This design comes from an exercise in tuning for small area, a short achievable clock period and few clock cycles per item on the open sky130 flow, not from production work. At most, simulation tests tie the RTL to the original design; equivalence was not proved. Some runs may be left out. An edit can pass the tests and still lose a function that they never use. The RTL of runs 2, 3 and 5 to 10 was laid out without a check of its function.

File: config.mk
export PLATFORM = sky130hd
export DESIGN_NAME = acc_cpu
export DESIGN_NICKNAME = acc_cpu
export VERILOG_FILES = /design/flow/design.v
export SDC_FILE = /design/flow/constraint.sdc
export NUM_CORES = 4
export LEC_CHECK = 0
export CAP_MARGIN = 20
export CORE_MARGIN = 2
export CORE_UTILIZATION = 40
export PLACE_DENSITY = 0.6
export SLEW_MARGIN = 20
File: design.v
`timescale 1ns / 1ps
module mux_2x1_rtl(in_0, in_1, select, out);
	input	select;
	input in_0; 
	input in_1;
	output out;
	assign out = (in_0 && ~select) || (in_1 && select);
endmodule
`timescale 1ns / 1ps
module mux_4x1_behavioral(in_0, in_1, in_2, in_3, select, out);
	input in_0;
	input in_1;
	input in_2;
	input in_3;
	input [1:0] select;
	output out;
	reg out;
	always@(select, in_0, in_1, in_2, in_3)
	begin
		case(select)
			2'b00: out = in_0;
			2'b01: out = in_1;
			2'b10: out = in_2;
			2'b11: out = in_3;
		endcase
	end
endmodule
`timescale 1ns / 1ps
module bfa_gl(in_0, in_1, carry_in, result, carry_out);
	input in_0, in_1, carry_in;
	output result, carry_out;
	wire w_xor, w_and_0, w_and_1;
	xor X0(w_xor, in_0, in_1);
	xor X1(result, w_xor, carry_in);
	and A0(w_and_0, w_xor, carry_in);
	and A1(w_and_1, in_0, in_1);
	or O1(carry_out, w_and_0, w_and_1);
endmodule
`timescale 1ns / 1ps
module alu_bitslice(in_a, in_b, in_carry, in_control, out_carry, out_result);
	input in_a, in_b, in_carry;
	input [2:0] in_control;
	wire w_xor_b_c0, w_invert_a, w_and_a_b, w_or_a_b, w_sum, w_2x1;
	output out_result;
	output out_carry;
	xor (w_xor_b_c0, in_b, in_control[0]);
	or  (w_or_a_b, in_a, w_xor_b_c0);
	and (w_and_a_b, in_a, w_xor_b_c0);
	not (w_invert_a, in_a);
	bfa_gl bfa (in_a, w_xor_b_c0, in_carry, w_sum, out_carry);
	mux_2x1_rtl mux_2x1 (w_invert_a, w_xor_b_c0, in_control[0], w_2x1);
	mux_4x1_behavioral mux_4x1 (w_sum, w_or_a_b, w_and_a_b, w_2x1, in_control[2:1], out_result);
endmodule
`timescale 1ns / 1ps
module n_bit_alu(a_in, b_in, control_in, sum_out, carry_out, overflow_out, zero_out);
	parameter n = 8;
	input [7:0] a_in;
	input [7:0] b_in;
	input [2:0] control_in;
	output [7:0] sum_out; 
	output carry_out, overflow_out, zero_out;
	wire [8:0] carry;
	wire is_zero_out;
	and is_zero(is_zero_out, ~sum_out[0], ~sum_out[1], ~sum_out[2], ~sum_out[3], ~sum_out[4], ~sum_out[5], ~sum_out[6], ~sum_out[7]);
	genvar i;
	assign carry_out = carry[n];
	assign overflow_out = carry[n - 1] ^ carry[n];
	assign zero_out = is_zero_out;
	assign carry[0] = control_in[0];
	alu_bitslice adder(a_in[0], b_in[0], carry[0], control_in, carry[1], sum_out[0]); 
	generate 
		for (i = 1; i < n; i = i + 1)
			begin: aluBitGen
				alu_bitslice adder(a_in[i], b_in[i], carry[i], control_in, carry[i+1], sum_out[i]);
			end
	endgenerate
endmodule
`timescale 1ns / 1ps
module acc_cpu(
	input clk,
	input rst,
	output [7:0] imem_addr,
	input [15:0] imem_rdata,
	output reg dmem_req,
	output reg dmem_we,
	output reg [7:0] dmem_addr,
	output [7:0] dmem_wdata,
	input dmem_ack,
	input [7:0] dmem_rdata,
	input [7:0] in_data,
	input in_valid,
	output in_ready,
	output [7:0] out_data,
	output out_valid,
	input out_ready,
	output halted,
	output [7:0] acc,
	output flag_c,
	output flag_z,
	output flag_v
);
parameter S_F0 = 4'd0;    
parameter S_F1 = 4'd1;    
parameter S_DEC = 4'd2;   
parameter S_IND = 4'd3;   
parameter S_MEM = 4'd4;   
parameter S_EX = 4'd5;    
parameter S_ST = 4'd6;    
parameter S_MUL = 4'd7;   
parameter S_DIV = 4'd8;   
parameter S_DIVW = 4'd9;  
parameter S_IN = 4'd10;   
parameter S_OUT = 4'd11;  
parameter S_NX = 4'd12;   
parameter S_HLT = 4'd13;  
reg [3:0] state;
reg [7:0] pc, npc;
reg [15:0] ir;
reg [7:0] ACC;
reg C, Z, V;
reg [7:0] mdata;
reg [7:0] JSRaddrReg;
reg [7:0] InteruptAdrReg;
reg [3:0] HVPIReg;
reg [7:0] MULreg, MULreg2;
reg [7:0] DIVreg;
reg ev_ov, ev_bi, ev_ba;
wire [4:0] op = ir[15:11];
wire [2:0] mode = ir[10:8];
wire [7:0] imm = ir[7:0];
wire is_alu = (op[4:3] == 2'b00);
wire is_ld = (op == 5'b01000);
wire is_st = (op == 5'b01001);
wire is_shl = (op == 5'b01010);
wire is_shr = (op == 5'b01011);
wire is_in = (op == 5'b01100);
wire is_out = (op == 5'b01101);
wire is_hlt = (op == 5'b01110);
wire is_hv = (op == 5'b01111);
wire is_mul = (op == 5'b11000);
wire is_div = (op == 5'b11001);
wire is_br = (op == 5'b11010);
wire is_bz = (op == 5'b11011);
wire is_jsr = (op == 5'b11100);
wire is_rts = (op == 5'b11101);
wire is_rti = (op == 5'b11110);
wire is_bad = (op[4:3] == 2'b10) || (op == 5'b11111);
wire bad_mode = (is_alu || is_ld) && (mode > 3'd2);
reg [7:0] alu_b;
reg [2:0] alu_ctl;
wire [7:0] alu_out;
wire alu_c, alu_v, alu_z;
n_bit_alu ALU(ACC, alu_b, alu_ctl, alu_out, alu_c, alu_v, alu_z);
always @(*) begin
	alu_b = (mode == 3'd0) ? imm : mdata;
	alu_ctl = op[2:0];
	if (state == S_MUL) begin
		alu_b = MULreg2;
		alu_ctl = 3'b000;
	end else if (state == S_DIV) begin
		alu_b = imm;
		alu_ctl = 3'b001;
	end
end
wire ovf_en = (HVPIReg == 4'b0000) || HVPIReg[0];
wire bi_en = (HVPIReg == 4'b0000) || HVPIReg[1];
wire ba_en = (HVPIReg == 4'b0000) || HVPIReg[2];
assign imem_addr = pc;
assign dmem_wdata = ACC;
assign in_ready = (state == S_IN);
assign out_valid = (state == S_OUT);
assign out_data = ACC;
assign halted = (state == S_HLT);
assign acc = ACC;
assign flag_c = C;
assign flag_z = Z;
assign flag_v = V;
always @(posedge clk) begin
	if (rst) begin
		state <= S_F0;
		pc <= 8'd0;
		npc <= 8'd0;
		ir <= 16'd0;
		ACC <= 8'd0;
		C <= 1'b0;
		Z <= 1'b0;
		V <= 1'b0;
		mdata <= 8'd0;
		JSRaddrReg <= 8'd0;
		InteruptAdrReg <= 8'd0;
		HVPIReg <= 4'd0;
		MULreg <= 8'd0;
		MULreg2 <= 8'd0;
		DIVreg <= 8'd0;
		ev_ov <= 1'b0;
		ev_bi <= 1'b0;
		ev_ba <= 1'b0;
		dmem_req <= 1'b0;
		dmem_we <= 1'b0;
		dmem_addr <= 8'd0;
	end else begin
		case (state)
		S_F0: begin
			ev_ov <= 1'b0;
			ev_bi <= 1'b0;
			ev_ba <= 1'b0;
			state <= S_F1;
		end
		S_F1: begin
			ir <= imem_rdata;
			state <= S_DEC;
		end
		S_DEC: begin
			npc <= pc + 8'd1;
			if (bad_mode) begin
				ev_ba <= 1'b1;
				state <= S_NX;
			end else if (is_bad) begin
				ev_bi <= 1'b1;
				state <= S_NX;
			end else if ((is_alu || is_ld) && mode == 3'd1) begin
				dmem_req <= 1'b1;
				dmem_we <= 1'b0;
				dmem_addr <= imm;
				state <= S_MEM;
			end else if ((is_alu || is_ld) && mode == 3'd2) begin
				dmem_req <= 1'b1;
				dmem_we <= 1'b0;
				dmem_addr <= imm;
				state <= S_IND;
			end else if (is_alu || is_ld) begin
				state <= S_EX;
			end else if (is_st) begin
				dmem_req <= 1'b1;
				dmem_we <= 1'b1;
				dmem_addr <= imm;
				state <= S_ST;
			end else if (is_mul) begin
				MULreg <= imm;
				MULreg2 <= ACC;
				state <= S_MUL;
			end else if (is_div) begin
				if (imm == 8'd0) begin
					ACC <= 8'hff;
					state <= S_NX;
				end else begin
					DIVreg <= 8'd0;
					state <= S_DIV;
				end
			end else if (is_in) begin
				state <= S_IN;
			end else if (is_out) begin
				state <= S_OUT;
			end else if (is_hlt) begin
				state <= S_HLT;
			end else begin
				if (is_shl) ACC <= {ACC[6:0], 1'b0};
				if (is_shr) ACC <= {1'b0, ACC[7:1]};
				if (is_hv) HVPIReg <= imm[3:0];
				if (is_br || (is_bz && Z)) npc <= imm;
				if (is_jsr) begin
					JSRaddrReg <= pc + 8'd1;
					npc <= imm;
				end
				if (is_rts) npc <= JSRaddrReg;
				if (is_rti) npc <= InteruptAdrReg;
				state <= S_NX;
			end
		end
		S_IND: begin
			if (dmem_ack) begin
				dmem_req <= 1'b0;
				dmem_addr <= dmem_rdata;
				state <= S_MEM;
			end else if (!dmem_req) begin
				dmem_req <= 1'b1;
			end
		end
		S_MEM: begin
			if (dmem_ack) begin
				dmem_req <= 1'b0;
				mdata <= dmem_rdata;
				state <= S_EX;
			end else begin
				dmem_req <= 1'b1;
			end
		end
		S_EX: begin
			if (is_ld) begin
				ACC <= (mode == 3'd0) ? imm : mdata;
			end else begin
				ACC <= alu_out;
				C <= alu_c;
				Z <= alu_z;
				V <= alu_v;
				ev_ov <= alu_v;
			end
			state <= S_NX;
		end
		S_ST: begin
			if (dmem_ack) begin
				dmem_req <= 1'b0;
				dmem_we <= 1'b0;
				state <= S_NX;
			end
		end
		S_MUL: begin
			ACC <= alu_out;
			MULreg <= MULreg - 8'd1;
			if (MULreg == 8'd2) state <= S_NX;
		end
		S_DIV: begin
			if (alu_c) begin
				ACC <= alu_out;
				DIVreg <= DIVreg + 8'd1;
			end else begin
				state <= S_DIVW;
			end
		end
		S_DIVW: begin
			ACC <= DIVreg;
			state <= S_NX;
		end
		S_IN: begin
			if (in_valid) begin
				ACC <= in_data;
				state <= S_NX;
			end
		end
		S_OUT: begin
			if (out_ready) state <= S_NX;
		end
		S_NX: begin
			if (ev_ov && ovf_en) begin
				InteruptAdrReg <= npc;
				pc <= 8'd100;
			end else if (ev_bi && bi_en) begin
				InteruptAdrReg <= npc;
				pc <= 8'd110;
			end else if (ev_ba && ba_en) begin
				InteruptAdrReg <= npc;
				pc <= 8'd120;
			end else begin
				pc <= npc;
			end
			state <= S_F0;
		end
		S_HLT: begin
		end
		default: state <= S_F0;
		endcase
	end
end
endmodule
File: run.sh
#!/bin/bash
# synth_recipe.tcl (not shown) runs the flow's synth.tcl, then flattens the netlist and writes it again
# the make line also repeats each setting of config.mk as NAME=value (left out here)
make -C /OpenROAD-flow-scripts/flow DESIGN_CONFIG=/design/flow/config.mk WORK_HOME=/design/flow/orfs CLKGATE_MAP_FILE= SYNTH_SCRIPT=/design/flow/synth_recipe.tcl finish
File: constraint.sdc
create_clock -name core_clock -period 7.0 [get_ports {clk}]
set_input_delay 1.4000 -clock core_clock [delete_from_list [all_inputs] [get_ports {clk}]]
set_output_delay 1.4000 -clock core_clock [all_outputs]
set_load 0.01 [all_outputs]
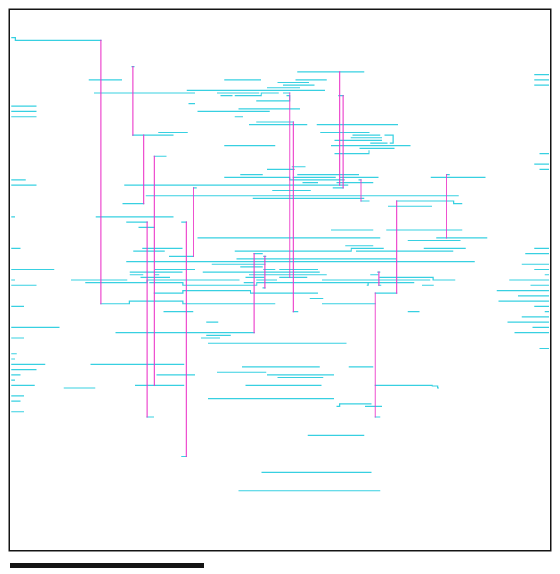
Fig. 1. Signal wires by layer (run 1).
The bar under the picture is 50 um long. Two of the layers only.
legend:
  metal 4:
    colour: magenta
    wire_length: 550 um
  metal 3:
    colour: cyan
    wire_length: 2,120 um

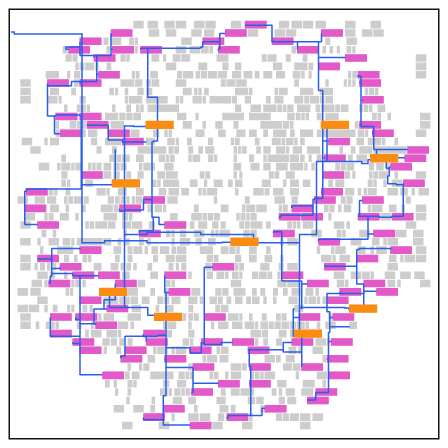
Fig. 2. Clock wires, drivers and flops (run 1).
legend:
  clock wires:
    colour: blue
    length: 1,550 um
  flip-flops:
    colour: magenta
    count: 112
  clock drivers:
    colour: orange
    count: 9
flops lie: widely spread
routed clock nets: 10

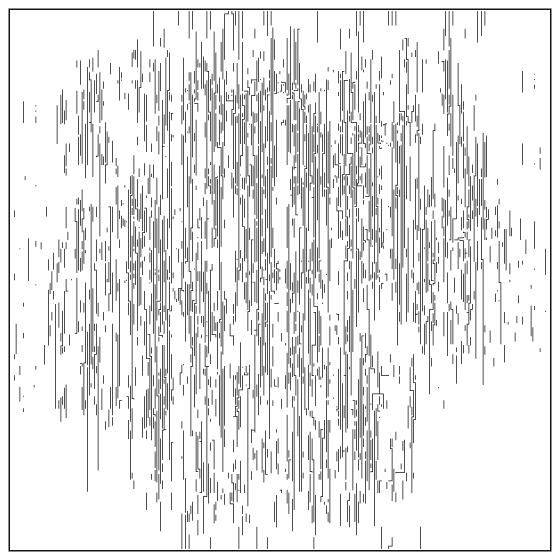
Fig. 3. Metal 2 (run 1).
wire length on this layer: 10,300 um
main direction: vertical
Total Wirelength: 24.35 mm
met2 usage: 0.3535

==> impl_results.md, run 1 <==
- Vias in the first global route: ~6,500
- Worst R2R End: state[0]
- Worst hold margin: between 0.4 and 0.5 ns
- Vias/cell: roughly 6.1
- Most frequent cell after synthesis: dfxtp_1
- Post-synthesis mux area share: 0.06073
- Achievable Freq: about 0.15 GHz
- WP buf/inv: 0
- Worst setup path end: state[0]
- Largest net degree at the start of global routing: 63
- Max FFs per register: 16
- Post-Synth Simple-Gate Area: 0.2192
- GR Util met1: 0.3692
- Met2 WL: around 10 mm
- Status: no timing/DRC/antenna violations
- Mapped cell area: around 0.0073 sq mm
- Syn. warnings: 2
- Std cell rows: 49
- Clock latency on the worst-skew pair: 0.37 ns
- Final nets: approximately 1,000
- # port buffers: 84
- Non-clk buf share: 0.1156
- Most common cell after layout, fill and taps aside: dfxtp_1
- Hold Crit Endpoint: C
- Max cap viols: 0
- DRC violations left: 0
- Setup Viol. Count Final: 0
- Final period util: 0.9260
- Grt ovf: 0
- Placed inst area: between 0.008 and 0.009 sq mm
- Mapped Nets: slightly below 1,000
- Fill count: about 1,800
- Sequential share of the synthesized area: 0.3057
- Htree depth: 3
- Biggest register: ir
- WL met1: 11.33 mm
- Worst-margin pin slew: 1.011 ns
- TritonCTS Buffers: 9
- Final RePlAce weighted congestion: around 0.98
- Post-CTS Setup Inserts: 0
- Register area: 0.002242 sq mm
- Worst Hold Launch: C
- Cts hold-fix bufs: 0
- # IOs: 85
- Mean Syn Cell Area: roughly 7.9 sq um
- Place WS: 0.6363 ns
- Setup crit start: ir[9]
- Clock sinks: 112
- Ratio of cells with drive above 1 in the final layout: 0.06276
- GRT Total Usage: 0.2487
- Seq cells: between 100 and 150
- Vias: 7,186
- Non-clk bufs: 103
Testbench counts for the RTL of run 1, summed over its fixed seeds: cycles 707,973, programs 480.
## Run 2: files that changed since run 1, shown whole
==> design.v <==
`timescale 1ns / 1ps
module acc_cpu(
	input clk,
	input rst,
	output [7:0] imem_addr,
	input [15:0] imem_rdata,
	output dmem_req,
	output dmem_we,
	output [7:0] dmem_addr,
	output [7:0] dmem_wdata,
	input dmem_ack,
	input [7:0] dmem_rdata,
	input [7:0] in_data,
	input in_valid,
	output in_ready,
	output [7:0] out_data,
	output out_valid,
	input out_ready,
	output halted,
	output [7:0] acc,
	output flag_c,
	output flag_z,
	output flag_v
);
localparam S_EXE = 3'd0;   
localparam S_RD1 = 3'd1;   
localparam S_RD2 = 3'd2;   
localparam S_STP = 3'd3;   
localparam S_OVF = 3'd4;   
localparam S_MUL = 3'd5;   
localparam S_DIV = 3'd6;   
reg [2:0] state;
reg [7:0] pc;        
reg [7:0] ACC;
reg C, Z, V;
reg [7:0] RET, IRET;
reg [3:0] HVPI;
reg hlt;
reg [7:0] P;         
reg [2:0] cnt;
reg hi;              
wire [15:0] I = imem_rdata;
wire [4:0] op = I[15:11];
wire [2:0] md = I[10:8];
wire [7:0] n = I[7:0];
wire is_alu = (op[4:3] == 2'b00);
wire is_ld  = (op == 5'b01000);
wire is_st  = (op == 5'b01001);
wire is_shl = (op == 5'b01010);
wire is_shr = (op == 5'b01011);
wire is_in  = (op == 5'b01100);
wire is_out = (op == 5'b01101);
wire is_hlt = (op == 5'b01110);
wire is_hv  = (op == 5'b01111);
wire is_mul = (op == 5'b11000);
wire is_div = (op == 5'b11001);
wire is_br  = (op == 5'b11010);
wire is_bz  = (op == 5'b11011);
wire is_jsr = (op == 5'b11100);
wire is_rts = (op == 5'b11101);
wire is_rti = (op == 5'b11110);
wire is_bad = (op[4:3] == 2'b10) || (op == 5'b11111);
wire aluld = is_alu | is_ld;
wire bad_mode = aluld & (md[2] | (md[1] & md[0]));
wire rd = aluld & ~bad_mode & (md[1] | md[0]);
wire needmem = rd | is_st;
wire ovf_en = (HVPI == 4'd0) | HVPI[0];
wire bi_en = (HVPI == 4'd0) | HVPI[1];
wire ba_en = (HVPI == 4'd0) | HVPI[2];
wire go = ~hlt & ((state == S_EXE) | ((state == S_STP) & dmem_ack & ~needmem));
wire rdv = (state == S_RD1) | (state == S_RD2);
wire [7:0] b = (state == S_MUL) ? P : rdv ? dmem_rdata : n;
wire [2:0] f = op[2:0];
wire [7:0] bx = b ^ {8{f[0]}};
wire [7:0] s7 = {1'b0, ACC[6:0]} + {1'b0, bx[6:0]} + {7'b0, f[0]};
wire c8 = (ACC[7] & bx[7]) | ((ACC[7] ^ bx[7]) & s7[7]);
wire [7:0] sum = {ACC[7] ^ bx[7] ^ s7[7], s7[6:0]};
reg [7:0] res;
always @(*) begin
	case (f[2:1])
	2'b00: res = sum;
	2'b01: res = ACC | bx;
	2'b10: res = ACC & bx;
	default: res = f[0] ? bx : ~ACC;
	endcase
end
wire vout = s7[7] ^ c8;
wire [7:0] hx = ACC ^ bx;
wire [7:0] ho = ACC | bx;
wire zsum = (hx == {ho[6:0], f[0]});
wire zres = (f[2:1] == 2'b00) ? zsum : (res == 8'd0);
reg mbit, mlast;
always @(*) begin
	case (cnt)
	3'd0: begin mbit = n[0]; mlast = (n[7:1] == 7'd0); end
	3'd1: begin mbit = n[1]; mlast = (n[7:2] == 6'd0); end
	3'd2: begin mbit = n[2]; mlast = (n[7:3] == 5'd0); end
	3'd3: begin mbit = n[3]; mlast = (n[7:4] == 4'd0); end
	3'd4: begin mbit = n[4]; mlast = (n[7:5] == 3'd0); end
	3'd5: begin mbit = n[5]; mlast = (n[7:6] == 2'd0); end
	3'd6: begin mbit = n[6]; mlast = (n[7] == 1'b0); end
	default: begin mbit = n[7]; mlast = 1'b1; end
	endcase
end
wire dge = hi | c8;
wire [7:0] drem = dge ? sum : ACC;
wire n_one = (n == 8'd1);
wire dq0 = n_one & ACC[7];
wire [7:0] pc1 = pc + 8'd1;
reg [7:0] nxt;
reg adv;             
always @(*) begin
	adv = 1'b0;
	nxt = pc1;
	if (state == S_OVF) begin
		adv = 1'b1;
		nxt = 8'd100;
	end else if (go) begin
		adv = 1'b1;
		if (bad_mode) begin
			if (ba_en) nxt = 8'd120;
		end else if (is_bad) begin
			if (bi_en) nxt = 8'd110;
		end else if (rd) begin
			adv = 1'b0;
		end else if (is_in) begin
			adv = in_valid;
		end else if (is_out) begin
			adv = out_ready;
		end else if (is_hlt) begin
			adv = 1'b0;
		end else if (is_mul) begin
			adv = mlast;
		end else if (is_div) begin
			adv = (n == 8'd0);
		end else if (is_br | (is_bz & Z) | is_jsr) begin
			nxt = n;
		end else if (is_rts) begin
			nxt = RET;
		end else if (is_rti) begin
			nxt = IRET;
		end
	end else if (state == S_RD1) begin
		adv = dmem_ack & ~md[1];
	end else if (state == S_RD2) begin
		adv = dmem_ack;
	end else if (state == S_MUL) begin
		adv = mlast;
	end else if (state == S_DIV) begin
		adv = (cnt == 3'd7);
	end
end
assign imem_addr = rst ? 8'd0 : adv ? nxt : pc;
assign dmem_req = ~rst & ((go & needmem) | (state == S_RD1) | (state == S_RD2) | (state == S_STP));
assign dmem_we = (state == S_STP) | (go & is_st);
assign dmem_addr = ((state == S_RD2) | (state == S_STP)) ? P : n;
assign dmem_wdata = ACC;
assign in_ready = ~rst & go & is_in;
assign out_valid = ~rst & go & is_out;
assign out_data = ACC;
assign halted = hlt;
assign acc = ACC;
assign flag_c = C;
assign flag_z = Z;
assign flag_v = V;
wire ex_op = (go & aluld & ~bad_mode & ~rd) | (rdv & dmem_ack & ~((state == S_RD1) & md[1]));
always @(posedge clk) begin
	if (rst) begin
		state <= S_EXE;
		pc <= 8'd0;
		ACC <= 8'd0;
		C <= 1'b0;
		Z <= 1'b0;
		V <= 1'b0;
		RET <= 8'd0;
		IRET <= 8'd0;
		HVPI <= 4'd0;
		hlt <= 1'b0;
		P <= 8'd0;
		cnt <= 3'd0;
		hi <= 1'b0;
	end else begin
		pc <= imem_addr;
		if (ex_op) begin
			if (is_ld) begin
				ACC <= b;
				state <= S_EXE;
			end else begin
				ACC <= res;
				C <= c8;
				Z <= zres;
				V <= vout;
				if (vout & ovf_en) begin
					IRET <= pc1;
					state <= S_OVF;
				end else begin
					state <= S_EXE;
				end
			end
		end else if (state == S_OVF) begin
			state <= S_EXE;
		end else if (go) begin
			state <= S_EXE;
			if (bad_mode) begin
				if (ba_en) IRET <= pc1;
			end else if (is_bad) begin
				if (bi_en) IRET <= pc1;
			end else if (rd) begin
				state <= S_RD1;
			end else if (is_st) begin
				P <= n;
				state <= S_STP;
			end else if (is_shl) begin
				ACC <= {ACC[6:0], 1'b0};
			end else if (is_shr) begin
				ACC <= {1'b0, ACC[7:1]};
			end else if (is_in) begin
				if (in_valid) ACC <= in_data;
			end else if (is_hlt) begin
				hlt <= 1'b1;
			end else if (is_hv) begin
				HVPI <= n[3:0];
			end else if (is_mul) begin
				ACC <= mbit ? ACC : 8'd0;
				P <= {ACC[6:0], 1'b0};
				if (!mlast) begin
					cnt <= 3'd1;
					state <= S_MUL;
				end
			end else if (is_div) begin
				if (n == 8'd0) begin
					ACC <= 8'hff;
				end else if (!c8) begin
					P <= 8'd0;
					ACC <= 8'd0;
					hi <= 1'b0;
					cnt <= 3'd7;
					state <= S_DIV;
				end else begin
					P <= {ACC[6:0], dq0};
					ACC <= {6'd0, ACC[7] & ~dq0, ACC[6]};
					hi <= 1'b0;
					cnt <= 3'd1;
					state <= S_DIV;
				end
			end else if (is_jsr) begin
				RET <= pc1;
			end
		end else if (state == S_RD1) begin
			if (dmem_ack) begin
				P <= dmem_rdata;
				state <= S_RD2;
			end
		end else if (state == S_STP) begin
			if (dmem_ack) state <= S_EXE;
		end else if (state == S_MUL) begin
			if (mbit) ACC <= sum;
			P <= {P[6:0], 1'b0};
			cnt <= cnt + 3'd1;
			if (mlast) begin
				cnt <= 3'd0;
				state <= S_EXE;
			end
		end else if (state == S_DIV) begin
			P <= {P[6:0], dge};
			cnt <= cnt + 3'd1;
			if (cnt == 3'd7) begin
				ACC <= {P[6:0], dge};
				state <= S_EXE;
			end else begin
				ACC <= {drem[6:0], P[6]};
				hi <= drem[7];
			end
		end
	end
end
endmodule
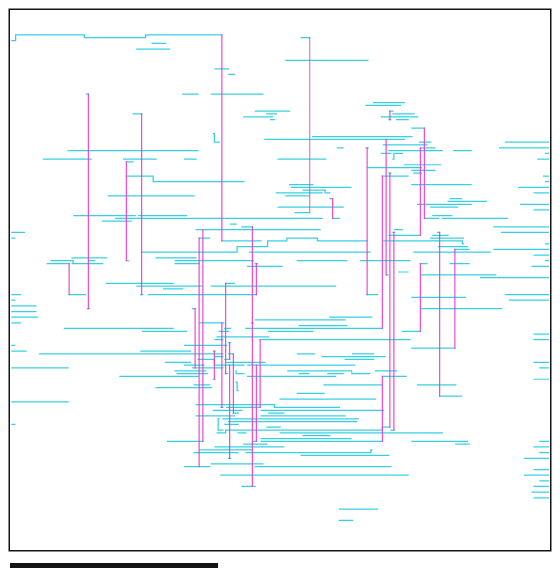
Fig. 4. Signal wires by layer (run 2).
The bar under the picture is 50 um long. Two of the layers only.
legend:
  metal 3:
    colour: cyan
    wire_length: 2,440 um
  metal 4:
    colour: magenta
    wire_length: 892 um
Routed WL per cell: 22.63 um
Total Wirelength: 25.52 mm
GRT Total Usage: 0.2984
Vias: 7,297

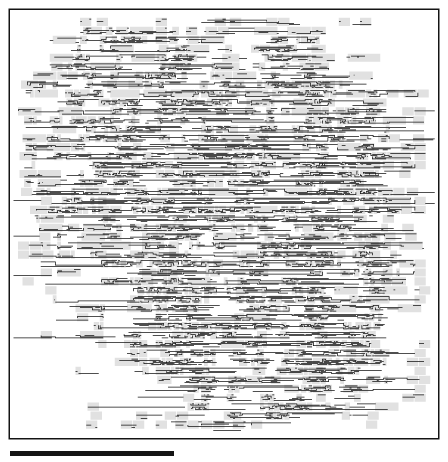
Fig. 5. Signal wires on met1 (run 2).
The bar under the picture is 50 um long. Cells faint in the background.
main direction: horizontal
share of all routed wire: 43%
longest straight run: 45.5 um
wire length on this layer: 11,000 um
nets with wire on the layer: 882

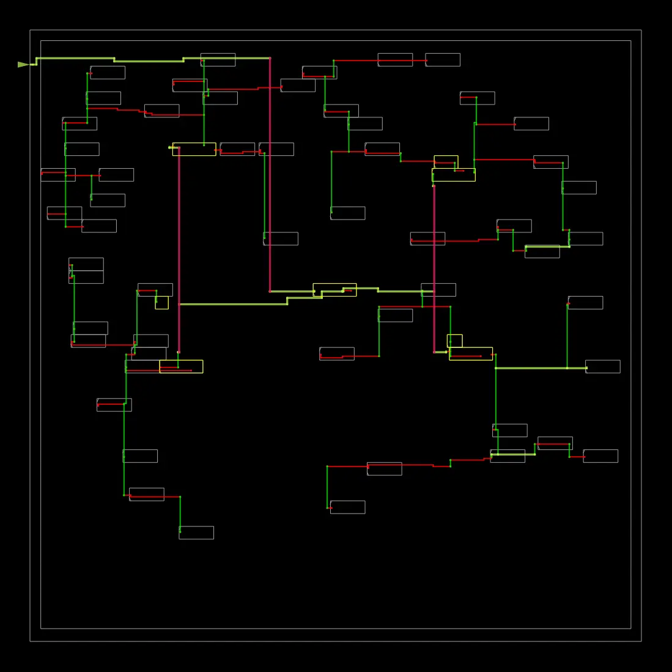
Fig. 6. Clock routing (run 2).
Setup Skew: 0.01236 ns
CLK BUF: 6

==> run 2 against run 1 <==
  * Die area is 13% lower
  * Sequential share of layout area is 12 points lower
  * Hold slack better by 0.0074 ns
  * Cell count is 4.8% lower
  * Count of clock-buffer cells in the layout is 4 lower
  * Fmax is 3.0% higher
  * Critical path depth is 6 lower
  * Worst setup slack better by 0.19 ns
  * Non-clock buffer count is 10 higher
  * Clock skew is 0.0030 ns higher
==> impl_results.md, run 2 <==
- Mapped cell area: 0.006361 sq mm (was 0.007335 sq mm)
- Max cap viols: 0 (unchanged)
- Worst R2R End: ACC[7] (was state[0])
- Met2 usage: 0.4669 (was 0.3535)
- WP buf/inv: 5 (was 0)
- Cts hold-fix bufs: 0 (unchanged)
- Final nets: 973 (was 1,015)
- TritonCTS Buffers: 5 (was 9)
- Final period util: 0.8992 (was 0.9260)
- DRC violations left: 0 (unchanged)
- Place WS: 0.5781 ns (was 0.6363 ns)
- Placed inst area: 0.007288 sq mm (was 0.008134 sq mm)
- Worst Hold Launch: V (was C)
- Grt ovf: 0 (unchanged)
- Setup Viol. Count Final: 0 (unchanged)
- Seq cells: 55 (was 112)
- Worst setup path end: imem_addr[5] (was state[0])
- Vias in the first global route: 6,639 (was 6,464)
- Clock latency on the worst-skew pair: 0.32 ns (was 0.37 ns)
- Mean Syn Cell Area: 7.328 sq um (was 7.921 sq um)
- Htree depth: 2 (was 3)
- Achievable Freq: 0.1589 GHz (was 0.1543 GHz)
- GR Util met1: 0.4116 (was 0.3692)
- Std cell rows: 46 (was 49)
- Status: no timing/DRC/antenna violations (unchanged)
- Mapped Nets: 930 (was 990)
- Non-clk buf share: 0.1415 (was 0.1156)
==> run 3: changes to the inputs <==
--- a/config.mk
+++ b/config.mk
@@ -6,7 +6,9 @@
 export NUM_CORES = 4
 export LEC_CHECK = 0
+export ABC_CLOCK_PERIOD_IN_PS = 3500
 export CAP_MARGIN = 20
 export CORE_MARGIN = 2
 export CORE_UTILIZATION = 40
 export PLACE_DENSITY = 0.6
+export SETUP_SLACK_MARGIN = 3.5
 export SLEW_MARGIN = 20
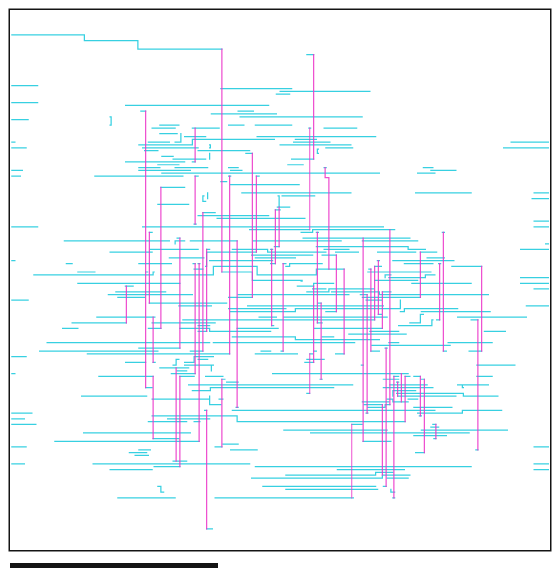
Fig. 7. Signal wires by layer (run 3).
The bar under the picture is 50 um long. Two of the layers only.
legend:
  metal 3:
    colour: cyan
    wire_length: 3,190 um
  metal 4:
    colour: magenta
    wire_length: 1,270 um
GRT Total Usage: 0.3331
Vias: 7,927
Routed WL per cell: 23.39 um

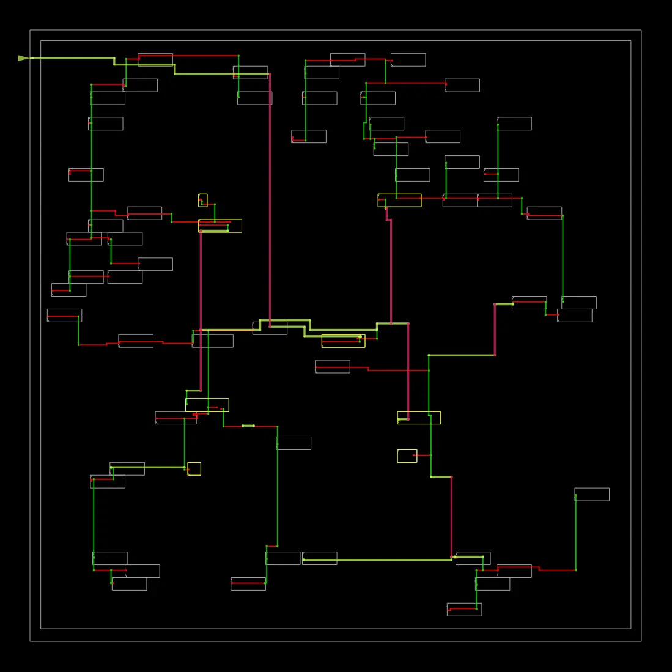
Fig. 8. Clock routing (run 3).
clock latency on the worst-skew pair: 0.32 ns
TritonCTS Buffers: 5
Seq cells: 55
Setup Skew: 0.01025 ns
clock sinks: 55

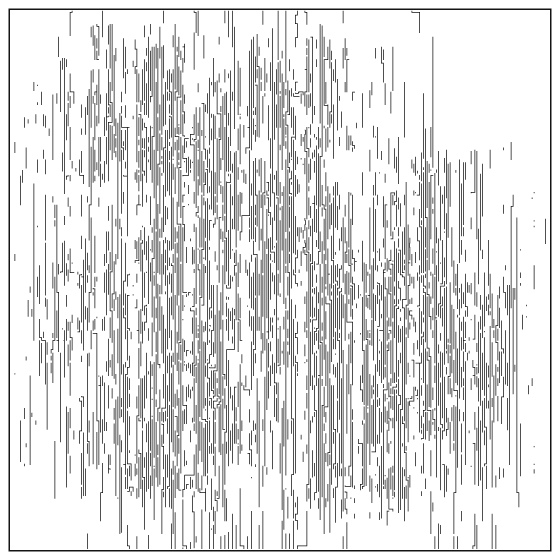
Fig. 9. Metal 2 (run 3).
longest straight run: 66.3 um
share of all routed wire: 44%
met2 usage: 0.5045
Total Wirelength: 28.47 mm

==> run 3 against run 2 <==
  * Sequential share of layout area down 2.8 points
  * Non-clock buffer count grew 89
  * Hold slack improved by 0.011 ns
  * Synthesized cell count did not move
  * Critical path depth down 1
  * Die area is the same
  * Worst setup slack gained 1.2 ns
  * Routed wire length rose by 12%
  * Cell count is 7.9% higher
  * Core utilization up 11 points
==> impl_results.md, run 3 <==
- Status: no timing/DRC/antenna violations (unchanged)
- Worst hold margin: 0.4776 ns (was 0.4669 ns)
- Htree depth: 2 (unchanged)
- Vias in the first global route: 7,466 (was 6,639)
- Std cell rows: 46 (unchanged)
- Cts hold-fix bufs: 0 (unchanged)
- DRC violations left: 0 (unchanged)
- WP buf/inv: 3 (was 5)
- Post-CTS Setup Inserts: 77 (was 0)
- Worst-margin pin slew: 0.9983 ns (was 0.9763 ns)
- Grt ovf: 0 (unchanged)
- Non-clk bufs: 202 (was 113)
- Mean Syn Cell Area: 7.328 sq um (unchanged)
- Ratio of cells with drive above 1 in the final layout: 0.3367 (was 0.09649)
- Max cap viols: 0 (unchanged)
- Vias/cell: 6.514 (was 6.469)
- Achievable Freq: 0.1980 GHz (was 0.1589 GHz)
- WL met1: 11.60 mm (was 10.96 mm)
- Hold Crit Endpoint: C (was V)
- Place WS: 0.7227 ns (was 0.5781 ns)
- Syn. warnings: 1 (unchanged)
==> run 4: changes to the inputs <==
--- a/design.v
+++ b/design.v
@@ -86,8 +86,4 @@
 end
 wire vout = s7[7] ^ c8;
-wire [7:0] hx = ACC ^ bx;
-wire [7:0] ho = ACC | bx;
-wire zsum = (hx == {ho[6:0], f[0]});
-wire zres = (f[2:1] == 2'b00) ? zsum : (res == 8'd0);
 reg mbit, mlast;
 always @(*) begin
@@ -133,5 +129,5 @@
 			adv = mlast;
 		end else if (is_div) begin
-			adv = (n == 8'd0);
+			adv = (n == 8'd0) | ~c8;
 		end else if (is_br | (is_bz & Z) | is_jsr) begin
 			nxt = n;
@@ -189,5 +185,5 @@
 				ACC <= res;
 				C <= c8;
-				Z <= zres;
+				Z <= (res == 8'd0);
 				V <= vout;
 				if (vout & ovf_en) begin
@@ -232,9 +228,5 @@
 					ACC <= 8'hff;
 				end else if (!c8) begin
-					P <= 8'd0;
 					ACC <= 8'd0;
-					hi <= 1'b0;
-					cnt <= 3'd7;
-					state <= S_DIV;
 				end else begin
 					P <= {ACC[6:0], dq0};
--- a/config.mk
+++ b/config.mk
@@ -6,9 +6,7 @@
 export NUM_CORES = 4
 export LEC_CHECK = 0
-export ABC_CLOCK_PERIOD_IN_PS = 3500
 export CAP_MARGIN = 20
 export CORE_MARGIN = 2
 export CORE_UTILIZATION = 40
 export PLACE_DENSITY = 0.6
-export SETUP_SLACK_MARGIN = 3.5
 export SLEW_MARGIN = 20
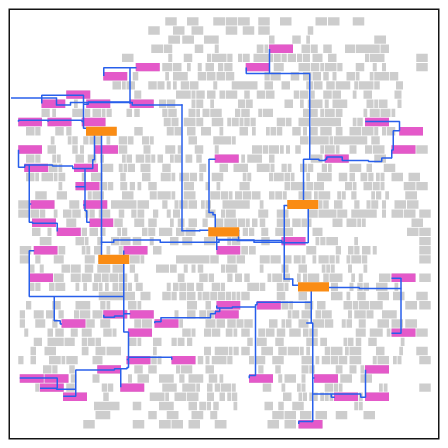
Fig. 10. Clock wires, drivers and flops (run 4).
legend:
  flip-flops:
    colour: magenta
    count: 55
  clock wires:
    colour: blue
    length: 975 um
  clock drivers:
    colour: orange
    count: 5
flops lie: widely spread
routed clock nets: 6

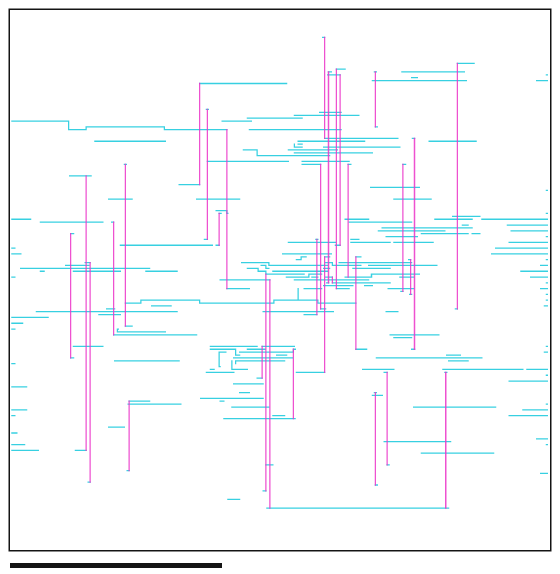
Fig. 11. Signal wires by layer (run 4).
The bar under the picture is 50 um long. Two of the layers only.
legend:
  metal 4:
    colour: magenta
    wire_length: 982 um
  metal 3:
    colour: cyan
    wire_length: 1,550 um

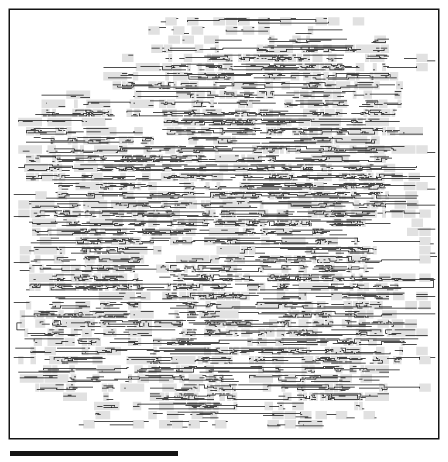
Fig. 12. Signal wires on met1 (run 4).
The bar under the picture is 50 um long. Cells faint in the background.
main direction: horizontal
wire length on this layer: 10,500 um
share of all routed wire: 44%
longest straight run: 45.5 um
nets with wire on the layer: 940
Vias: 7,066
GR Util met1: 0.3894

==> run 4 against run 3 <==
  * Clock skew down 0.0015 ns
  * Synthesized cell count shrank 1.6%
  * Global-route usage down 4.3 points
  * Worst setup slack worse by 1.7 ns
==> impl_results.md, run 4 <==
- Status: no timing/DRC/antenna violations (unchanged)
- Hold Crit Endpoint: IRET[1] (was C)
- Setup Viol. Count Final: 0 (unchanged)
- Met2 WL: 11.07 mm (was 12.42 mm)
- Clock latency on the worst-skew pair: 0.32 ns (about the same)
- Setup crit start: dmem_rdata[4] (was imem_rdata[12])
- Fill count: 1,542 (was 1,437)
- Routed WL per cell: 21.14 um (was 23.39 um)
- Setup Skew: 0.008744 ns (was 0.01025 ns)
- Htree depth: 2 (unchanged)
- Non-clk buf share: 0.1864 (was 0.2081)
- Met2 usage: 0.4807 (was 0.5045)
- Most frequent cell after synthesis: nand2_1 (was nor2_1)
- Sequential share of the synthesized area: 0.1816 (was 0.1731)
- Worst setup path end: imem_addr[4] (was imem_addr[5])
- Achievable Freq: 0.1478 GHz (was 0.1980 GHz)
- Std cell rows: 45 (was 46)
- Ratio of cells with drive above 1 in the final layout: 0.1483 (was 0.3367)
- Vias/cell: 6.204 (was 6.514)
- Post-CTS Setup Inserts: 3 (was 77)
- WP buf/inv: 8 (was 3)
- Final nets: 1,012 (was 1,062)
- Clock sinks: 55 (unchanged)
- Max cap viols: 0 (unchanged)
- Mapped Nets: 916 (was 930)
- Post-synthesis mux area share: 0.07222 (was 0.05075)
- Mapped cell area: 0.006063 sq mm (was 0.006361 sq mm)
- Worst R2R End: ACC[3] (unchanged)
- Post-Synth Simple-Gate Area: 0.2784 (was 0.2600)
- Final period util: 0.9667 (was 0.7214)
- Syn. warnings: 1 (unchanged)
- Mean Syn Cell Area: 7.100 sq um (was 7.328 sq um)
- Grt ovf: 0 (unchanged)
- # port buffers: 84 (unchanged)
Testbench counts for the RTL of run 4, summed over its fixed seeds: cycles 152,102, programs 480.
## Run 5: files that changed since run 4, shown whole
==> design.v <==
`timescale 1ns / 1ps
module acc_cpu(
	input clk,
	input rst,
	output [7:0] imem_addr,
	input [15:0] imem_rdata,
	output dmem_req,
	output dmem_we,
	output [7:0] dmem_addr,
	output [7:0] dmem_wdata,
	input dmem_ack,
	input [7:0] dmem_rdata,
	input [7:0] in_data,
	input in_valid,
	output in_ready,
	output [7:0] out_data,
	output out_valid,
	input out_ready,
	output halted,
	output [7:0] acc,
	output flag_c,
	output flag_z,
	output flag_v
);
localparam S_EXE = 3'b000;   
localparam S_RD1 = 3'b001;   
localparam S_RD2 = 3'b011;   
localparam S_ST  = 3'b010;   
localparam S_OVF = 3'b100;   
localparam S_MUL = 3'b101;   
localparam S_DIV = 3'b110;   
localparam S_HLT = 3'b111;   
reg [2:0] state;
reg [7:0] pc;        
reg [7:0] ACC;
reg C, Z, V;
reg [7:0] RET, IRET;
reg [3:0] HVPI;
reg [7:0] P;         
reg [2:0] cnt;       
wire exe = (state == S_EXE);
wire rd1 = (state == S_RD1);
wire rd2 = (state == S_RD2);
wire sst = (state == S_ST);
wire ovf = (state == S_OVF);
wire mul = (state == S_MUL);
wire div = (state == S_DIV);
wire rdv = rd1 | rd2;
wire [4:0] op = imem_rdata[15:11];
wire [2:0] md = imem_rdata[10:8];
wire [7:0] n = imem_rdata[7:0];
wire is_alu = (op[4:3] == 2'b00);
wire is_ld  = (op == 5'b01000);
wire is_st  = (op == 5'b01001);
wire is_shl = (op == 5'b01010);
wire is_shr = (op == 5'b01011);
wire is_in  = (op == 5'b01100);
wire is_out = (op == 5'b01101);
wire is_hlt = (op == 5'b01110);
wire is_hv  = (op == 5'b01111);
wire is_mul = (op == 5'b11000);
wire is_div = (op == 5'b11001);
wire is_br  = (op == 5'b11010);
wire is_bz  = (op == 5'b11011);
wire is_jsr = (op == 5'b11100);
wire is_rts = (op == 5'b11101);
wire is_rti = (op == 5'b11110);
wire is_bad = (op[4:3] == 2'b10) | (op == 5'b11111);
wire aluld = is_alu | is_ld;
wire bad_mode = aluld & (md[2] | (md[1] & md[0]));
wire m0 = (md == 3'd0);
wire rd = aluld & ~md[2] & (md[1] ^ md[0]);
wire hv0 = (HVPI == 4'd0);
wire ovf_en = hv0 | HVPI[0];
wire bi_en = hv0 | HVPI[1];
wire ba_en = hv0 | HVPI[2];
wire [7:0] a = div ? {P[6:0], ACC[7]} : ACC;
wire [7:0] b = rdv ? dmem_rdata : mul ? P : n;
wire [2:0] f = op[2:0];
wire [7:0] bx = b ^ {8{f[0]}};
wire [7:0] s7 = {1'b0, a[6:0]} + {1'b0, bx[6:0]} + {7'b0, f[0]};
wire c8 = (a[7] & bx[7]) | ((a[7] ^ bx[7]) & s7[7]);
wire [7:0] sum = {a[7] ^ bx[7] ^ s7[7], s7[6:0]};
reg [7:0] res;
always @(*) begin
	case (f[2:1])
	2'b00: res = sum;
	2'b01: res = a | bx;
	2'b10: res = a & bx;
	default: res = f[0] ? bx : ~a;
	endcase
end
wire vout = s7[7] ^ c8;
wire [7:0] hx = a ^ bx;
wire [7:0] ho = a | bx;
wire zsum = (hx == {ho[6:0], f[0]});
wire zres = (f[2:1] == 2'b00) ? zsum : (res == 8'd0);
reg mbit, mlast;
always @(*) begin
	case (cnt)
	3'd0: begin mbit = n[0]; mlast = (n[7:1] == 7'd0); end
	3'd1: begin mbit = n[1]; mlast = (n[7:2] == 6'd0); end
	3'd2: begin mbit = n[2]; mlast = (n[7:3] == 5'd0); end
	3'd3: begin mbit = n[3]; mlast = (n[7:4] == 4'd0); end
	3'd4: begin mbit = n[4]; mlast = (n[7:5] == 3'd0); end
	3'd5: begin mbit = n[5]; mlast = (n[7:6] == 2'd0); end
	3'd6: begin mbit = n[6]; mlast = ~n[7]; end
	default: begin mbit = n[7]; mlast = 1'b1; end
	endcase
end
wire dge = P[7] | c8;
wire nz = (n == 8'd0);
wire dq0 = (n == 8'd1) & ACC[7];    
wire ex_now = exe & aluld & m0;
wire ex_rd = (rd1 & ~md[1] | rd2) & dmem_ack;
wire ex = ex_now | ex_rd;
wire ex_alu = ex & is_alu;
wire ex_ld = ex & is_ld;
wire [7:0] pc1 = pc + 8'd1;
wire j_n   = exe & (is_br | (is_bz & Z) | is_jsr);
wire j_ret = exe & is_rts;
wire j_iret = exe & is_rti;
wire j_110 = exe & is_bad & bi_en;
wire j_120 = exe & bad_mode & ba_en;
wire stay_exe = rd | is_st | (is_in & ~in_valid) | (is_out & ~out_ready) | is_hlt |
	(is_mul & ~mlast) | (is_div & ~nz);
wire adv = (exe & ~stay_exe) | ovf | ex_rd | (sst & dmem_ack) | (mul & mlast) | (div & (cnt == 3'd7));
wire [7:0] jt = j_n ? n : j_ret ? RET : j_iret ? IRET :
	j_110 ? 8'd110 : j_120 ? 8'd120 : ovf ? 8'd100 : pc1;
assign imem_addr = rst ? 8'd0 : adv ? jt : pc;
assign dmem_req = ~rst & ((exe & (rd | is_st)) | rdv | sst);
assign dmem_we = sst | (exe & is_st);
assign dmem_addr = rd2 ? P : n;
assign dmem_wdata = ACC;
assign in_ready = ~rst & exe & is_in;
assign out_valid = ~rst & exe & is_out;
assign out_data = ACC;
assign halted = (state == S_HLT);
assign acc = ACC;
assign flag_c = C;
assign flag_z = Z;
assign flag_v = V;
wire div_go = exe & is_div & ~nz & c8;     
wire div_0 = exe & is_div & ~nz & ~c8;     
wire acc_res = ex_alu | (mul & mbit);
wire acc_b = ex_ld;
wire acc_in = exe & is_in & in_valid;
wire acc_shl = (exe & is_shl) | div | div_go;
wire acc_shr = exe & is_shr;
wire acc_ff = exe & is_div & nz;
wire acc_clr = div_0 | (exe & is_mul & ~mbit);
wire acc_keep = ~(acc_res | acc_b | acc_in | acc_shl | acc_shr | acc_ff | acc_clr);
wire shl_in = div ? dge : div_go & dq0;
wire [7:0] acc_nx = ({8{acc_res}} & res) | ({8{acc_b}} & b) | ({8{acc_in}} & in_data) |
	({8{acc_shl}} & {ACC[6:0], shl_in}) | ({8{acc_shr}} & {1'b0, ACC[7:1]}) |
	{8{acc_ff}} | ({8{acc_keep}} & ACC);
wire p_ptr = rd1 & dmem_ack;
wire p_sub = div & dge;
wire p_shift = mul | (div & ~dge);
wire p_mstart = exe & is_mul;
wire p_dfirst = div_go;
wire p_keep = ~(p_ptr | p_sub | p_shift | p_mstart | p_dfirst | div_0);
wire [7:0] p_nx = ({8{p_ptr}} & dmem_rdata) | ({8{p_sub}} & sum) |
	({8{p_shift}} & {P[6:0], div & ACC[7]}) | ({8{p_mstart}} & {ACC[6:0], 1'b0}) |
	{7'd0, p_dfirst & ACC[7] & ~dq0} | ({8{p_keep}} & P);
reg [2:0] st_nx;
always @(*) begin
	st_nx = state;
	case (state)
	S_EXE: begin
		if (ex_now) st_nx = (is_alu & vout & ovf_en) ? S_OVF : S_EXE;
		else if (rd) st_nx = S_RD1;
		else if (is_st) st_nx = S_ST;
		else if (is_hlt) st_nx = S_HLT;
		else if (is_mul & ~mlast) st_nx = S_MUL;
		else if (is_div & ~nz) st_nx = S_DIV;
	end
	S_RD1: if (dmem_ack) st_nx = md[1] ? S_RD2 : (is_alu & vout & ovf_en) ? S_OVF : S_EXE;
	S_RD2: if (dmem_ack) st_nx = (is_alu & vout & ovf_en) ? S_OVF : S_EXE;
	S_ST: if (dmem_ack) st_nx = S_EXE;
	S_OVF: st_nx = S_EXE;
	S_MUL: if (mlast) st_nx = S_EXE;
	S_DIV: if (cnt == 3'd7) st_nx = S_EXE;
	default: st_nx = state;
	endcase
end
always @(posedge clk) begin
	pc <= imem_addr;
	P <= p_nx;
	if (rst) begin
		state <= S_EXE;
		ACC <= 8'd0;
		C <= 1'b0;
		Z <= 1'b0;
		V <= 1'b0;
		RET <= 8'd0;
		IRET <= 8'd0;
		HVPI <= 4'd0;
		cnt <= 3'd0;
	end else begin
		state <= st_nx;
		ACC <= acc_nx;
		if (ex_alu) begin
			C <= c8;
			Z <= zres;
			V <= vout;
		end
		if ((ex_alu & vout & ovf_en) | j_110 | j_120) IRET <= pc1;
		if (exe & is_jsr) RET <= pc1;
		if (exe & is_hv) HVPI <= n[3:0];
		if (div_0) cnt <= 3'd7;
		else if ((exe & is_mul & ~mlast) | div_go | div | (mul & ~mlast)) cnt <= cnt + 3'd1;
		else if (mul) cnt <= 3'd0;
	end
end
endmodule
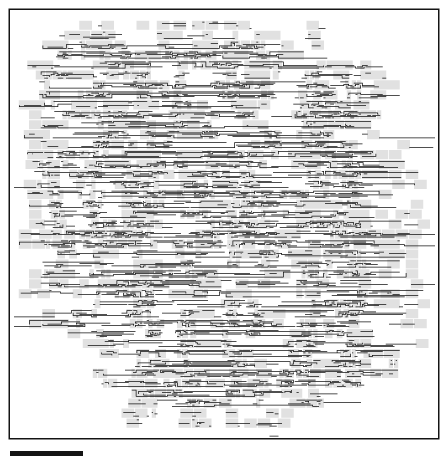
Fig. 13. Signal wires on met1 (run 5).
The bar under the picture is 20 um long. Cells faint in the background.
nets with wire on the layer: 678
wire length on this layer: 8,460 um
share of all routed wire: 45%
main direction: horizontal
longest straight run: 39.6 um

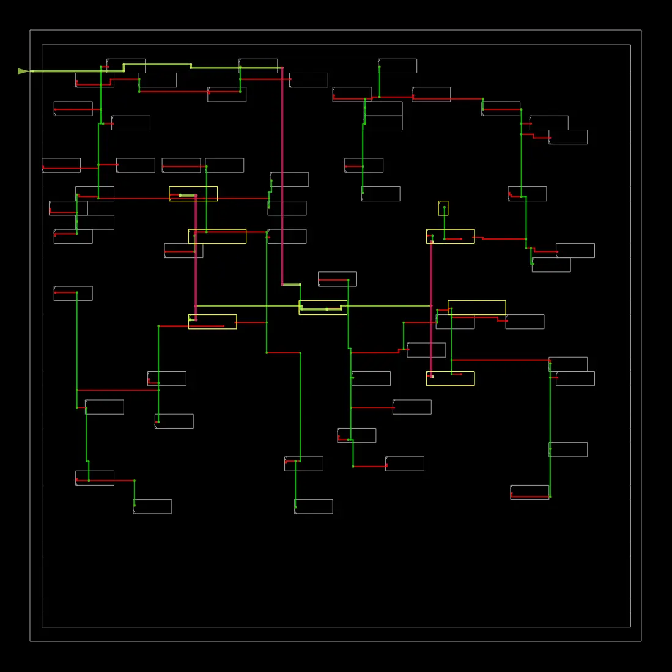
Fig. 14. Clock routing (run 5).
clock latency on the worst-skew pair: 0.31 ns
clock sinks: 53
CLK BUF: 5

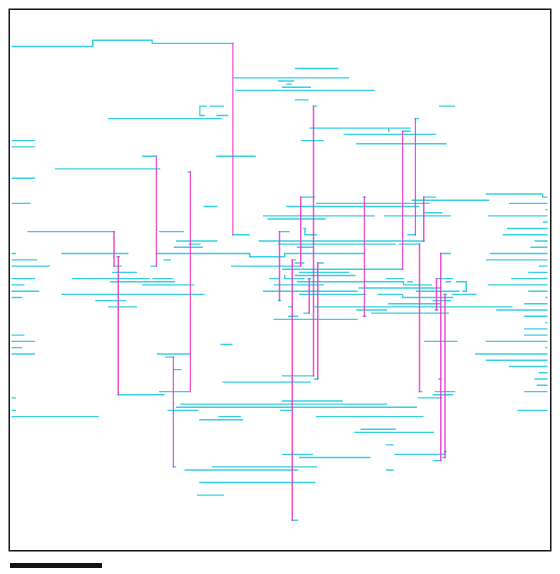
Fig. 15. Signal wires by layer (run 5).
The bar under the picture is 20 um long. Two of the layers only.
legend:
  metal 3:
    colour: cyan
    wire_length: 1,660 um
  metal 4:
    colour: magenta
    wire_length: 561 um

==> run 5 against run 4 <==
  * First-iteration DRC count is 8.9% lower
  * Cell count is 23% lower
  * Sequential cell count is 2 lower
  * Count of clock-buffer cells in the layout stayed put
  * Fmax is 9.0% higher
  * Die area is 15% lower
  * Non-clock buffer count is 68 lower
  * Hold slack better by 0.013 ns
==> impl_results.md, run 5 <==
- Mean Syn Cell Area: 7.805 sq um (was 7.100 sq um)
- Top sig layer: met4 (unchanged)
- Routed WL per cell: 21.33 um (was 21.14 um)
- Fill count: 1,268 (was 1,542)
- Htree depth: 2 (unchanged)
- DRC violations left: 0 (unchanged)
- Std cell rows: 41 (was 45)
- Sequential share of the synthesized area: 0.2075 (was 0.1816)
- Most frequent cell after synthesis: nor2_1 (was nand2_1)
- Max cap viols: 0 (unchanged)
- Placed inst area: 0.005983 sq mm (was 0.007343 sq mm)
- Vias/cell: 6.165 (was 6.204)
- Grt ovf: 0 (unchanged)
- Non-clk buf share: 0.1523 (was 0.1864)
- Met2 WL: 8.093 mm (was 11.07 mm)
- Worst R2R End: P[5] (was ACC[3])
- Total Wirelength: 18.77 mm (was 24.08 mm)
- Cts hold-fix bufs: 0 (unchanged)
- Setup crit start: imem_rdata[2] (was dmem_rdata[4])
- # IOs: 85 (unchanged)
- Post-CTS Setup Inserts: 0 (was 3)
- Setup Skew: 0.01094 ns (was 0.008744 ns)
- Most common cell after layout, fill and taps aside: clkdlybuf4s50_1 (was nand2_1)
- Worst hold margin: 0.4980 ns (was 0.4851 ns)
- Post-synthesis mux area share: 0.07905 (was 0.07222)
- Hold Crit Endpoint: cnt[1] (was IRET[1])
- Commonest cells after routing, fill and taps aside: 83 x clkdlybuf4s50_1, 60 x nor2_1, 53 x dfxtp_1 (was 97 x nand2_1, 95 x nor2_1, 81 x buf_4)
- Hold depth: 2 (unchanged)
- Final period util: 0.8867 (was 0.9667)
- Syn. warnings: 1 (unchanged)
- Vias: 5,425 (was 7,066)
- Largest net degree at the start of global routing: 47 (was 36)
- GRT Total Usage: 0.2750 (was 0.2899)
- Post-Synth Simple-Gate Area: 0.2212 (was 0.2784)
- Setup Viol. Count Final: 0 (unchanged)
- Status: no timing/DRC/antenna violations (unchanged)
- Mapped Nets: 719 (was 916)
- GR Util met1: 0.3910 (was 0.3894)
- Vias in the first global route: 5,087 (was 6,562)
- Non-clk bufs: 98 (was 166)
- Worst Hold Launch: cnt[1] (was IRET[1])
- # port buffers: 84 (unchanged)
- Achievable Freq: 0.1611 GHz (was 0.1478 GHz)
- Place WS: 0.8301 ns (was -0.4582 ns)
- Final RePlAce weighted congestion: 0.9187 (was 0.9674)
- Register area: 0.001061 sq mm (was 0.001101 sq mm)
- TritonCTS Buffers: 5 (unchanged)
- Ys flop type: dfxtp_1 (unchanged)
- Post-Synth Adder-Cell Area: 0.06902 (was 0.05407)
- Worst-margin pin slew: 0.9902 ns (was 1.040 ns)
- Ratio of cells with drive above 1 in the final layout: 0.09181 (was 0.1483)
- Final nets: 771 (was 1,012)
==> run 6: changes to the inputs <==
--- a/config.mk
+++ b/config.mk
@@ -10,3 +10,4 @@
 export CORE_UTILIZATION = 40
 export PLACE_DENSITY = 0.6
+export SETUP_SLACK_MARGIN = 3.0
 export SLEW_MARGIN = 20
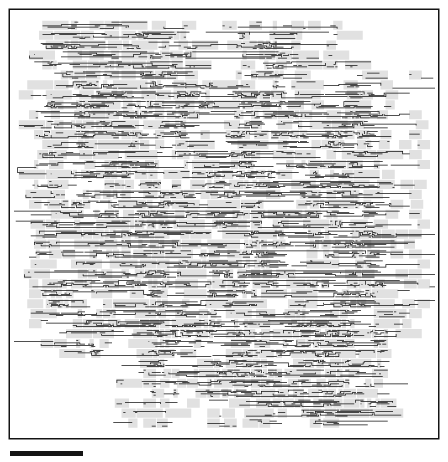
Fig. 16. Signal wires on met1 (run 6).
The bar under the picture is 20 um long. Cells faint in the background.
longest straight run: 35.9 um
main direction: horizontal
share of all routed wire: 41%
nets with wire on the layer: 775
Total Wirelength: 21.57 mm
GR Util met1: 0.3912

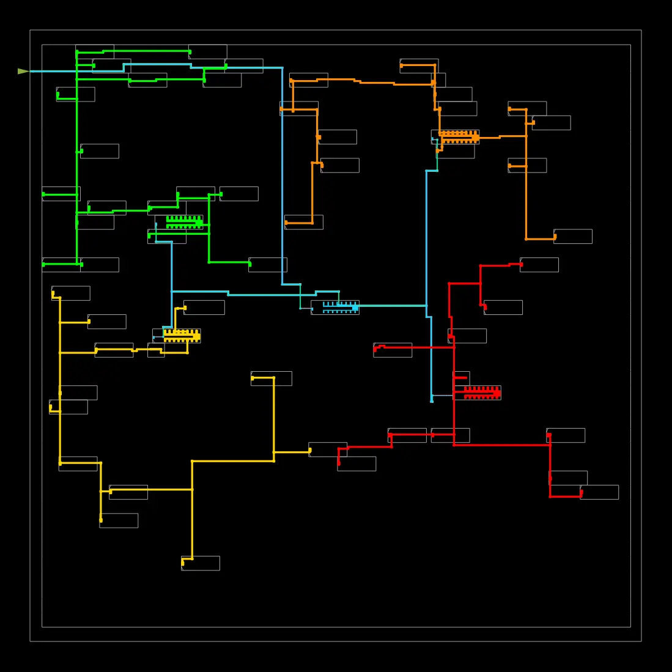
Fig. 17. The clock tree on the layout (run 6).
Clock Root Buffer: clkbuf_16
Seq cells: 53
htree depth: 2

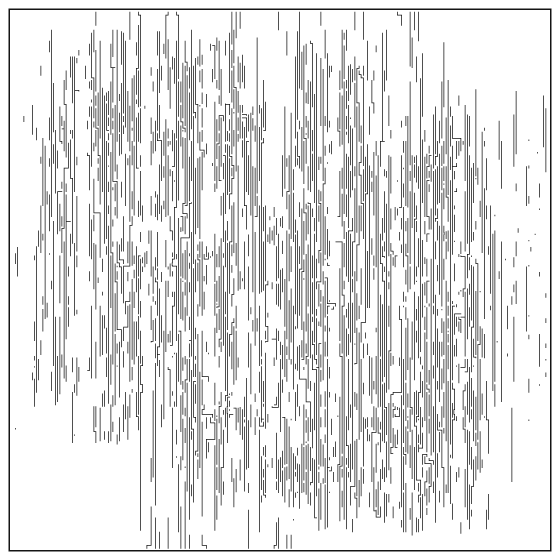
Fig. 18. Metal 2 (run 6).
nets with wire on the layer: 758
main direction: vertical
wire length on this layer: 10,100 um
longest straight run: 59.2 um
met2 usage: 0.4956
Vias: 6,037

==> run 6 against run 5 <==
  * Area after synthesis is the same
  * Clock skew shrank 0.0031 ns
  * Hold slack lost 0.013 ns
  * Design area grew 26%
  * Global-route usage grew 2.8 points
  * Routed wire length grew 15%
  * Core utilization grew 13 points
  * Sequential cell count is the same
  * Critical path type unchanged
==> impl_results.md, run 6 <==
- Status: no timing/DRC/antenna violations (unchanged)
- Worst hold margin: 0.4847 ns (was 0.4980 ns)
- Commonest cells after routing, fill and taps aside: 75 x buf_4, 53 x nor2_1, 51 x dfxtp_1 (was 83 x clkdlybuf4s50_1, 60 x nor2_1, 53 x dfxtp_1)
- Mean Syn Cell Area: 7.805 sq um (unchanged)
- TritonCTS Buffers: 5 (unchanged)
- Worst-margin pin slew: 0.8820 ns (was 0.9902 ns)
- Post-Synth Simple-Gate Area: 0.2212 (unchanged)
- Setup crit start: imem_rdata[6] (was imem_rdata[2])
- Std cell rows: 41 (unchanged)
- Clock sinks: 53 (unchanged)
- Routed WL per cell: 22.01 um (was 21.33 um)
- WP buf/inv: 4 (was 3)
- Final period util: 0.7164 (was 0.8867)
- Vias/cell: 6.160 (was 6.165)
- Most frequent cell after synthesis: nor2_1 (unchanged)
- Post-Synth Adder-Cell Area: 0.06902 (unchanged)
- Place WS: 0.8459 ns (was 0.8301 ns)
- Setup Skew: 0.007828 ns (was 0.01094 ns)
- Clock latency on the worst-skew pair: 0.31 ns (about the same)
- Largest net degree at the start of global routing: 27 (was 47)
- # IOs: 85 (unchanged)
- Final RePlAce weighted congestion: 0.9453 (was 0.9187)
- Hold Crit Endpoint: IRET[1] (was cnt[1])
- Non-clk buf share: 0.2432 (was 0.1523)
- Grt ovf: 0 (unchanged)
- Non-clk bufs: 198 (was 98)
- Worst Hold Launch: IRET[1] (was cnt[1])
- DRC violations left: 0 (unchanged)
- Worst R2R End: pc[1] (was P[5])
- Ratio of cells with drive above 1 in the final layout: 0.3589 (was 0.09181)
- Fill count: 1,075 (was 1,268)
## Run 7: files that changed since run 6, shown whole
==> design.v <==
`timescale 1ns / 1ps
module acc_cpu(
	input clk,
	input rst,
	output [7:0] imem_addr,
	input [15:0] imem_rdata,
	output dmem_req,
	output dmem_we,
	output [7:0] dmem_addr,
	output [7:0] dmem_wdata,
	input dmem_ack,
	input [7:0] dmem_rdata,
	input [7:0] in_data,
	input in_valid,
	output in_ready,
	output [7:0] out_data,
	output out_valid,
	input out_ready,
	output halted,
	output [7:0] acc,
	output flag_c,
	output flag_z,
	output flag_v
);
localparam S_EXE = 3'b000;   
localparam S_RD1 = 3'b001;   
localparam S_RD2 = 3'b011;   
localparam S_ST  = 3'b010;   
localparam S_OVF = 3'b100;   
localparam S_MUL = 3'b101;   
localparam S_DIV = 3'b110;   
localparam S_HLT = 3'b111;   
reg [2:0] state;
reg [7:0] pc;        
reg [7:0] ACC;
reg C, Z, V;
reg [7:0] RET, IRET;
reg [3:0] HVPI;
reg [7:0] P;         
reg [2:0] cnt;       
reg mdone;           
wire exe = (state == S_EXE);
wire rd1 = (state == S_RD1);
wire rd2 = (state == S_RD2);
wire sst = (state == S_ST);
wire ovf = (state == S_OVF);
wire mul = (state == S_MUL);
wire div = (state == S_DIV);
wire rdv = rd1 | rd2;
wire [4:0] op = imem_rdata[15:11];
wire [2:0] md = imem_rdata[10:8];
wire [7:0] n = imem_rdata[7:0];
wire is_alu = (op[4:3] == 2'b00);
wire is_ld  = (op == 5'b01000);
wire is_st  = (op == 5'b01001);
wire is_shl = (op == 5'b01010);
wire is_shr = (op == 5'b01011);
wire is_in  = (op == 5'b01100);
wire is_out = (op == 5'b01101);
wire is_hlt = (op == 5'b01110);
wire is_hv  = (op == 5'b01111);
wire is_mul = (op == 5'b11000);
wire is_div = (op == 5'b11001);
wire is_br  = (op == 5'b11010);
wire is_bz  = (op == 5'b11011);
wire is_jsr = (op == 5'b11100);
wire is_rts = (op == 5'b11101);
wire is_rti = (op == 5'b11110);
wire is_bad = (op[4:3] == 2'b10) | (op == 5'b11111);
wire aluld = is_alu | is_ld;
wire bad_mode = aluld & (md[2] | (md[1] & md[0]));
wire m0 = (md == 3'd0);
wire rd = aluld & ~md[2] & (md[1] ^ md[0]);
wire hv0 = (HVPI == 4'd0);
wire ovf_en = hv0 | HVPI[0];
wire bi_en = hv0 | HVPI[1];
wire ba_en = hv0 | HVPI[2];
wire [7:0] a = div ? {P[6:0], ACC[7]} : ACC;
wire [7:0] b = rdv ? dmem_rdata : mul ? P : n;
wire [2:0] f = op[2:0];
wire [7:0] bx = b ^ {8{f[0]}};
wire [7:0] g0 = a & bx;
wire [7:0] p0 = a ^ bx;
wire [7:0] t0 = a | bx;
wire [7:0] G1, T1, G2, T2, G3;
assign G1[0] = g0[0] | (t0[0] & f[0]);
genvar gi;
generate for (gi = 1; gi < 8; gi = gi + 1) begin : pf1
	assign G1[gi] = g0[gi] | (t0[gi] & g0[gi-1]);
	assign T1[gi] = t0[gi] & t0[gi-1];
end endgenerate
assign G2[0] = G1[0];
assign G2[1] = G1[1] | (T1[1] & f[0]);
generate for (gi = 2; gi < 8; gi = gi + 1) begin : pf2
	assign G2[gi] = G1[gi] | (T1[gi] & (gi == 2 ? G1[0] : G1[gi-2]));
	if (gi >= 3) begin : t2
		assign T2[gi] = T1[gi] & T1[gi-2];
	end
end endgenerate
assign G3[0] = G2[0];
assign G3[1] = G2[1];
assign G3[2] = G2[2];
assign G3[3] = G2[3] | (T2[3] & f[0]);
generate for (gi = 4; gi < 8; gi = gi + 1) begin : pf3
	assign G3[gi] = G2[gi] | (T2[gi] & G3[gi-4]);
end endgenerate
wire [8:0] cy = {G3, f[0]};
wire c8 = cy[8];
wire [7:0] sum = p0 ^ cy[7:0];
reg [7:0] res;
always @(*) begin
	case (f[2:1])
	2'b00: res = sum;
	2'b01: res = a | bx;
	2'b10: res = a & bx;
	default: res = f[0] ? bx : ~a;
	endcase
end
wire vout = cy[7] ^ c8;
wire zsum = (p0 == {t0[6:0], f[0]});
wire zres = (f[2:1] == 2'b00) ? zsum : (res == 8'd0);
reg mbit, mnext;
always @(*) begin
	case (cnt)
	3'd0: begin mbit = n[0]; mnext = (n[7:2] == 6'd0); end
	3'd1: begin mbit = n[1]; mnext = (n[7:3] == 5'd0); end
	3'd2: begin mbit = n[2]; mnext = (n[7:4] == 4'd0); end
	3'd3: begin mbit = n[3]; mnext = (n[7:5] == 3'd0); end
	3'd4: begin mbit = n[4]; mnext = (n[7:6] == 2'd0); end
	3'd5: begin mbit = n[5]; mnext = ~n[7]; end
	default: begin mbit = n[cnt]; mnext = 1'b1; end
	endcase
end
wire dge = P[7] | c8;
wire nz = (n == 8'd0);
wire dq0 = (n == 8'd1) & ACC[7];    
wire ex_now = exe & aluld & m0;
wire ex_rd = (rd1 & ~md[1] | rd2) & dmem_ack;
wire ex = ex_now | ex_rd;
wire ex_alu = ex & is_alu;
wire ex_ld = ex & is_ld;
wire [7:0] pc1 = pc + 8'd1;
wire j_n   = exe & (is_br | (is_bz & Z) | is_jsr);
wire j_ret = exe & is_rts;
wire j_iret = exe & is_rti;
wire j_110 = exe & is_bad & bi_en;
wire j_120 = exe & bad_mode & ba_en;
wire stay_exe = rd | is_st | (is_in & ~in_valid) | (is_out & ~out_ready) | is_hlt | is_mul | is_div;
wire adv = (exe & ~stay_exe) | ovf | ex_rd | (sst & dmem_ack) | (mul & mdone) | (div & (cnt == 3'd7));
wire [7:0] jt = j_n ? n : j_ret ? RET : j_iret ? IRET :
	j_110 ? 8'd110 : j_120 ? 8'd120 : ovf ? 8'd100 : pc1;
assign imem_addr = rst ? 8'd0 : adv ? jt : pc;
assign dmem_req = ~rst & ((exe & (rd | is_st)) | rdv | sst);
assign dmem_we = sst | (exe & is_st);
assign dmem_addr = rd2 ? P : n;
assign dmem_wdata = ACC;
assign in_ready = ~rst & exe & is_in;
assign out_valid = ~rst & exe & is_out;
assign out_data = ACC;
assign halted = (state == S_HLT);
assign acc = ACC;
assign flag_c = C;
assign flag_z = Z;
assign flag_v = V;
wire div_go = exe & is_div & ~nz & c8;      
wire div_0 = exe & is_div & ~nz & ~c8;      
wire div_ff = exe & is_div & nz;            
wire acc_res = ex_alu | (mul & mbit);
wire acc_b = ex_ld;
wire acc_in = exe & is_in & in_valid;
wire acc_shl = (exe & is_shl) | div | div_go;
wire acc_shr = exe & is_shr;
wire acc_ff = div_ff;
wire acc_clr = div_0 | (exe & is_mul & ~n[0]);
wire acc_keep = ~(acc_res | acc_b | acc_in | acc_shl | acc_shr | acc_ff | acc_clr);
wire shl_in = div ? dge : div_go & dq0;
wire [7:0] acc_nx = ({8{acc_res}} & res) | ({8{acc_b}} & b) | ({8{acc_in}} & in_data) |
	({8{acc_shl}} & {ACC[6:0], shl_in}) | ({8{acc_shr}} & {1'b0, ACC[7:1]}) |
	{8{acc_ff}} | ({8{acc_keep}} & ACC);
wire p_ptr = rd1 & dmem_ack;
wire p_sub = div & dge;
wire p_shift = mul | (div & ~dge);
wire p_mstart = exe & is_mul;
wire p_dfirst = div_go;
wire p_keep = ~(p_ptr | p_sub | p_shift | p_mstart | p_dfirst | div_0);
wire [7:0] p_nx = ({8{p_ptr}} & dmem_rdata) | ({8{p_sub}} & sum) |
	({8{p_shift}} & {P[6:0], div & ACC[7]}) | ({8{p_mstart}} & {ACC[6:0], 1'b0}) |
	{7'd0, p_dfirst & ACC[7] & ~dq0} | ({8{p_keep}} & P);
reg [2:0] st_nx;
always @(*) begin
	st_nx = state;
	case (state)
	S_EXE: begin
		if (ex_now) st_nx = (is_alu & vout & ovf_en) ? S_OVF : S_EXE;
		else if (rd) st_nx = S_RD1;
		else if (is_st) st_nx = S_ST;
		else if (is_hlt) st_nx = S_HLT;
		else if (is_mul) st_nx = S_MUL;
		else if (is_div) st_nx = S_DIV;
	end
	S_RD1: if (dmem_ack) st_nx = md[1] ? S_RD2 : (is_alu & vout & ovf_en) ? S_OVF : S_EXE;
	S_RD2: if (dmem_ack) st_nx = (is_alu & vout & ovf_en) ? S_OVF : S_EXE;
	S_ST: if (dmem_ack) st_nx = S_EXE;
	S_OVF: st_nx = S_EXE;
	S_MUL: if (mdone) st_nx = S_EXE;
	S_DIV: if (cnt == 3'd7) st_nx = S_EXE;
	default: st_nx = state;
	endcase
end
always @(posedge clk) begin
	pc <= imem_addr;
	P <= p_nx;
	mdone <= mnext;
	if (rst) begin
		state <= S_EXE;
		ACC <= 8'd0;
		C <= 1'b0;
		Z <= 1'b0;
		V <= 1'b0;
		RET <= 8'd0;
		IRET <= 8'd0;
		HVPI <= 4'd0;
		cnt <= 3'd0;
	end else begin
		state <= st_nx;
		ACC <= acc_nx;
		if (ex_alu) begin
			C <= c8;
			Z <= zres;
			V <= vout;
		end
		if ((ex_alu & vout & ovf_en) | j_110 | j_120) IRET <= pc1;
		if (exe & is_jsr) RET <= pc1;
		if (exe & is_hv) HVPI <= n[3:0];
		if (div_0 | div_ff) cnt <= 3'd7;
		else if ((exe & is_mul) | div_go | div | (mul & ~mdone)) cnt <= cnt + 3'd1;
		else if (mul) cnt <= 3'd0;
	end
end
endmodule
==> config.mk <==
export PLATFORM = sky130hd
export DESIGN_NAME = acc_cpu
export DESIGN_NICKNAME = acc_cpu
export VERILOG_FILES = /design/flow/design.v
export SDC_FILE = /design/flow/constraint.sdc
export NUM_CORES = 4
export LEC_CHECK = 0
export CAP_MARGIN = 20
export CORE_MARGIN = 2
export CORE_UTILIZATION = 40
export PLACE_DENSITY = 0.6
export SLEW_MARGIN = 20
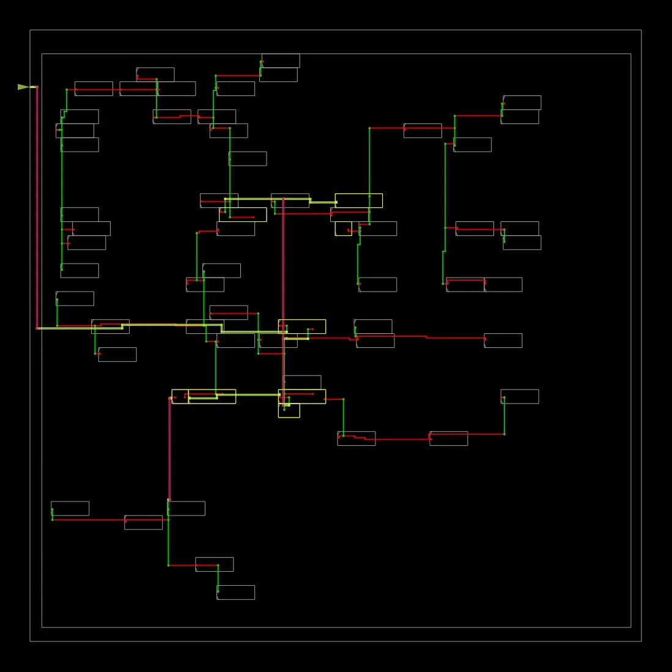
Fig. 19. Clock routing (run 7).
Setup Skew: 0.006145 ns
Seq cells: 54
clock sinks: 54

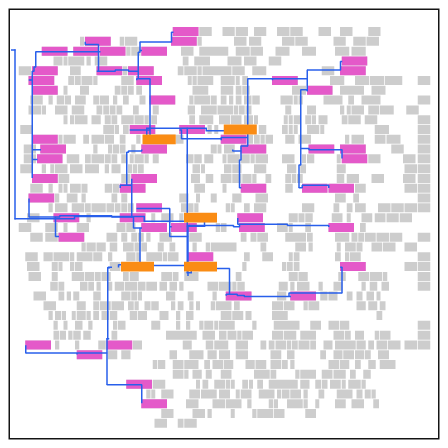
Fig. 20. Clock wires, drivers and flops (run 7).
legend:
  clock wires:
    colour: blue
    length: 786 um
  clock drivers:
    colour: orange
    count: 5
  flip-flops:
    colour: magenta
    count: 54
routed clock nets: 6

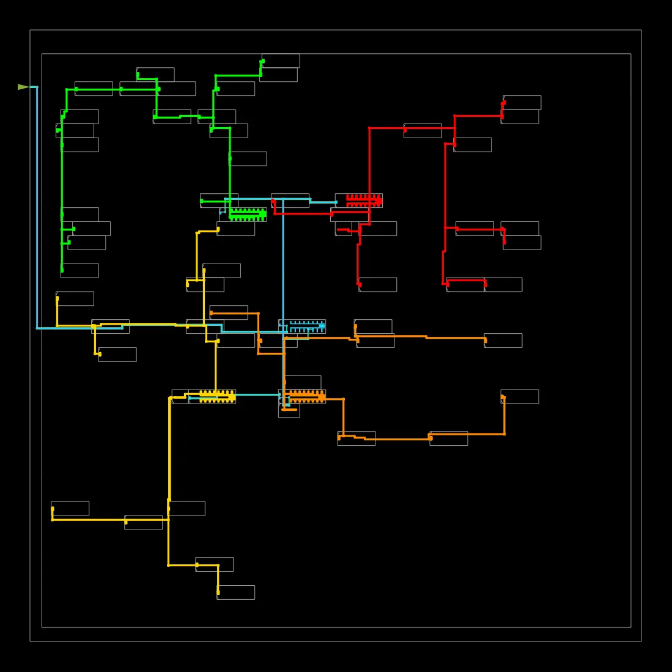
Fig. 21. The clock tree on the layout (run 7).

==> run 7 against run 6 <==
  * Cell count fell by 6.7%
  * Synthesized cell count rose by 5.0%
  * Routed wire length down 10%
  * Area after synthesis increased by 3.2%
  * Critical endpoint is now imem_addr[7]
  * Highest routed layer unchanged
==> impl_results.md, run 7 <==
- Setup Viol. Count Final: 0 (unchanged)
- Ratio of cells with drive above 1 in the final layout: 0.08086 (was 0.3589)
- Vias: 5,743 (was 6,037)
- Most common cell after layout, fill and taps aside: clkdlybuf4s50_1 (was buf_4)
- Place WS: 0.9400 ns (was 0.8459 ns)
- Status: no timing/DRC/antenna violations (unchanged)
- Sequential share of the synthesized area: 0.2048 (was 0.2075)
- Grt ovf: 0 (unchanged)
- Hold depth: 2 (unchanged)
- Vias/cell: 6.283 (was 6.160)
- Largest net degree at the start of global routing: 51 (was 27)
- # IOs: 85 (unchanged)
- Final period util: 0.8820 (was 0.7164)
- Met2 usage: 0.4486 (was 0.4956)
- Routed WL per cell: 21.15 um (was 22.01 um)
- Mapped Nets: 747 (was 719)
- Most frequent cell after synthesis: nand2_1 (was nor2_1)
- Std cell rows: 41 (unchanged)
- Final RePlAce weighted congestion: 0.9769 (was 0.9453)
- Mean Syn Cell Area: 7.671 sq um (was 7.805 sq um)
- Non-clk buf share: 0.1509 (was 0.2432)
- Top sig layer: met4 (unchanged)
- Register area: 0.001081 sq mm (was 0.001064 sq mm)
- WP buf/inv: 2 (was 4)
- Met2 WL: 9.143 mm (was 10.13 mm)
- Achievable Freq: 0.1620 GHz (was 0.1994 GHz)
- Post-Synth Simple-Gate Area: 0.2229 (was 0.2212)
- WL met1: 8.077 mm (was 8.891 mm)
- Mapped cell area: 0.005278 sq mm (was 0.005112 sq mm)
- Non-clk bufs: 100 (was 198)
- Cts hold-fix bufs: 0 (unchanged)
- TritonCTS Buffers: 5 (unchanged)
- Htree depth: 2 (unchanged)
- Post-synthesis mux area share: 0.1147 (was 0.07905)
- Post-CTS Setup Inserts: 0 (was 78)
- Post-Synth Adder-Cell Area: 0.05216 (was 0.06902)
- Worst hold margin: 0.4904 ns (was 0.4847 ns)
- Clock latency on the worst-skew pair: 0.30 ns (was 0.31 ns)
==> run 8: changes to the inputs <==
==> flow/run.sh (new file) <==
#!/bin/bash
# Standard layout, with plain buf_1 cells as the port buffers.
bash standard.sh 'BUFFER_PORTS_ARGS=-buffer_cell sky130_fd_sc_hd__buf_1' > standard.log 2>&1
==> standard.sh (new file) <==
#!/bin/bash
# synth_recipe.tcl (not shown) runs the flow's synth.tcl, then flattens the netlist and writes it again
# the make line also repeats each setting of config.mk as NAME=value (left out here)
make -C /OpenROAD-flow-scripts/flow DESIGN_CONFIG=/design/flow/config.mk WORK_HOME=/design/flow/orfs CLKGATE_MAP_FILE= SYNTH_SCRIPT=/design/flow/synth_recipe.tcl "${@:-finish}"
removed: run.sh
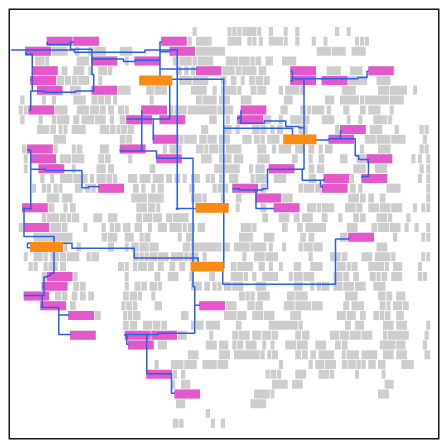
Fig. 22. Clock wires, drivers and flops (run 8).
legend:
  clock wires:
    colour: blue
    length: 859 um
  clock drivers:
    colour: orange
    count: 5
  flip-flops:
    colour: magenta
    count: 54
routed clock nets: 6

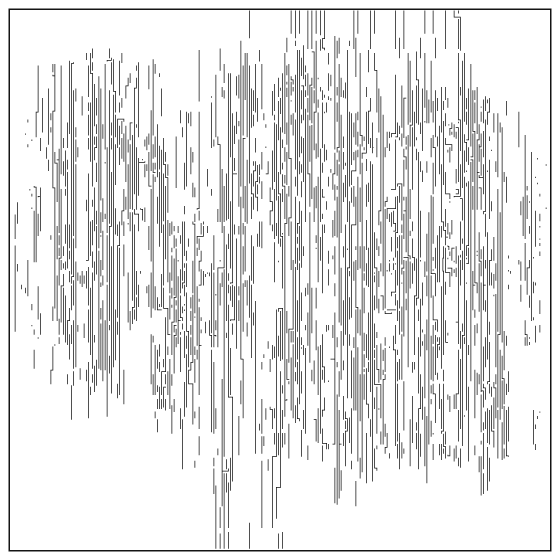
Fig. 23. Metal 2 (run 8).
main direction: vertical
wire length on this layer: 8,960 um
nets with wire on the layer: 672
share of all routed wire: 48%

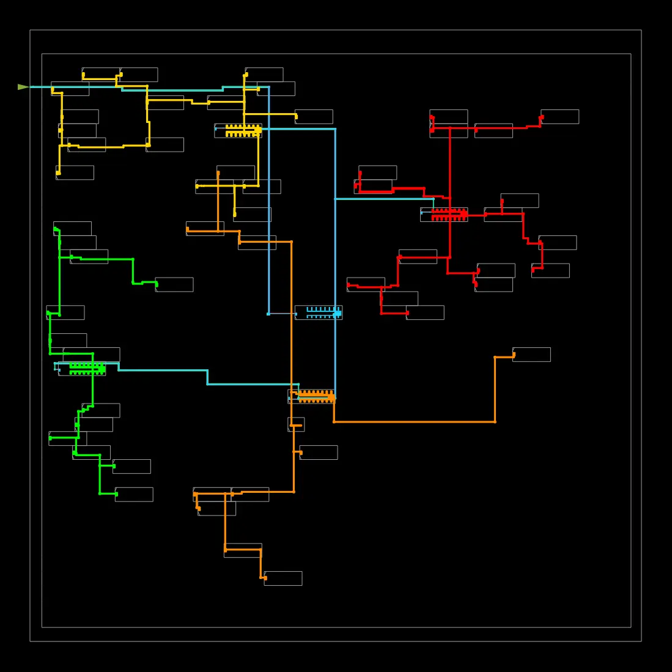
Fig. 24. The clock tree on the layout (run 8).

==> run 8 against run 7 <==
  * Synthesized cell count did not move
  * Worst setup slack better by 0.45 ns
  * Fmax rose by 7.9%
  * Cell count is 0.77% lower
==> impl_results.md, run 8 <==
- Status: no timing/DRC/antenna violations (unchanged)
- Max cap viols: 0 (unchanged)
- Most common cell after layout, fill and taps aside: buf_1 (was clkdlybuf4s50_1)
- Mapped cell area: 0.005278 sq mm (unchanged)
- Commonest cells after routing, fill and taps aside: 82 x buf_1, 66 x nand2_1, 57 x nor2_1 (was 83 x clkdlybuf4s50_1, 66 x nand2_1, 57 x nor2_1)
- Ratio of cells with drive above 1 in the final layout: 0.07483 (was 0.08086)
- WL met1: 7.809 mm (was 8.077 mm)
- Register area: 0.001081 sq mm (unchanged)
- Mapped Nets: 747 (unchanged)
- Std cell rows: 41 (unchanged)
- Setup crit start: imem_rdata[15] (was imem_rdata[11])
- Hold depth: 2 (unchanged)
- Met2 usage: 0.4404 (was 0.4486)
- Clock sinks: 54 (unchanged)
- Syn. warnings: 1 (unchanged)
- Post-Synth Adder-Cell Area: 0.05216 (unchanged)
- Largest net degree at the start of global routing: 51 (unchanged)
- # IOs: 85 (unchanged)
- Worst R2R End: Z (unchanged)
- Setup Viol. Count Final: 0 (unchanged)
- Sequential share of the synthesized area: 0.2048 (unchanged)
- Cts hold-fix bufs: 0 (unchanged)
- DRC violations left: 0 (unchanged)
- Most frequent cell after synthesis: nand2_1 (unchanged)
- Post-Synth Simple-Gate Area: 0.2229 (unchanged)
- Seq cells: 54 (unchanged)
- Worst setup path end: imem_addr[6] (was imem_addr[7])
- GRT Total Usage: 0.2604 (was 0.2714)
- Routed WL per cell: 20.54 um (was 21.15 um)
- Setup Skew: 0.01089 ns (was 0.006145 ns)
- Total Wirelength: 18.63 mm (was 19.33 mm)
- Fill count: 1,321 (was 1,257)
- Worst hold margin: 0.4867 ns (was 0.4904 ns)
- Vias/cell: 6.260 (was 6.283)
- # port buffers: 84 (unchanged)
- Clock latency on the worst-skew pair: 0.31 ns (was 0.30 ns)
- Non-clk bufs: 94 (was 100)
- Mean Syn Cell Area: 7.671 sq um (unchanged)
- TritonCTS Buffers: 5 (unchanged)
- Grt ovf: 0 (unchanged)
- Post-CTS Setup Inserts: 0 (unchanged)
==> run 9: changes to the inputs <==
--- a/config.mk
+++ b/config.mk
@@ -10,3 +10,4 @@
 export CORE_UTILIZATION = 40
 export PLACE_DENSITY = 0.6
+export SETUP_SLACK_MARGIN = 2
 export SLEW_MARGIN = 20
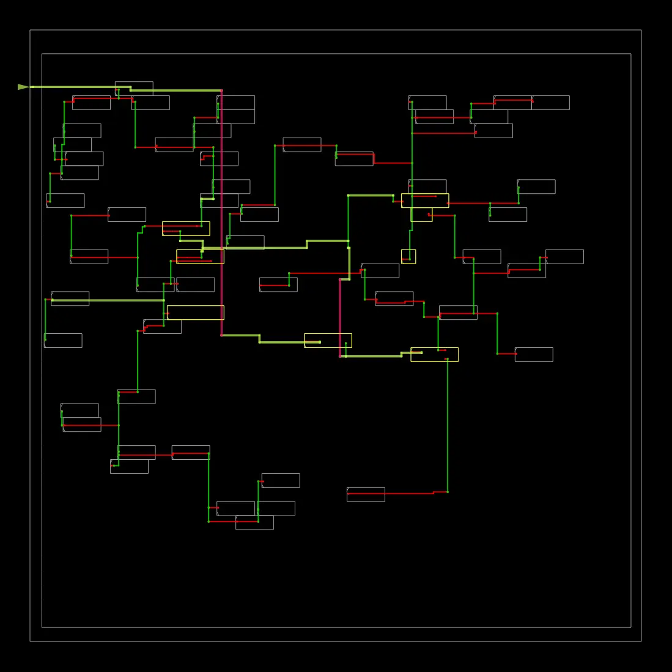
Fig. 25. Clock routing (run 9).
Setup Skew: 0.005654 ns

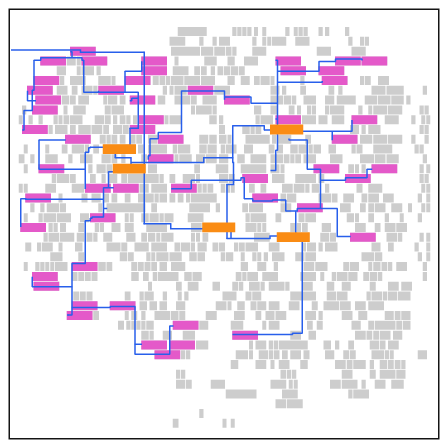
Fig. 26. Clock wires, drivers and flops (run 9).
legend:
  flip-flops:
    colour: magenta
    count: 54
  clock drivers:
    colour: orange
    count: 5
  clock wires:
    colour: blue
    length: 861 um
routed clock nets: 6
clock latency on the worst-skew pair: 0.30 ns

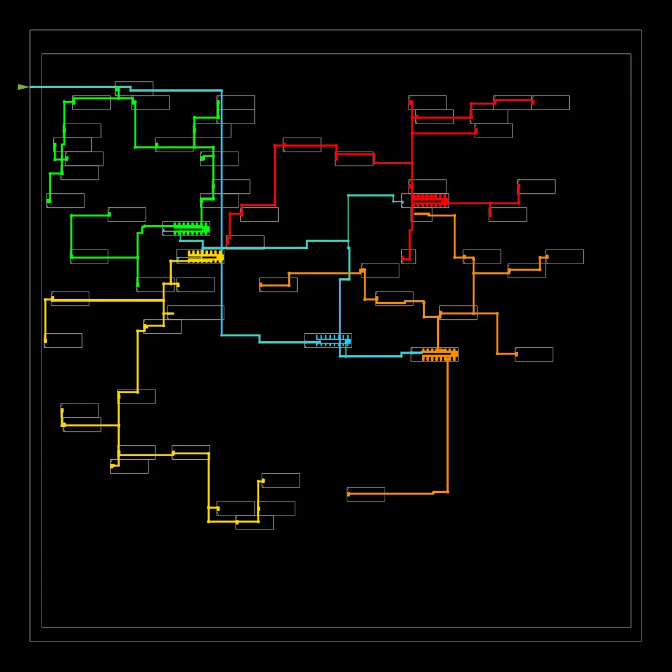
Fig. 27. The clock tree on the layout (run 9).

==> run 9 against run 8 <==
  * Routed wire length up 1.9%
  * Critical endpoint unchanged
  * Design area up 2.6%
  * Area after synthesis unchanged
==> impl_results.md, run 9 <==
- Grt ovf: 0 (unchanged)
- Cts hold-fix bufs: 0 (unchanged)
- TritonCTS Buffers: 5 (unchanged)
- Syn. warnings: 1 (unchanged)
- Worst Hold Launch: IRET[1] (unchanged)
- Vias/cell: 6.306 (was 6.260)
- Sequential share of the synthesized area: 0.2048 (unchanged)
- Setup crit start: imem_rdata[14] (was imem_rdata[15])
- Seq cells: 54 (unchanged)
- Placed inst area: 0.005630 sq mm (was 0.005618 sq mm)
- Most common cell after layout, fill and taps aside: buf_1 (unchanged)
- CLK BUF: 5 (unchanged)
- Final period util: 0.7006 (was 0.8176)
- Non-clk bufs: 99 (was 94)
- Hold Crit Endpoint: IRET[1] (unchanged)
- Worst-margin pin slew: 0.9706 ns (was 1.099 ns)
- Status: no timing/DRC/antenna violations (unchanged)
- Met2 WL: 8.780 mm (was 8.961 mm)
- Max cap viols: 0 (unchanged)
- Clock Root Buffer: clkbuf_16 (unchanged)
- Post-Synth Adder-Cell Area: 0.05216 (unchanged)
- Non-clk buf share: 0.07713 (was 0.06788)
- # IOs: 85 (unchanged)
- Std cell rows: 41 (unchanged)
- Commonest cells after routing, fill and taps aside: 77 x buf_1, 66 x nand2_1, 56 x nor2_1 (was 82 x buf_1, 66 x nand2_1, 57 x nor2_1)
- Final nets: 799 (was 794)
- WP buf/inv: 2 (unchanged)
- Worst hold margin: 0.4835 ns (was 0.4867 ns)
- Top sig layer: met4 (unchanged)
- Setup Viol. Count Final: 0 (unchanged)
==> run 10: changes to the inputs <==
--- a/config.mk
+++ b/config.mk
@@ -10,4 +10,4 @@
 export CORE_UTILIZATION = 40
 export PLACE_DENSITY = 0.6
-export SETUP_SLACK_MARGIN = 2
+export SETUP_SLACK_MARGIN = 3
 export SLEW_MARGIN = 20
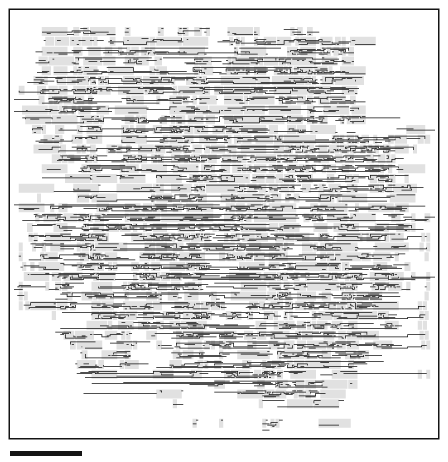
Fig. 28. Signal wires on met1 (run 10).
The bar under the picture is 20 um long. Cells faint in the background.
share of all routed wire: 42%
longest straight run: 66.7 um

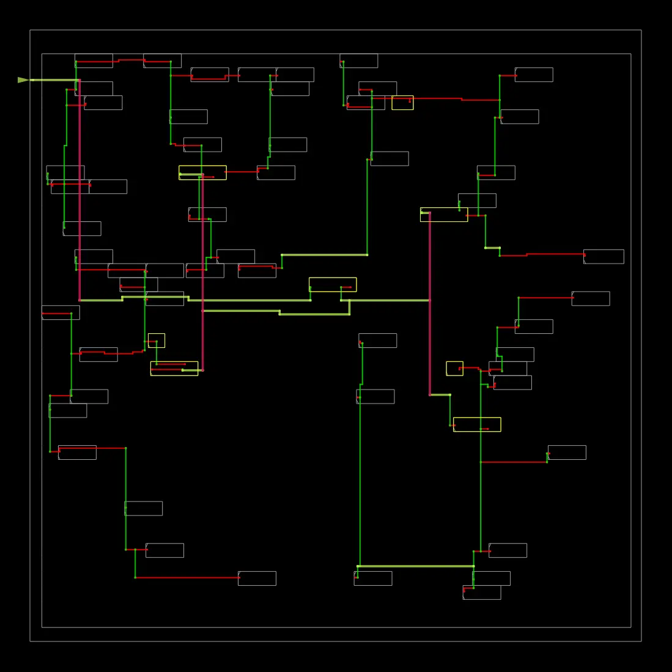
Fig. 29. Clock routing (run 10).
Setup Skew: 0.01094 ns
clock latency on the worst-skew pair: 0.32 ns

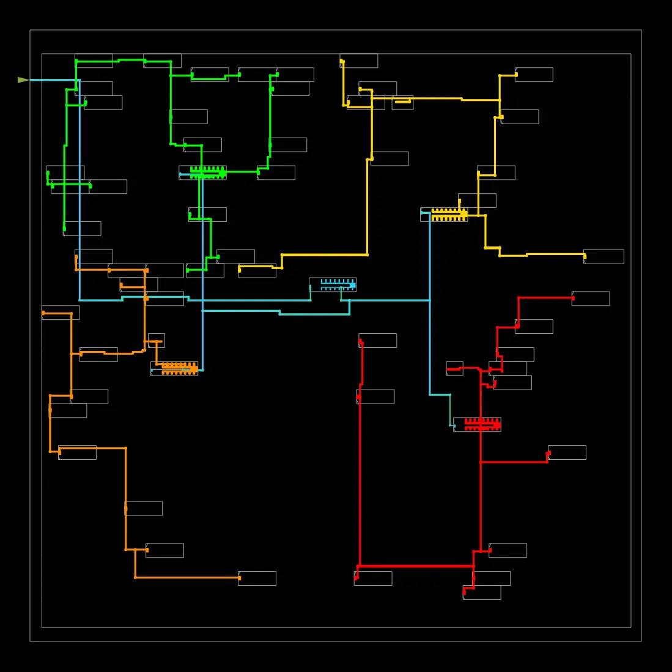
Fig. 30. The clock tree on the layout (run 10).

==> run 10 against run 9 <==
  * First-iteration DRC count increased by 14%
  * Register-to-register slack improved by 0.27 ns
  * Highest routed layer unchanged
  * Critical path depth unchanged
  * Critical path type unchanged
  * Sequential share of layout area decreased by 3.6 points
  * Count of clock-buffer cells in the layout unchanged
  * Routed wire length increased by 16%
==> impl_results.md, run 10 <==
- Met2 usage: 0.4490 (was 0.4292)
- Commonest cells after routing, fill and taps aside: 70 x buf_4, 61 x buf_1, 60 x nand2_1 (was 77 x buf_1, 66 x nand2_1, 56 x nor2_1)
- Ys flop type: dfxtp_1 (unchanged)
- Vias: 6,358 (was 5,757)
- Placed inst area: 0.005749 sq mm (was 0.005630 sq mm)
- Post-Synth Adder-Cell Area: 0.05216 (unchanged)
- Std cell rows: 41 (unchanged)
- DRC violations left: 0 (unchanged)
- Post-synthesis mux area share: 0.1147 (unchanged)
- WP buf/inv: 2 (unchanged)
- Worst Hold Launch: IRET[1] (unchanged)
- Total Wirelength: 21.97 mm (was 18.99 mm)
- Worst R2R End: pc[7] (was Z)
- Clock Root Buffer: clkbuf_16 (unchanged)
- Routed WL per cell: 22.14 um (was 20.80 um)
- Final period util: 0.6589 (was 0.7006)
- Cts hold-fix bufs: 0 (unchanged)
- Status: no timing/DRC/antenna violations (unchanged)
- Mapped Nets: 747 (unchanged)
- Mapped cell area: 0.005278 sq mm (unchanged)
- Place WS: 1.358 ns (was 1.399 ns)
- Final RePlAce weighted congestion: 0.9617 (was 0.9757)
- Mean Syn Cell Area: 7.671 sq um (unchanged)
- Register area: 0.001082 sq mm (was 0.001081 sq mm)
- Worst-margin pin slew: 1.081 ns (was 0.9706 ns)
- Final nets: 878 (was 799)
- Non-clk bufs: 178 (was 99)
- Sequential share of the synthesized area: 0.2048 (unchanged)
- Top sig layer: met4 (unchanged)
- GR Util met1: 0.4031 (was 0.3315)
- # port buffers: 84 (unchanged)
- Syn. warnings: 1 (unchanged)
==> run 11: changes to the inputs <==
--- a/design.v
+++ b/design.v
@@ -147,8 +147,12 @@
 wire j_120 = exe & bad_mode & ba_en;
 wire stay_exe = rd | is_st | (is_in & ~in_valid) | (is_out & ~out_ready) | is_hlt | is_mul | is_div;
-wire adv = (exe & ~stay_exe) | ovf | ex_rd | (sst & dmem_ack) | (mul & mdone) | (div & (cnt == 3'd7));
-wire [7:0] jt = j_n ? n : j_ret ? RET : j_iret ? IRET :
-	j_110 ? 8'd110 : j_120 ? 8'd120 : ovf ? 8'd100 : pc1;
-assign imem_addr = rst ? 8'd0 : adv ? jt : pc;
+wire stall = (exe & stay_exe) | (rd1 & ~(dmem_ack & ~md[1])) | (rd2 & ~dmem_ack) |
+	(sst & ~dmem_ack) | (mul & ~mdone) | (div & (cnt != 3'd7)) | (state == S_HLT);
+wire jmp = j_n | j_ret | j_iret | j_110 | j_120 | ovf;
+wire s_pc1 = ~stall & ~jmp;
+wire [7:0] nxt = ({8{stall}} & pc) | ({8{s_pc1}} & pc1) | ({8{j_n}} & n) |
+	({8{j_ret}} & RET) | ({8{j_iret}} & IRET) |
+	({8{ovf}} & 8'd100) | ({8{j_110}} & 8'd110) | ({8{j_120}} & 8'd120);
+assign imem_addr = nxt & {8{~rst}};
 assign dmem_req = ~rst & ((exe & (rd | is_st)) | rdv | sst);
 assign dmem_we = sst | (exe & is_st);
--- a/config.mk
+++ b/config.mk
@@ -10,4 +10,4 @@
 export CORE_UTILIZATION = 40
 export PLACE_DENSITY = 0.6
-export SETUP_SLACK_MARGIN = 3
+export SETUP_SLACK_MARGIN = 2
 export SLEW_MARGIN = 20
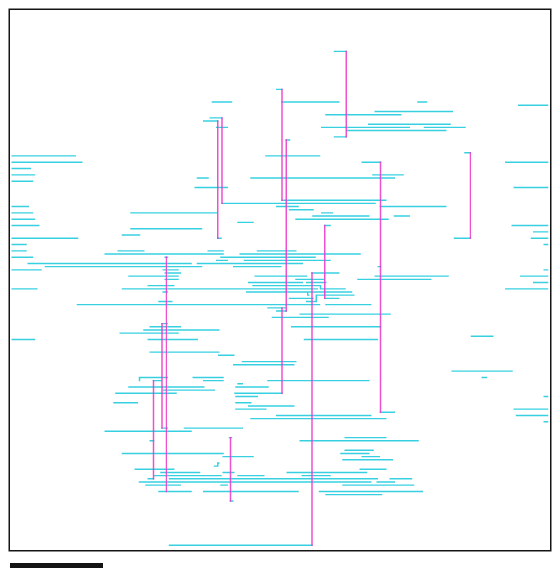
Fig. 31. Signal wires by layer (run 11).
The bar under the picture is 20 um long. Two of the layers only.
legend:
  metal 4:
    colour: magenta
    wire_length: 394 um
  metal 3:
    colour: cyan
    wire_length: 1,770 um

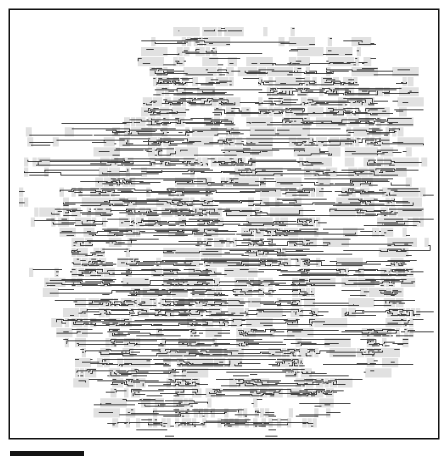
Fig. 32. Signal wires on met1 (run 11).
The bar under the picture is 20 um long. Cells faint in the background.
share of all routed wire: 43%
wire length on this layer: 7,990 um
longest straight run: 40.9 um
GR Util met1: 0.3732
Vias: 5,512
Total Wirelength: 18.43 mm

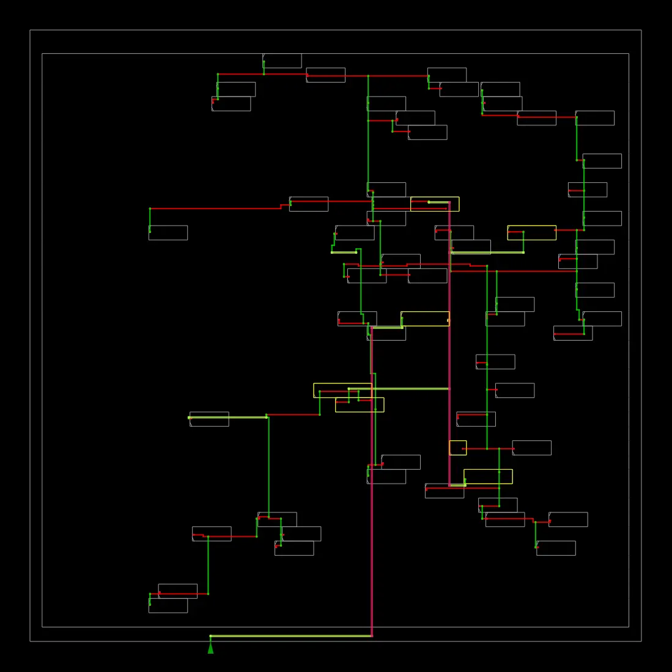
Fig. 33. Clock routing (run 11).
Setup Skew: 0.009799 ns

==> run 11 against run 10 <==
  * Fmax is 7.5% lower
  * Worst setup slack worse by 0.37 ns
  * Highest routed layer unchanged
==> impl_results.md, run 11 <==
- Vias in the first global route: 5,089 (was 6,004)
- Worst hold margin: 0.4860 ns (was 0.4674 ns)
- Worst-margin pin slew: 0.9561 ns (was 1.081 ns)
- Clock Root Buffer: clkbuf_16 (unchanged)
- Worst Hold Launch: IRET[1] (unchanged)
- Non-clk buf share: 0.07986 (was 0.1870)
- Register area: 0.001081 sq mm (was 0.001082 sq mm)
- Std cell rows: 40 (was 41)
- Final period util: 0.7124 (was 0.6589)
- Post-Synth Simple-Gate Area: 0.2142 (was 0.2229)
- Status: no timing/DRC/antenna violations (unchanged)
- Routed WL per cell: 21.15 um (was 22.14 um)
- WL met1: 7.987 mm (was 9.156 mm)
- Achievable Freq: 0.2005 GHz (was 0.2168 GHz)
- DRC violations left: 0 (unchanged)
- Ratio of cells with drive above 1 in the final layout: 0.1351 (was 0.3073)
- # IOs: 85 (unchanged)
- Hold Crit Endpoint: IRET[1] (unchanged)
- Htree depth: 2 (unchanged)
- Mapped cell area: 0.005017 sq mm (was 0.005278 sq mm)
- Post-Synth Adder-Cell Area: 0.06234 (was 0.05216)
- Setup crit start: state[0] (was imem_rdata[11])
- Clock sinks: 54 (unchanged)
- Syn. warnings: 1 (unchanged)
- Seq cells: 54 (unchanged)
- Largest net degree at the start of global routing: 34 (was 50)
- Worst R2R End: IRET[4] (was pc[7])
- Hold depth: 2 (unchanged)
- Post-synthesis mux area share: 0.08404 (was 0.1147)
- # port buffers: 84 (unchanged)
- Mapped Nets: 711 (was 747)
Testbench counts for the RTL of run 11, summed over its fixed seeds: cycles 162,768, programs 480.
==> run 12: changes to the inputs <==
--- a/config.mk
+++ b/config.mk
@@ -10,4 +10,4 @@
 export CORE_UTILIZATION = 40
 export PLACE_DENSITY = 0.6
-export SETUP_SLACK_MARGIN = 2
+export SETUP_SLACK_MARGIN = 3
 export SLEW_MARGIN = 20
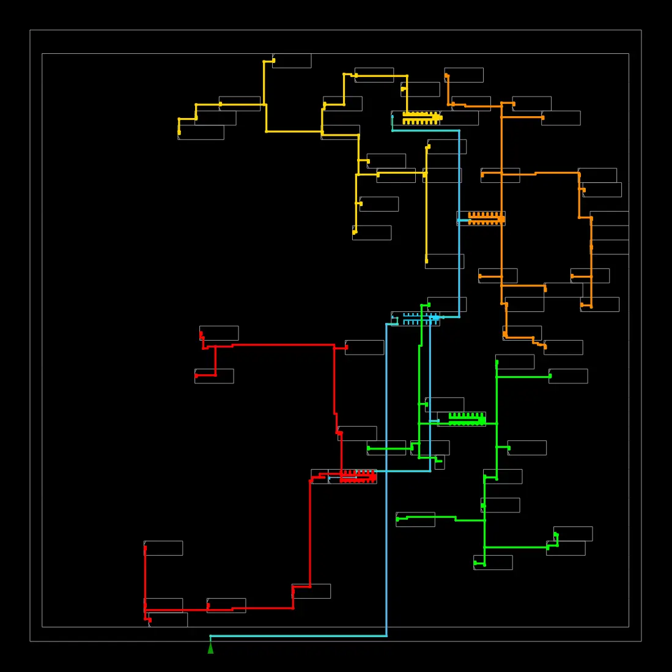
Fig. 34. The clock tree on the layout (run 12).

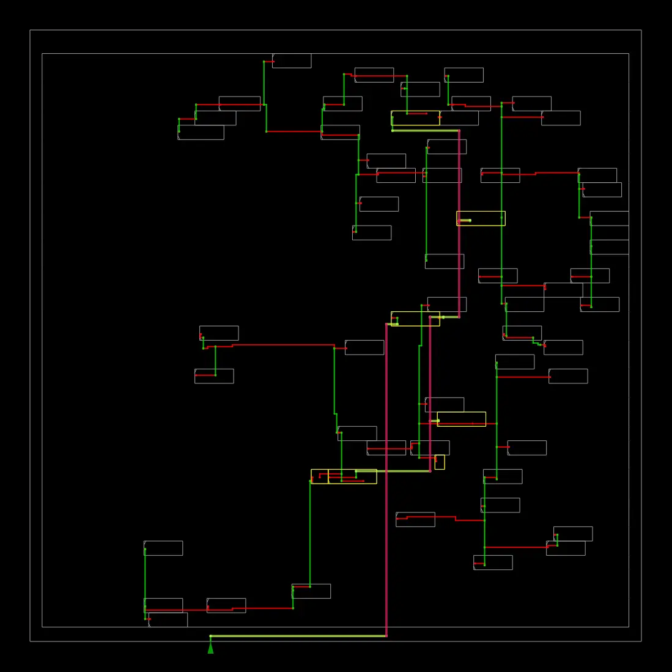
Fig. 35. Clock routing (run 12).
clock latency on the worst-skew pair: 0.30 ns
Setup Skew: 0.005227 ns

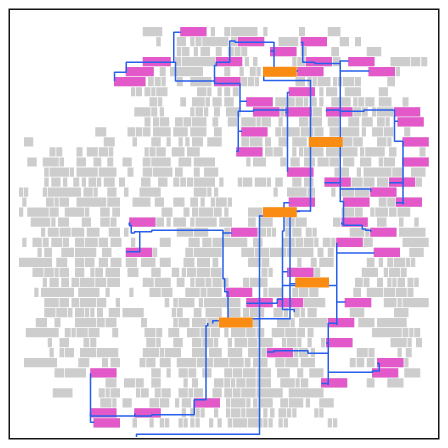
Fig. 36. Clock wires, drivers and flops (run 12).
legend:
  clock drivers:
    colour: orange
    count: 5
  clock wires:
    colour: blue
    length: 813 um
  flip-flops:
    colour: magenta
    count: 54
routed clock nets: 6

==> run 12 against run 11 <==
  * Critical path type is now in -> out
  * Design area rose by 19%
  * First-iteration DRC count rose by 17%
  * Area after synthesis unchanged
  * Synthesized cell count did not move
  * Non-clock buffer count is 69 higher
  * Global-route usage up 2.3 points
  * Still clean on timing, DRC and antenna
  * Core utilization rose by 8.9 points
  * Sequential share of layout area fell by 2.9 points
==> impl_results.md, run 12 <==
- Status: no timing/DRC/antenna violations (unchanged)
- Std cell rows: 40 (unchanged)
- Non-clk bufs: 167 (was 98)
- Met2 WL: 9.397 mm (was 8.273 mm)
- # IOs: 85 (unchanged)
- Final period util: 0.6897 (was 0.7124)
- Seq cells: 54 (unchanged)
- Worst hold margin: 0.4899 ns (was 0.4860 ns)
- Top sig layer: met4 (unchanged)
- Final RePlAce weighted congestion: 0.9588 (was 0.9911)
- Hold Crit Endpoint: IRET[2] (was IRET[1])
- GRT Total Usage: 0.2929 (was 0.2700)
- Non-clk buf share: 0.1690 (was 0.07986)
- Sequential share of the synthesized area: 0.2155 (unchanged)
- Worst Hold Launch: IRET[2] (was IRET[1])
- DRC violations left: 0 (unchanged)
- Grt ovf: 0 (unchanged)
- Mapped Nets: 711 (unchanged)
- Most frequent cell after synthesis: nor2_1 (unchanged)
- CLK BUF: 5 (unchanged)
- Post-synthesis mux area share: 0.08404 (unchanged)
- Max cap viols: 0 (unchanged)
- Commonest cells after routing, fill and taps aside: 64 x buf_4, 56 x buf_1, 52 x nand2_1 (was 69 x buf_1, 56 x nand2_1, 54 x dfxtp_1, 54 x nor2_1, 41 x a21oi_1)
- Htree depth: 2 (unchanged)
- Vias: 5,863 (was 5,512)
- Post-Synth Simple-Gate Area: 0.2142 (unchanged)
- Most common cell after layout, fill and taps aside: buf_4 (was buf_1)
- Placed inst area: 0.005449 sq mm (was 0.005323 sq mm)
- Total Wirelength: 20.42 mm (was 18.43 mm)
- Hold depth: 2 (unchanged)
- TritonCTS Buffers: 5 (unchanged)
- Final nets: 834 (was 765)
- Mapped cell area: 0.005017 sq mm (unchanged)
- Vias/cell: 6.237 (was 6.328)
- Clock Root Buffer: clkbuf_16 (unchanged)
- Largest net degree at the start of global routing: 57 (was 34)
- Mean Syn Cell Area: 7.731 sq um (unchanged)
- WL met1: 8.706 mm (was 7.987 mm)
- Worst-margin pin slew: 0.8546 ns (was 0.9561 ns)
- Register area: 0.001087 sq mm (was 0.001081 sq mm)
- Fill count: 1,151 (was 1,233)
- GR Util met1: 0.3955 (was 0.3732)
- Setup Viol. Count Final: 0 (unchanged)
- Place WS: 1.585 ns (was 1.410 ns)
==> run 13: changes to the inputs <==
--- a/config.mk
+++ b/config.mk
@@ -10,4 +10,4 @@
 export CORE_UTILIZATION = 40
 export PLACE_DENSITY = 0.6
-export SETUP_SLACK_MARGIN = 3
+export SETUP_SLACK_MARGIN = 2.1
 export SLEW_MARGIN = 20
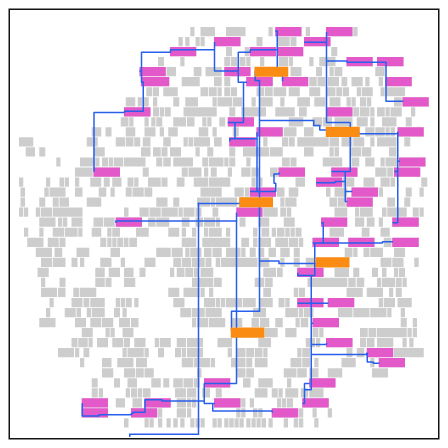
Fig. 37. Clock wires, drivers and flops (run 13).
legend:
  clock drivers:
    colour: orange
    count: 5
  flip-flops:
    colour: magenta
    count: 54
  clock wires:
    colour: blue
    length: 815 um
routed clock nets: 6
Setup Skew: 0.008300 ns

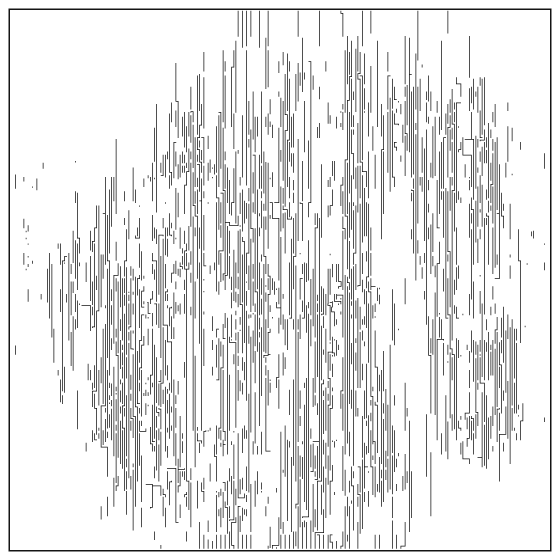
Fig. 38. Metal 2 (run 13).
nets with wire on the layer: 654
share of all routed wire: 45%
main direction: vertical
longest straight run: 55.8 um
wire length on this layer: 8,400 um

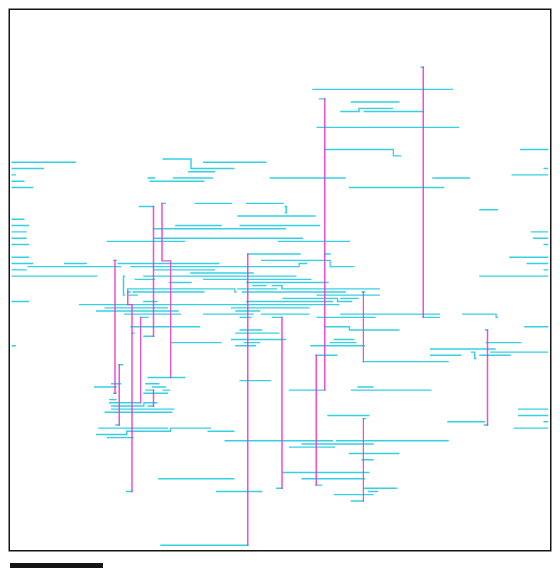
Fig. 39. Signal wires by layer (run 13).
The bar under the picture is 20 um long. Two of the layers only.
legend:
  metal 3:
    colour: cyan
    wire_length: 1,630 um
  metal 4:
    colour: magenta
    wire_length: 471 um
GRT Total Usage: 0.2750
Routed WL per cell: 21.32 um

==> run 13 against run 12 <==
  * Sequential share of layout area grew 2.6 points
  * Via count shrank 6.7%
  * Count of clock-buffer cells in the layout grew 1
  * Non-clock buffer count is 65 lower
  * Sequential cell count stayed put
  * Still clean
  * Register-to-register slack got worse by 0.48 ns
  * Largest cell class unchanged
==> impl_results.md, run 13 <==
- Clock sinks: 54 (unchanged)
- Top sig layer: met4 (unchanged)
- Post-Synth Simple-Gate Area: 0.2142 (unchanged)
- Most common cell after layout, fill and taps aside: buf_1 (was buf_4)
- Final period util: 0.6918 (was 0.6897)
- # IOs: 85 (unchanged)
- Post-synthesis mux area share: 0.08404 (unchanged)
- Sequential share of the synthesized area: 0.2155 (unchanged)
- Final nets: 769 (was 834)
- WP buf/inv: 3 (was 4)
- Ys flop type: dfxtp_1 (unchanged)
- Non-clk bufs: 102 (was 167)
- Syn. warnings: 1 (unchanged)
- Register area: 0.001082 sq mm (was 0.001087 sq mm)
- Total Wirelength: 18.68 mm (was 20.42 mm)
- Met2 usage: 0.4203 (was 0.4671)
- Worst hold margin: 0.4808 ns (was 0.4899 ns)
- Hold depth: 2 (unchanged)
- Place WS: 1.369 ns (was 1.585 ns)
- Grt ovf: 0 (unchanged)
- Worst Hold Launch: IRET[1] (was IRET[2])
- Setup crit start: imem_rdata[12] (was imem_rdata[9])
- Worst R2R End: IRET[4] (was IRET[0])
- Worst setup path end: imem_addr[5] (was imem_addr[7])
- Placed inst area: 0.005324 sq mm (was 0.005449 sq mm)
- DRC violations left: 0 (unchanged)
- # port buffers: 84 (unchanged)
- Vias in the first global route: 5,232 (was 5,568)
- Hold Crit Endpoint: IRET[1] (was IRET[2])
- Status: no timing/DRC/antenna violations (unchanged)
==> run 14: changes to the inputs <==
--- a/config.mk
+++ b/config.mk
@@ -10,4 +10,4 @@
 export CORE_UTILIZATION = 40
 export PLACE_DENSITY = 0.6
-export SETUP_SLACK_MARGIN = 2.1
+export SETUP_SLACK_MARGIN = 2.5
 export SLEW_MARGIN = 20
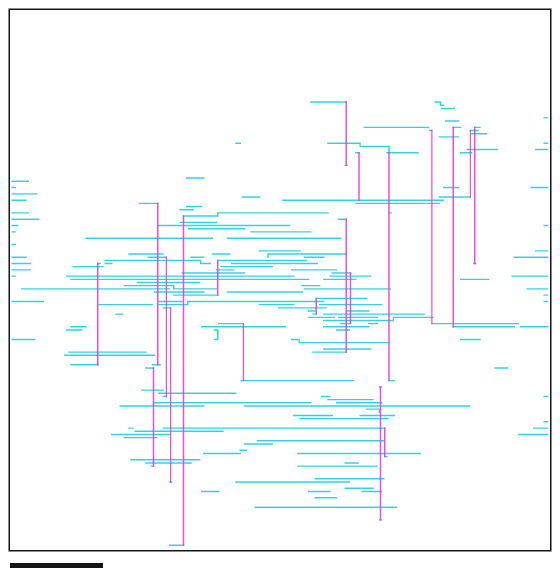
Fig. 40. Signal wires by layer (run 14).
The bar under the picture is 20 um long. Two of the layers only.
legend:
  metal 4:
    colour: magenta
    wire_length: 513 um
  metal 3:
    colour: cyan
    wire_length: 1,630 um

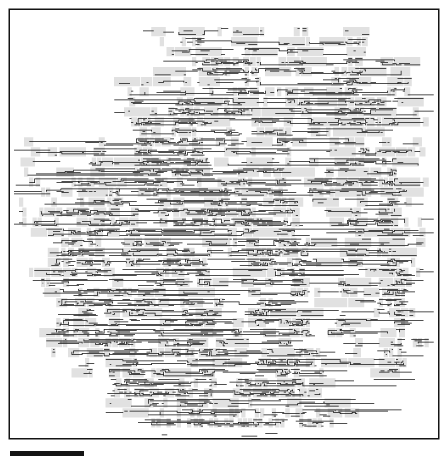
Fig. 41. Signal wires on met1 (run 14).
The bar under the picture is 20 um long. Cells faint in the background.
main direction: horizontal
share of all routed wire: 44%
nets with wire on the layer: 696
Total Wirelength: 18.56 mm
GR Util met1: 0.3820
Vias: 5,553

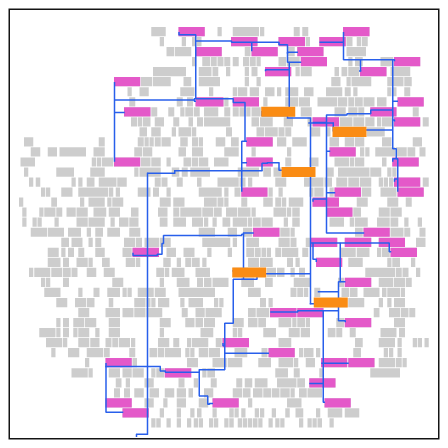
Fig. 42. Clock wires, drivers and flops (run 14).
legend:
  clock wires:
    colour: blue
    length: 818 um
  clock drivers:
    colour: orange
    count: 5
  flip-flops:
    colour: magenta
    count: 54
routed clock nets: 6
flops lie: widely spread
Setup Skew: 0.01316 ns

==> run 14 against run 13 <==
  * Worst setup slack improved by 0.047 ns
  * Global-route usage increased by 0.072 points
  * Still clean on timing, DRC and antenna
  * Non-clock buffer count increased by 3
  * Cell count increased by 0.23%
  * Hold slack improved by 0.0024 ns
  * Count of clock-buffer cells in the layout decreased by 1
  * Core utilization increased by 0.58 points
  * Register-to-register slack got worse by 0.06 ns
==> impl_results.md, run 14 <==
- Status: no timing/DRC/antenna violations (unchanged)
- Mapped cell area: 0.005017 sq mm (unchanged)
- Largest net degree at the start of global routing: 35 (was 34)
- WP buf/inv: 3 (unchanged)
- Cts hold-fix bufs: 0 (unchanged)
- Non-clk buf share: 0.09323 (was 0.08855)
- Most frequent cell after synthesis: nor2_1 (unchanged)
- Fill count: 1,265 (was 1,261)
- Hold depth: 2 (unchanged)
- Syn. warnings: 1 (unchanged)
- GRT Total Usage: 0.2757 (was 0.2750)
- TritonCTS Buffers: 5 (unchanged)
- Register area: 0.001082 sq mm (unchanged)
- # port buffers: 84 (unchanged)
- CLK BUF: 5 (was 6)
- Clock Root Buffer: clkbuf_16 (unchanged)
- # IOs: 85 (unchanged)
- Vias in the first global route: 5,204 (was 5,232)
- Top sig layer: met4 (unchanged)
- Mapped Nets: 711 (unchanged)
- Vias/cell: 6.325 (was 6.247)
- Non-clk bufs: 105 (was 102)
- Achievable Freq: 0.2085 GHz (was 0.2065 GHz)
- Ys flop type: dfxtp_1 (unchanged)
- Worst setup path end: imem_addr[5] (unchanged)
- Met2 usage: 0.4218 (was 0.4203)
- Worst Hold Launch: IRET[2] (was IRET[1])
- Mean Syn Cell Area: 7.731 sq um (unchanged)
- Setup Viol. Count Final: 0 (unchanged)

## Gallery

Signal wires on met1.
(a)
The bar under the picture is 20 um long. Cells faint in the background.
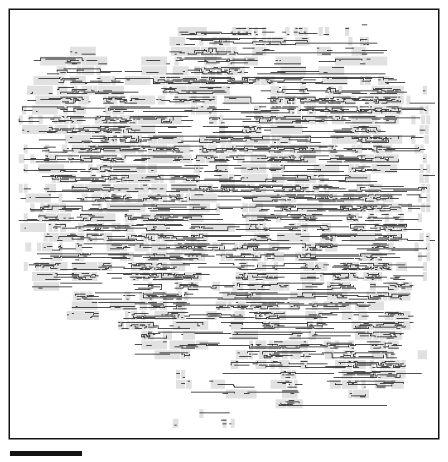
(b)
The bar under the picture is 50 um long. Cells faint in the background.
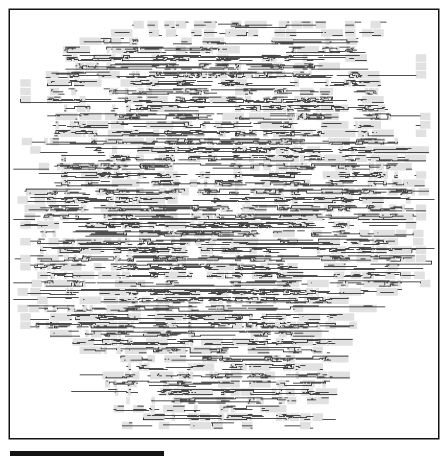
(c)
The bar under the picture is 20 um long. Cells faint in the background.
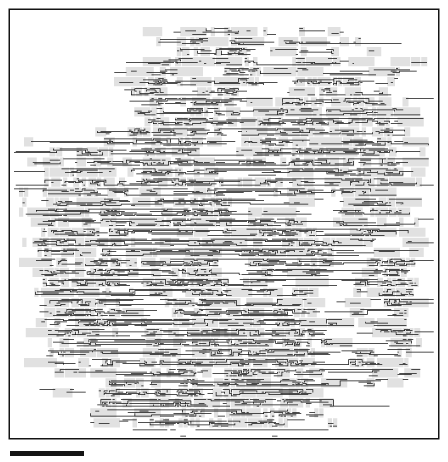
(d)
The bar under the picture is 50 um long. Cells faint in the background.
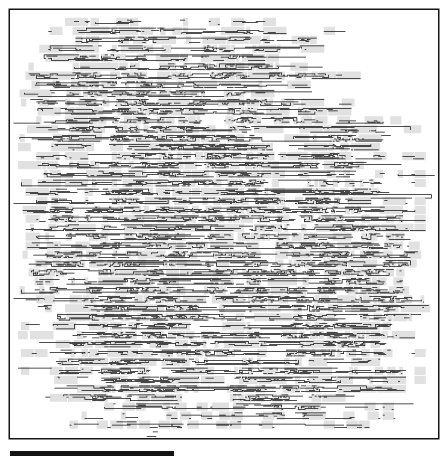
run 12: (c)
run 1: (b)
run 9: (a)
run 3: (d)


==> layout pictures side by side <==
Metal 2.
image #1
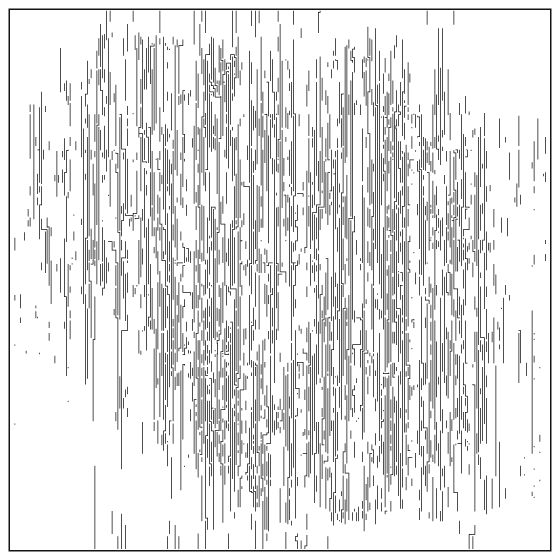
image #2
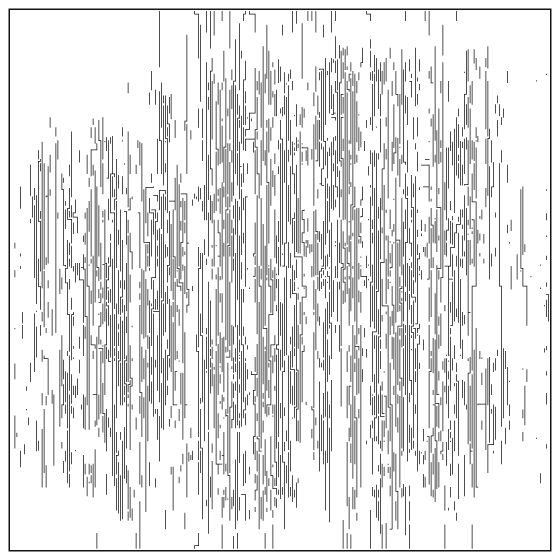
image #3
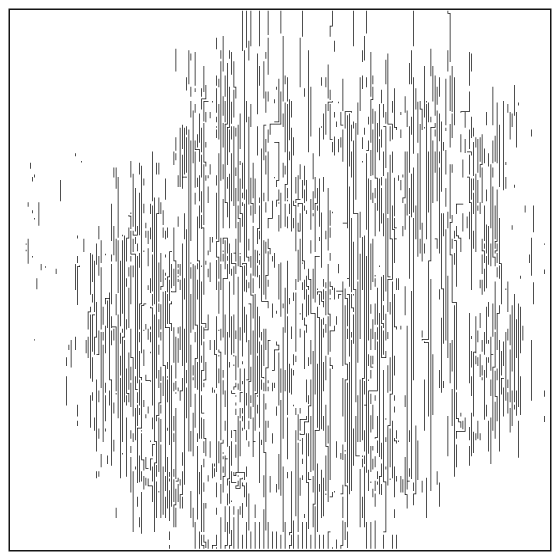
image #4
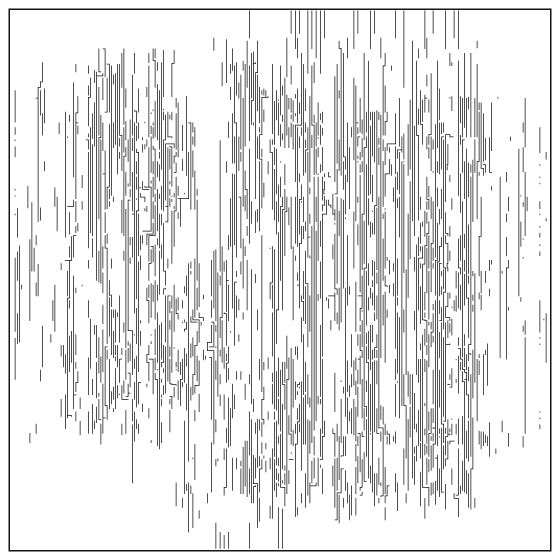
| picture | from |
|---|---|
| image #3 | run 11 |
| image #2 | run 4 |
| image #1 | run 2 |
| image #4 | run 7 |

-- port drivers added, routing unchanged --
No port has a modelled driver above. Below, the same layouts with a new extraction and two added sets of constraints. Step 1 assumes that a clkbuf_16 drives the clock port and a buf_2 every other input. Step 2, shift: input delay + t, output delay - t, t = (earliest + latest rising clock arrival at the registers) / 2. This alone moves slack from input paths to output paths. a / b / c = ideal ports / drivers / drivers and shift; a / b = the first two.
run | t, ns | setup slack, ns | latest minus earliest clock arrival (ns) | slew at the worst register clock pin (ns) | worst slew at a driven data input, ns
run 1 | 0.409 | 0.518 / 0.518 / 0.518 | 0.009 / 0.009 | 0.08 / 0.08 | 0.04
run 2 | 0.353 | 0.706 / 0.683 / 0.483 | 0.013 / 0.013 | 0.08 / 0.08 | 0.04
run 3 | 0.366 | 1.950 / 1.911 / 1.911 | 0.011 / 0.011 | 0.09 / 0.09 | 0.06
run 4 | 0.351 | 0.233 / 0.207 / 0.207 | 0.009 / 0.009 | 0.09 / 0.09 | 0.04
run 5 | 0.341 | 0.793 / 0.771 / 0.771 | 0.011 / 0.011 | 0.08 / 0.08 | 0.04
run 6 | 0.351 | 1.985 / 1.936 / 1.925 | 0.008 / 0.008 | 0.08 / 0.08 | 0.06
run 7 | 0.336 | 0.826 / 0.798 / 0.798 | 0.006 / 0.007 | 0.08 / 0.08 | 0.04
run 8 | 0.347 | 1.277 / 1.233 / 1.233 | 0.011 / 0.011 | 0.08 / 0.08 | 0.04
run 9 | 0.343 | 2.096 / 2.063 / 1.866 | 0.005 / 0.005 | 0.08 / 0.08 | 0.05
run 10 | 0.353 | 2.388 / 2.321 / 2.082 | 0.011 / 0.011 | 0.09 / 0.09 | 0.15
run 11 | 0.339 | 2.013 / 1.981 / 1.828 | 0.010 / 0.010 | 0.08 / 0.08 | 0.05
run 12 | 0.338 | 2.172 / 2.124 / 2.124 | 0.006 / 0.007 | 0.07 / 0.07 | 0.06
run 13 | 0.339 | 2.157 / 2.137 / 1.999 | 0.008 / 0.009 | 0.08 / 0.08 | 0.05
run 14 | 0.339 | 2.204 / 2.174 / 2.057 | 0.013 / 0.013 | 0.08 / 0.08 | 0.06
After both steps every run listed still meets setup and hold. For run 10, which loses most, drivers alone change the setup slack by -0.067 ns; drivers and shift together by -0.306 ns.
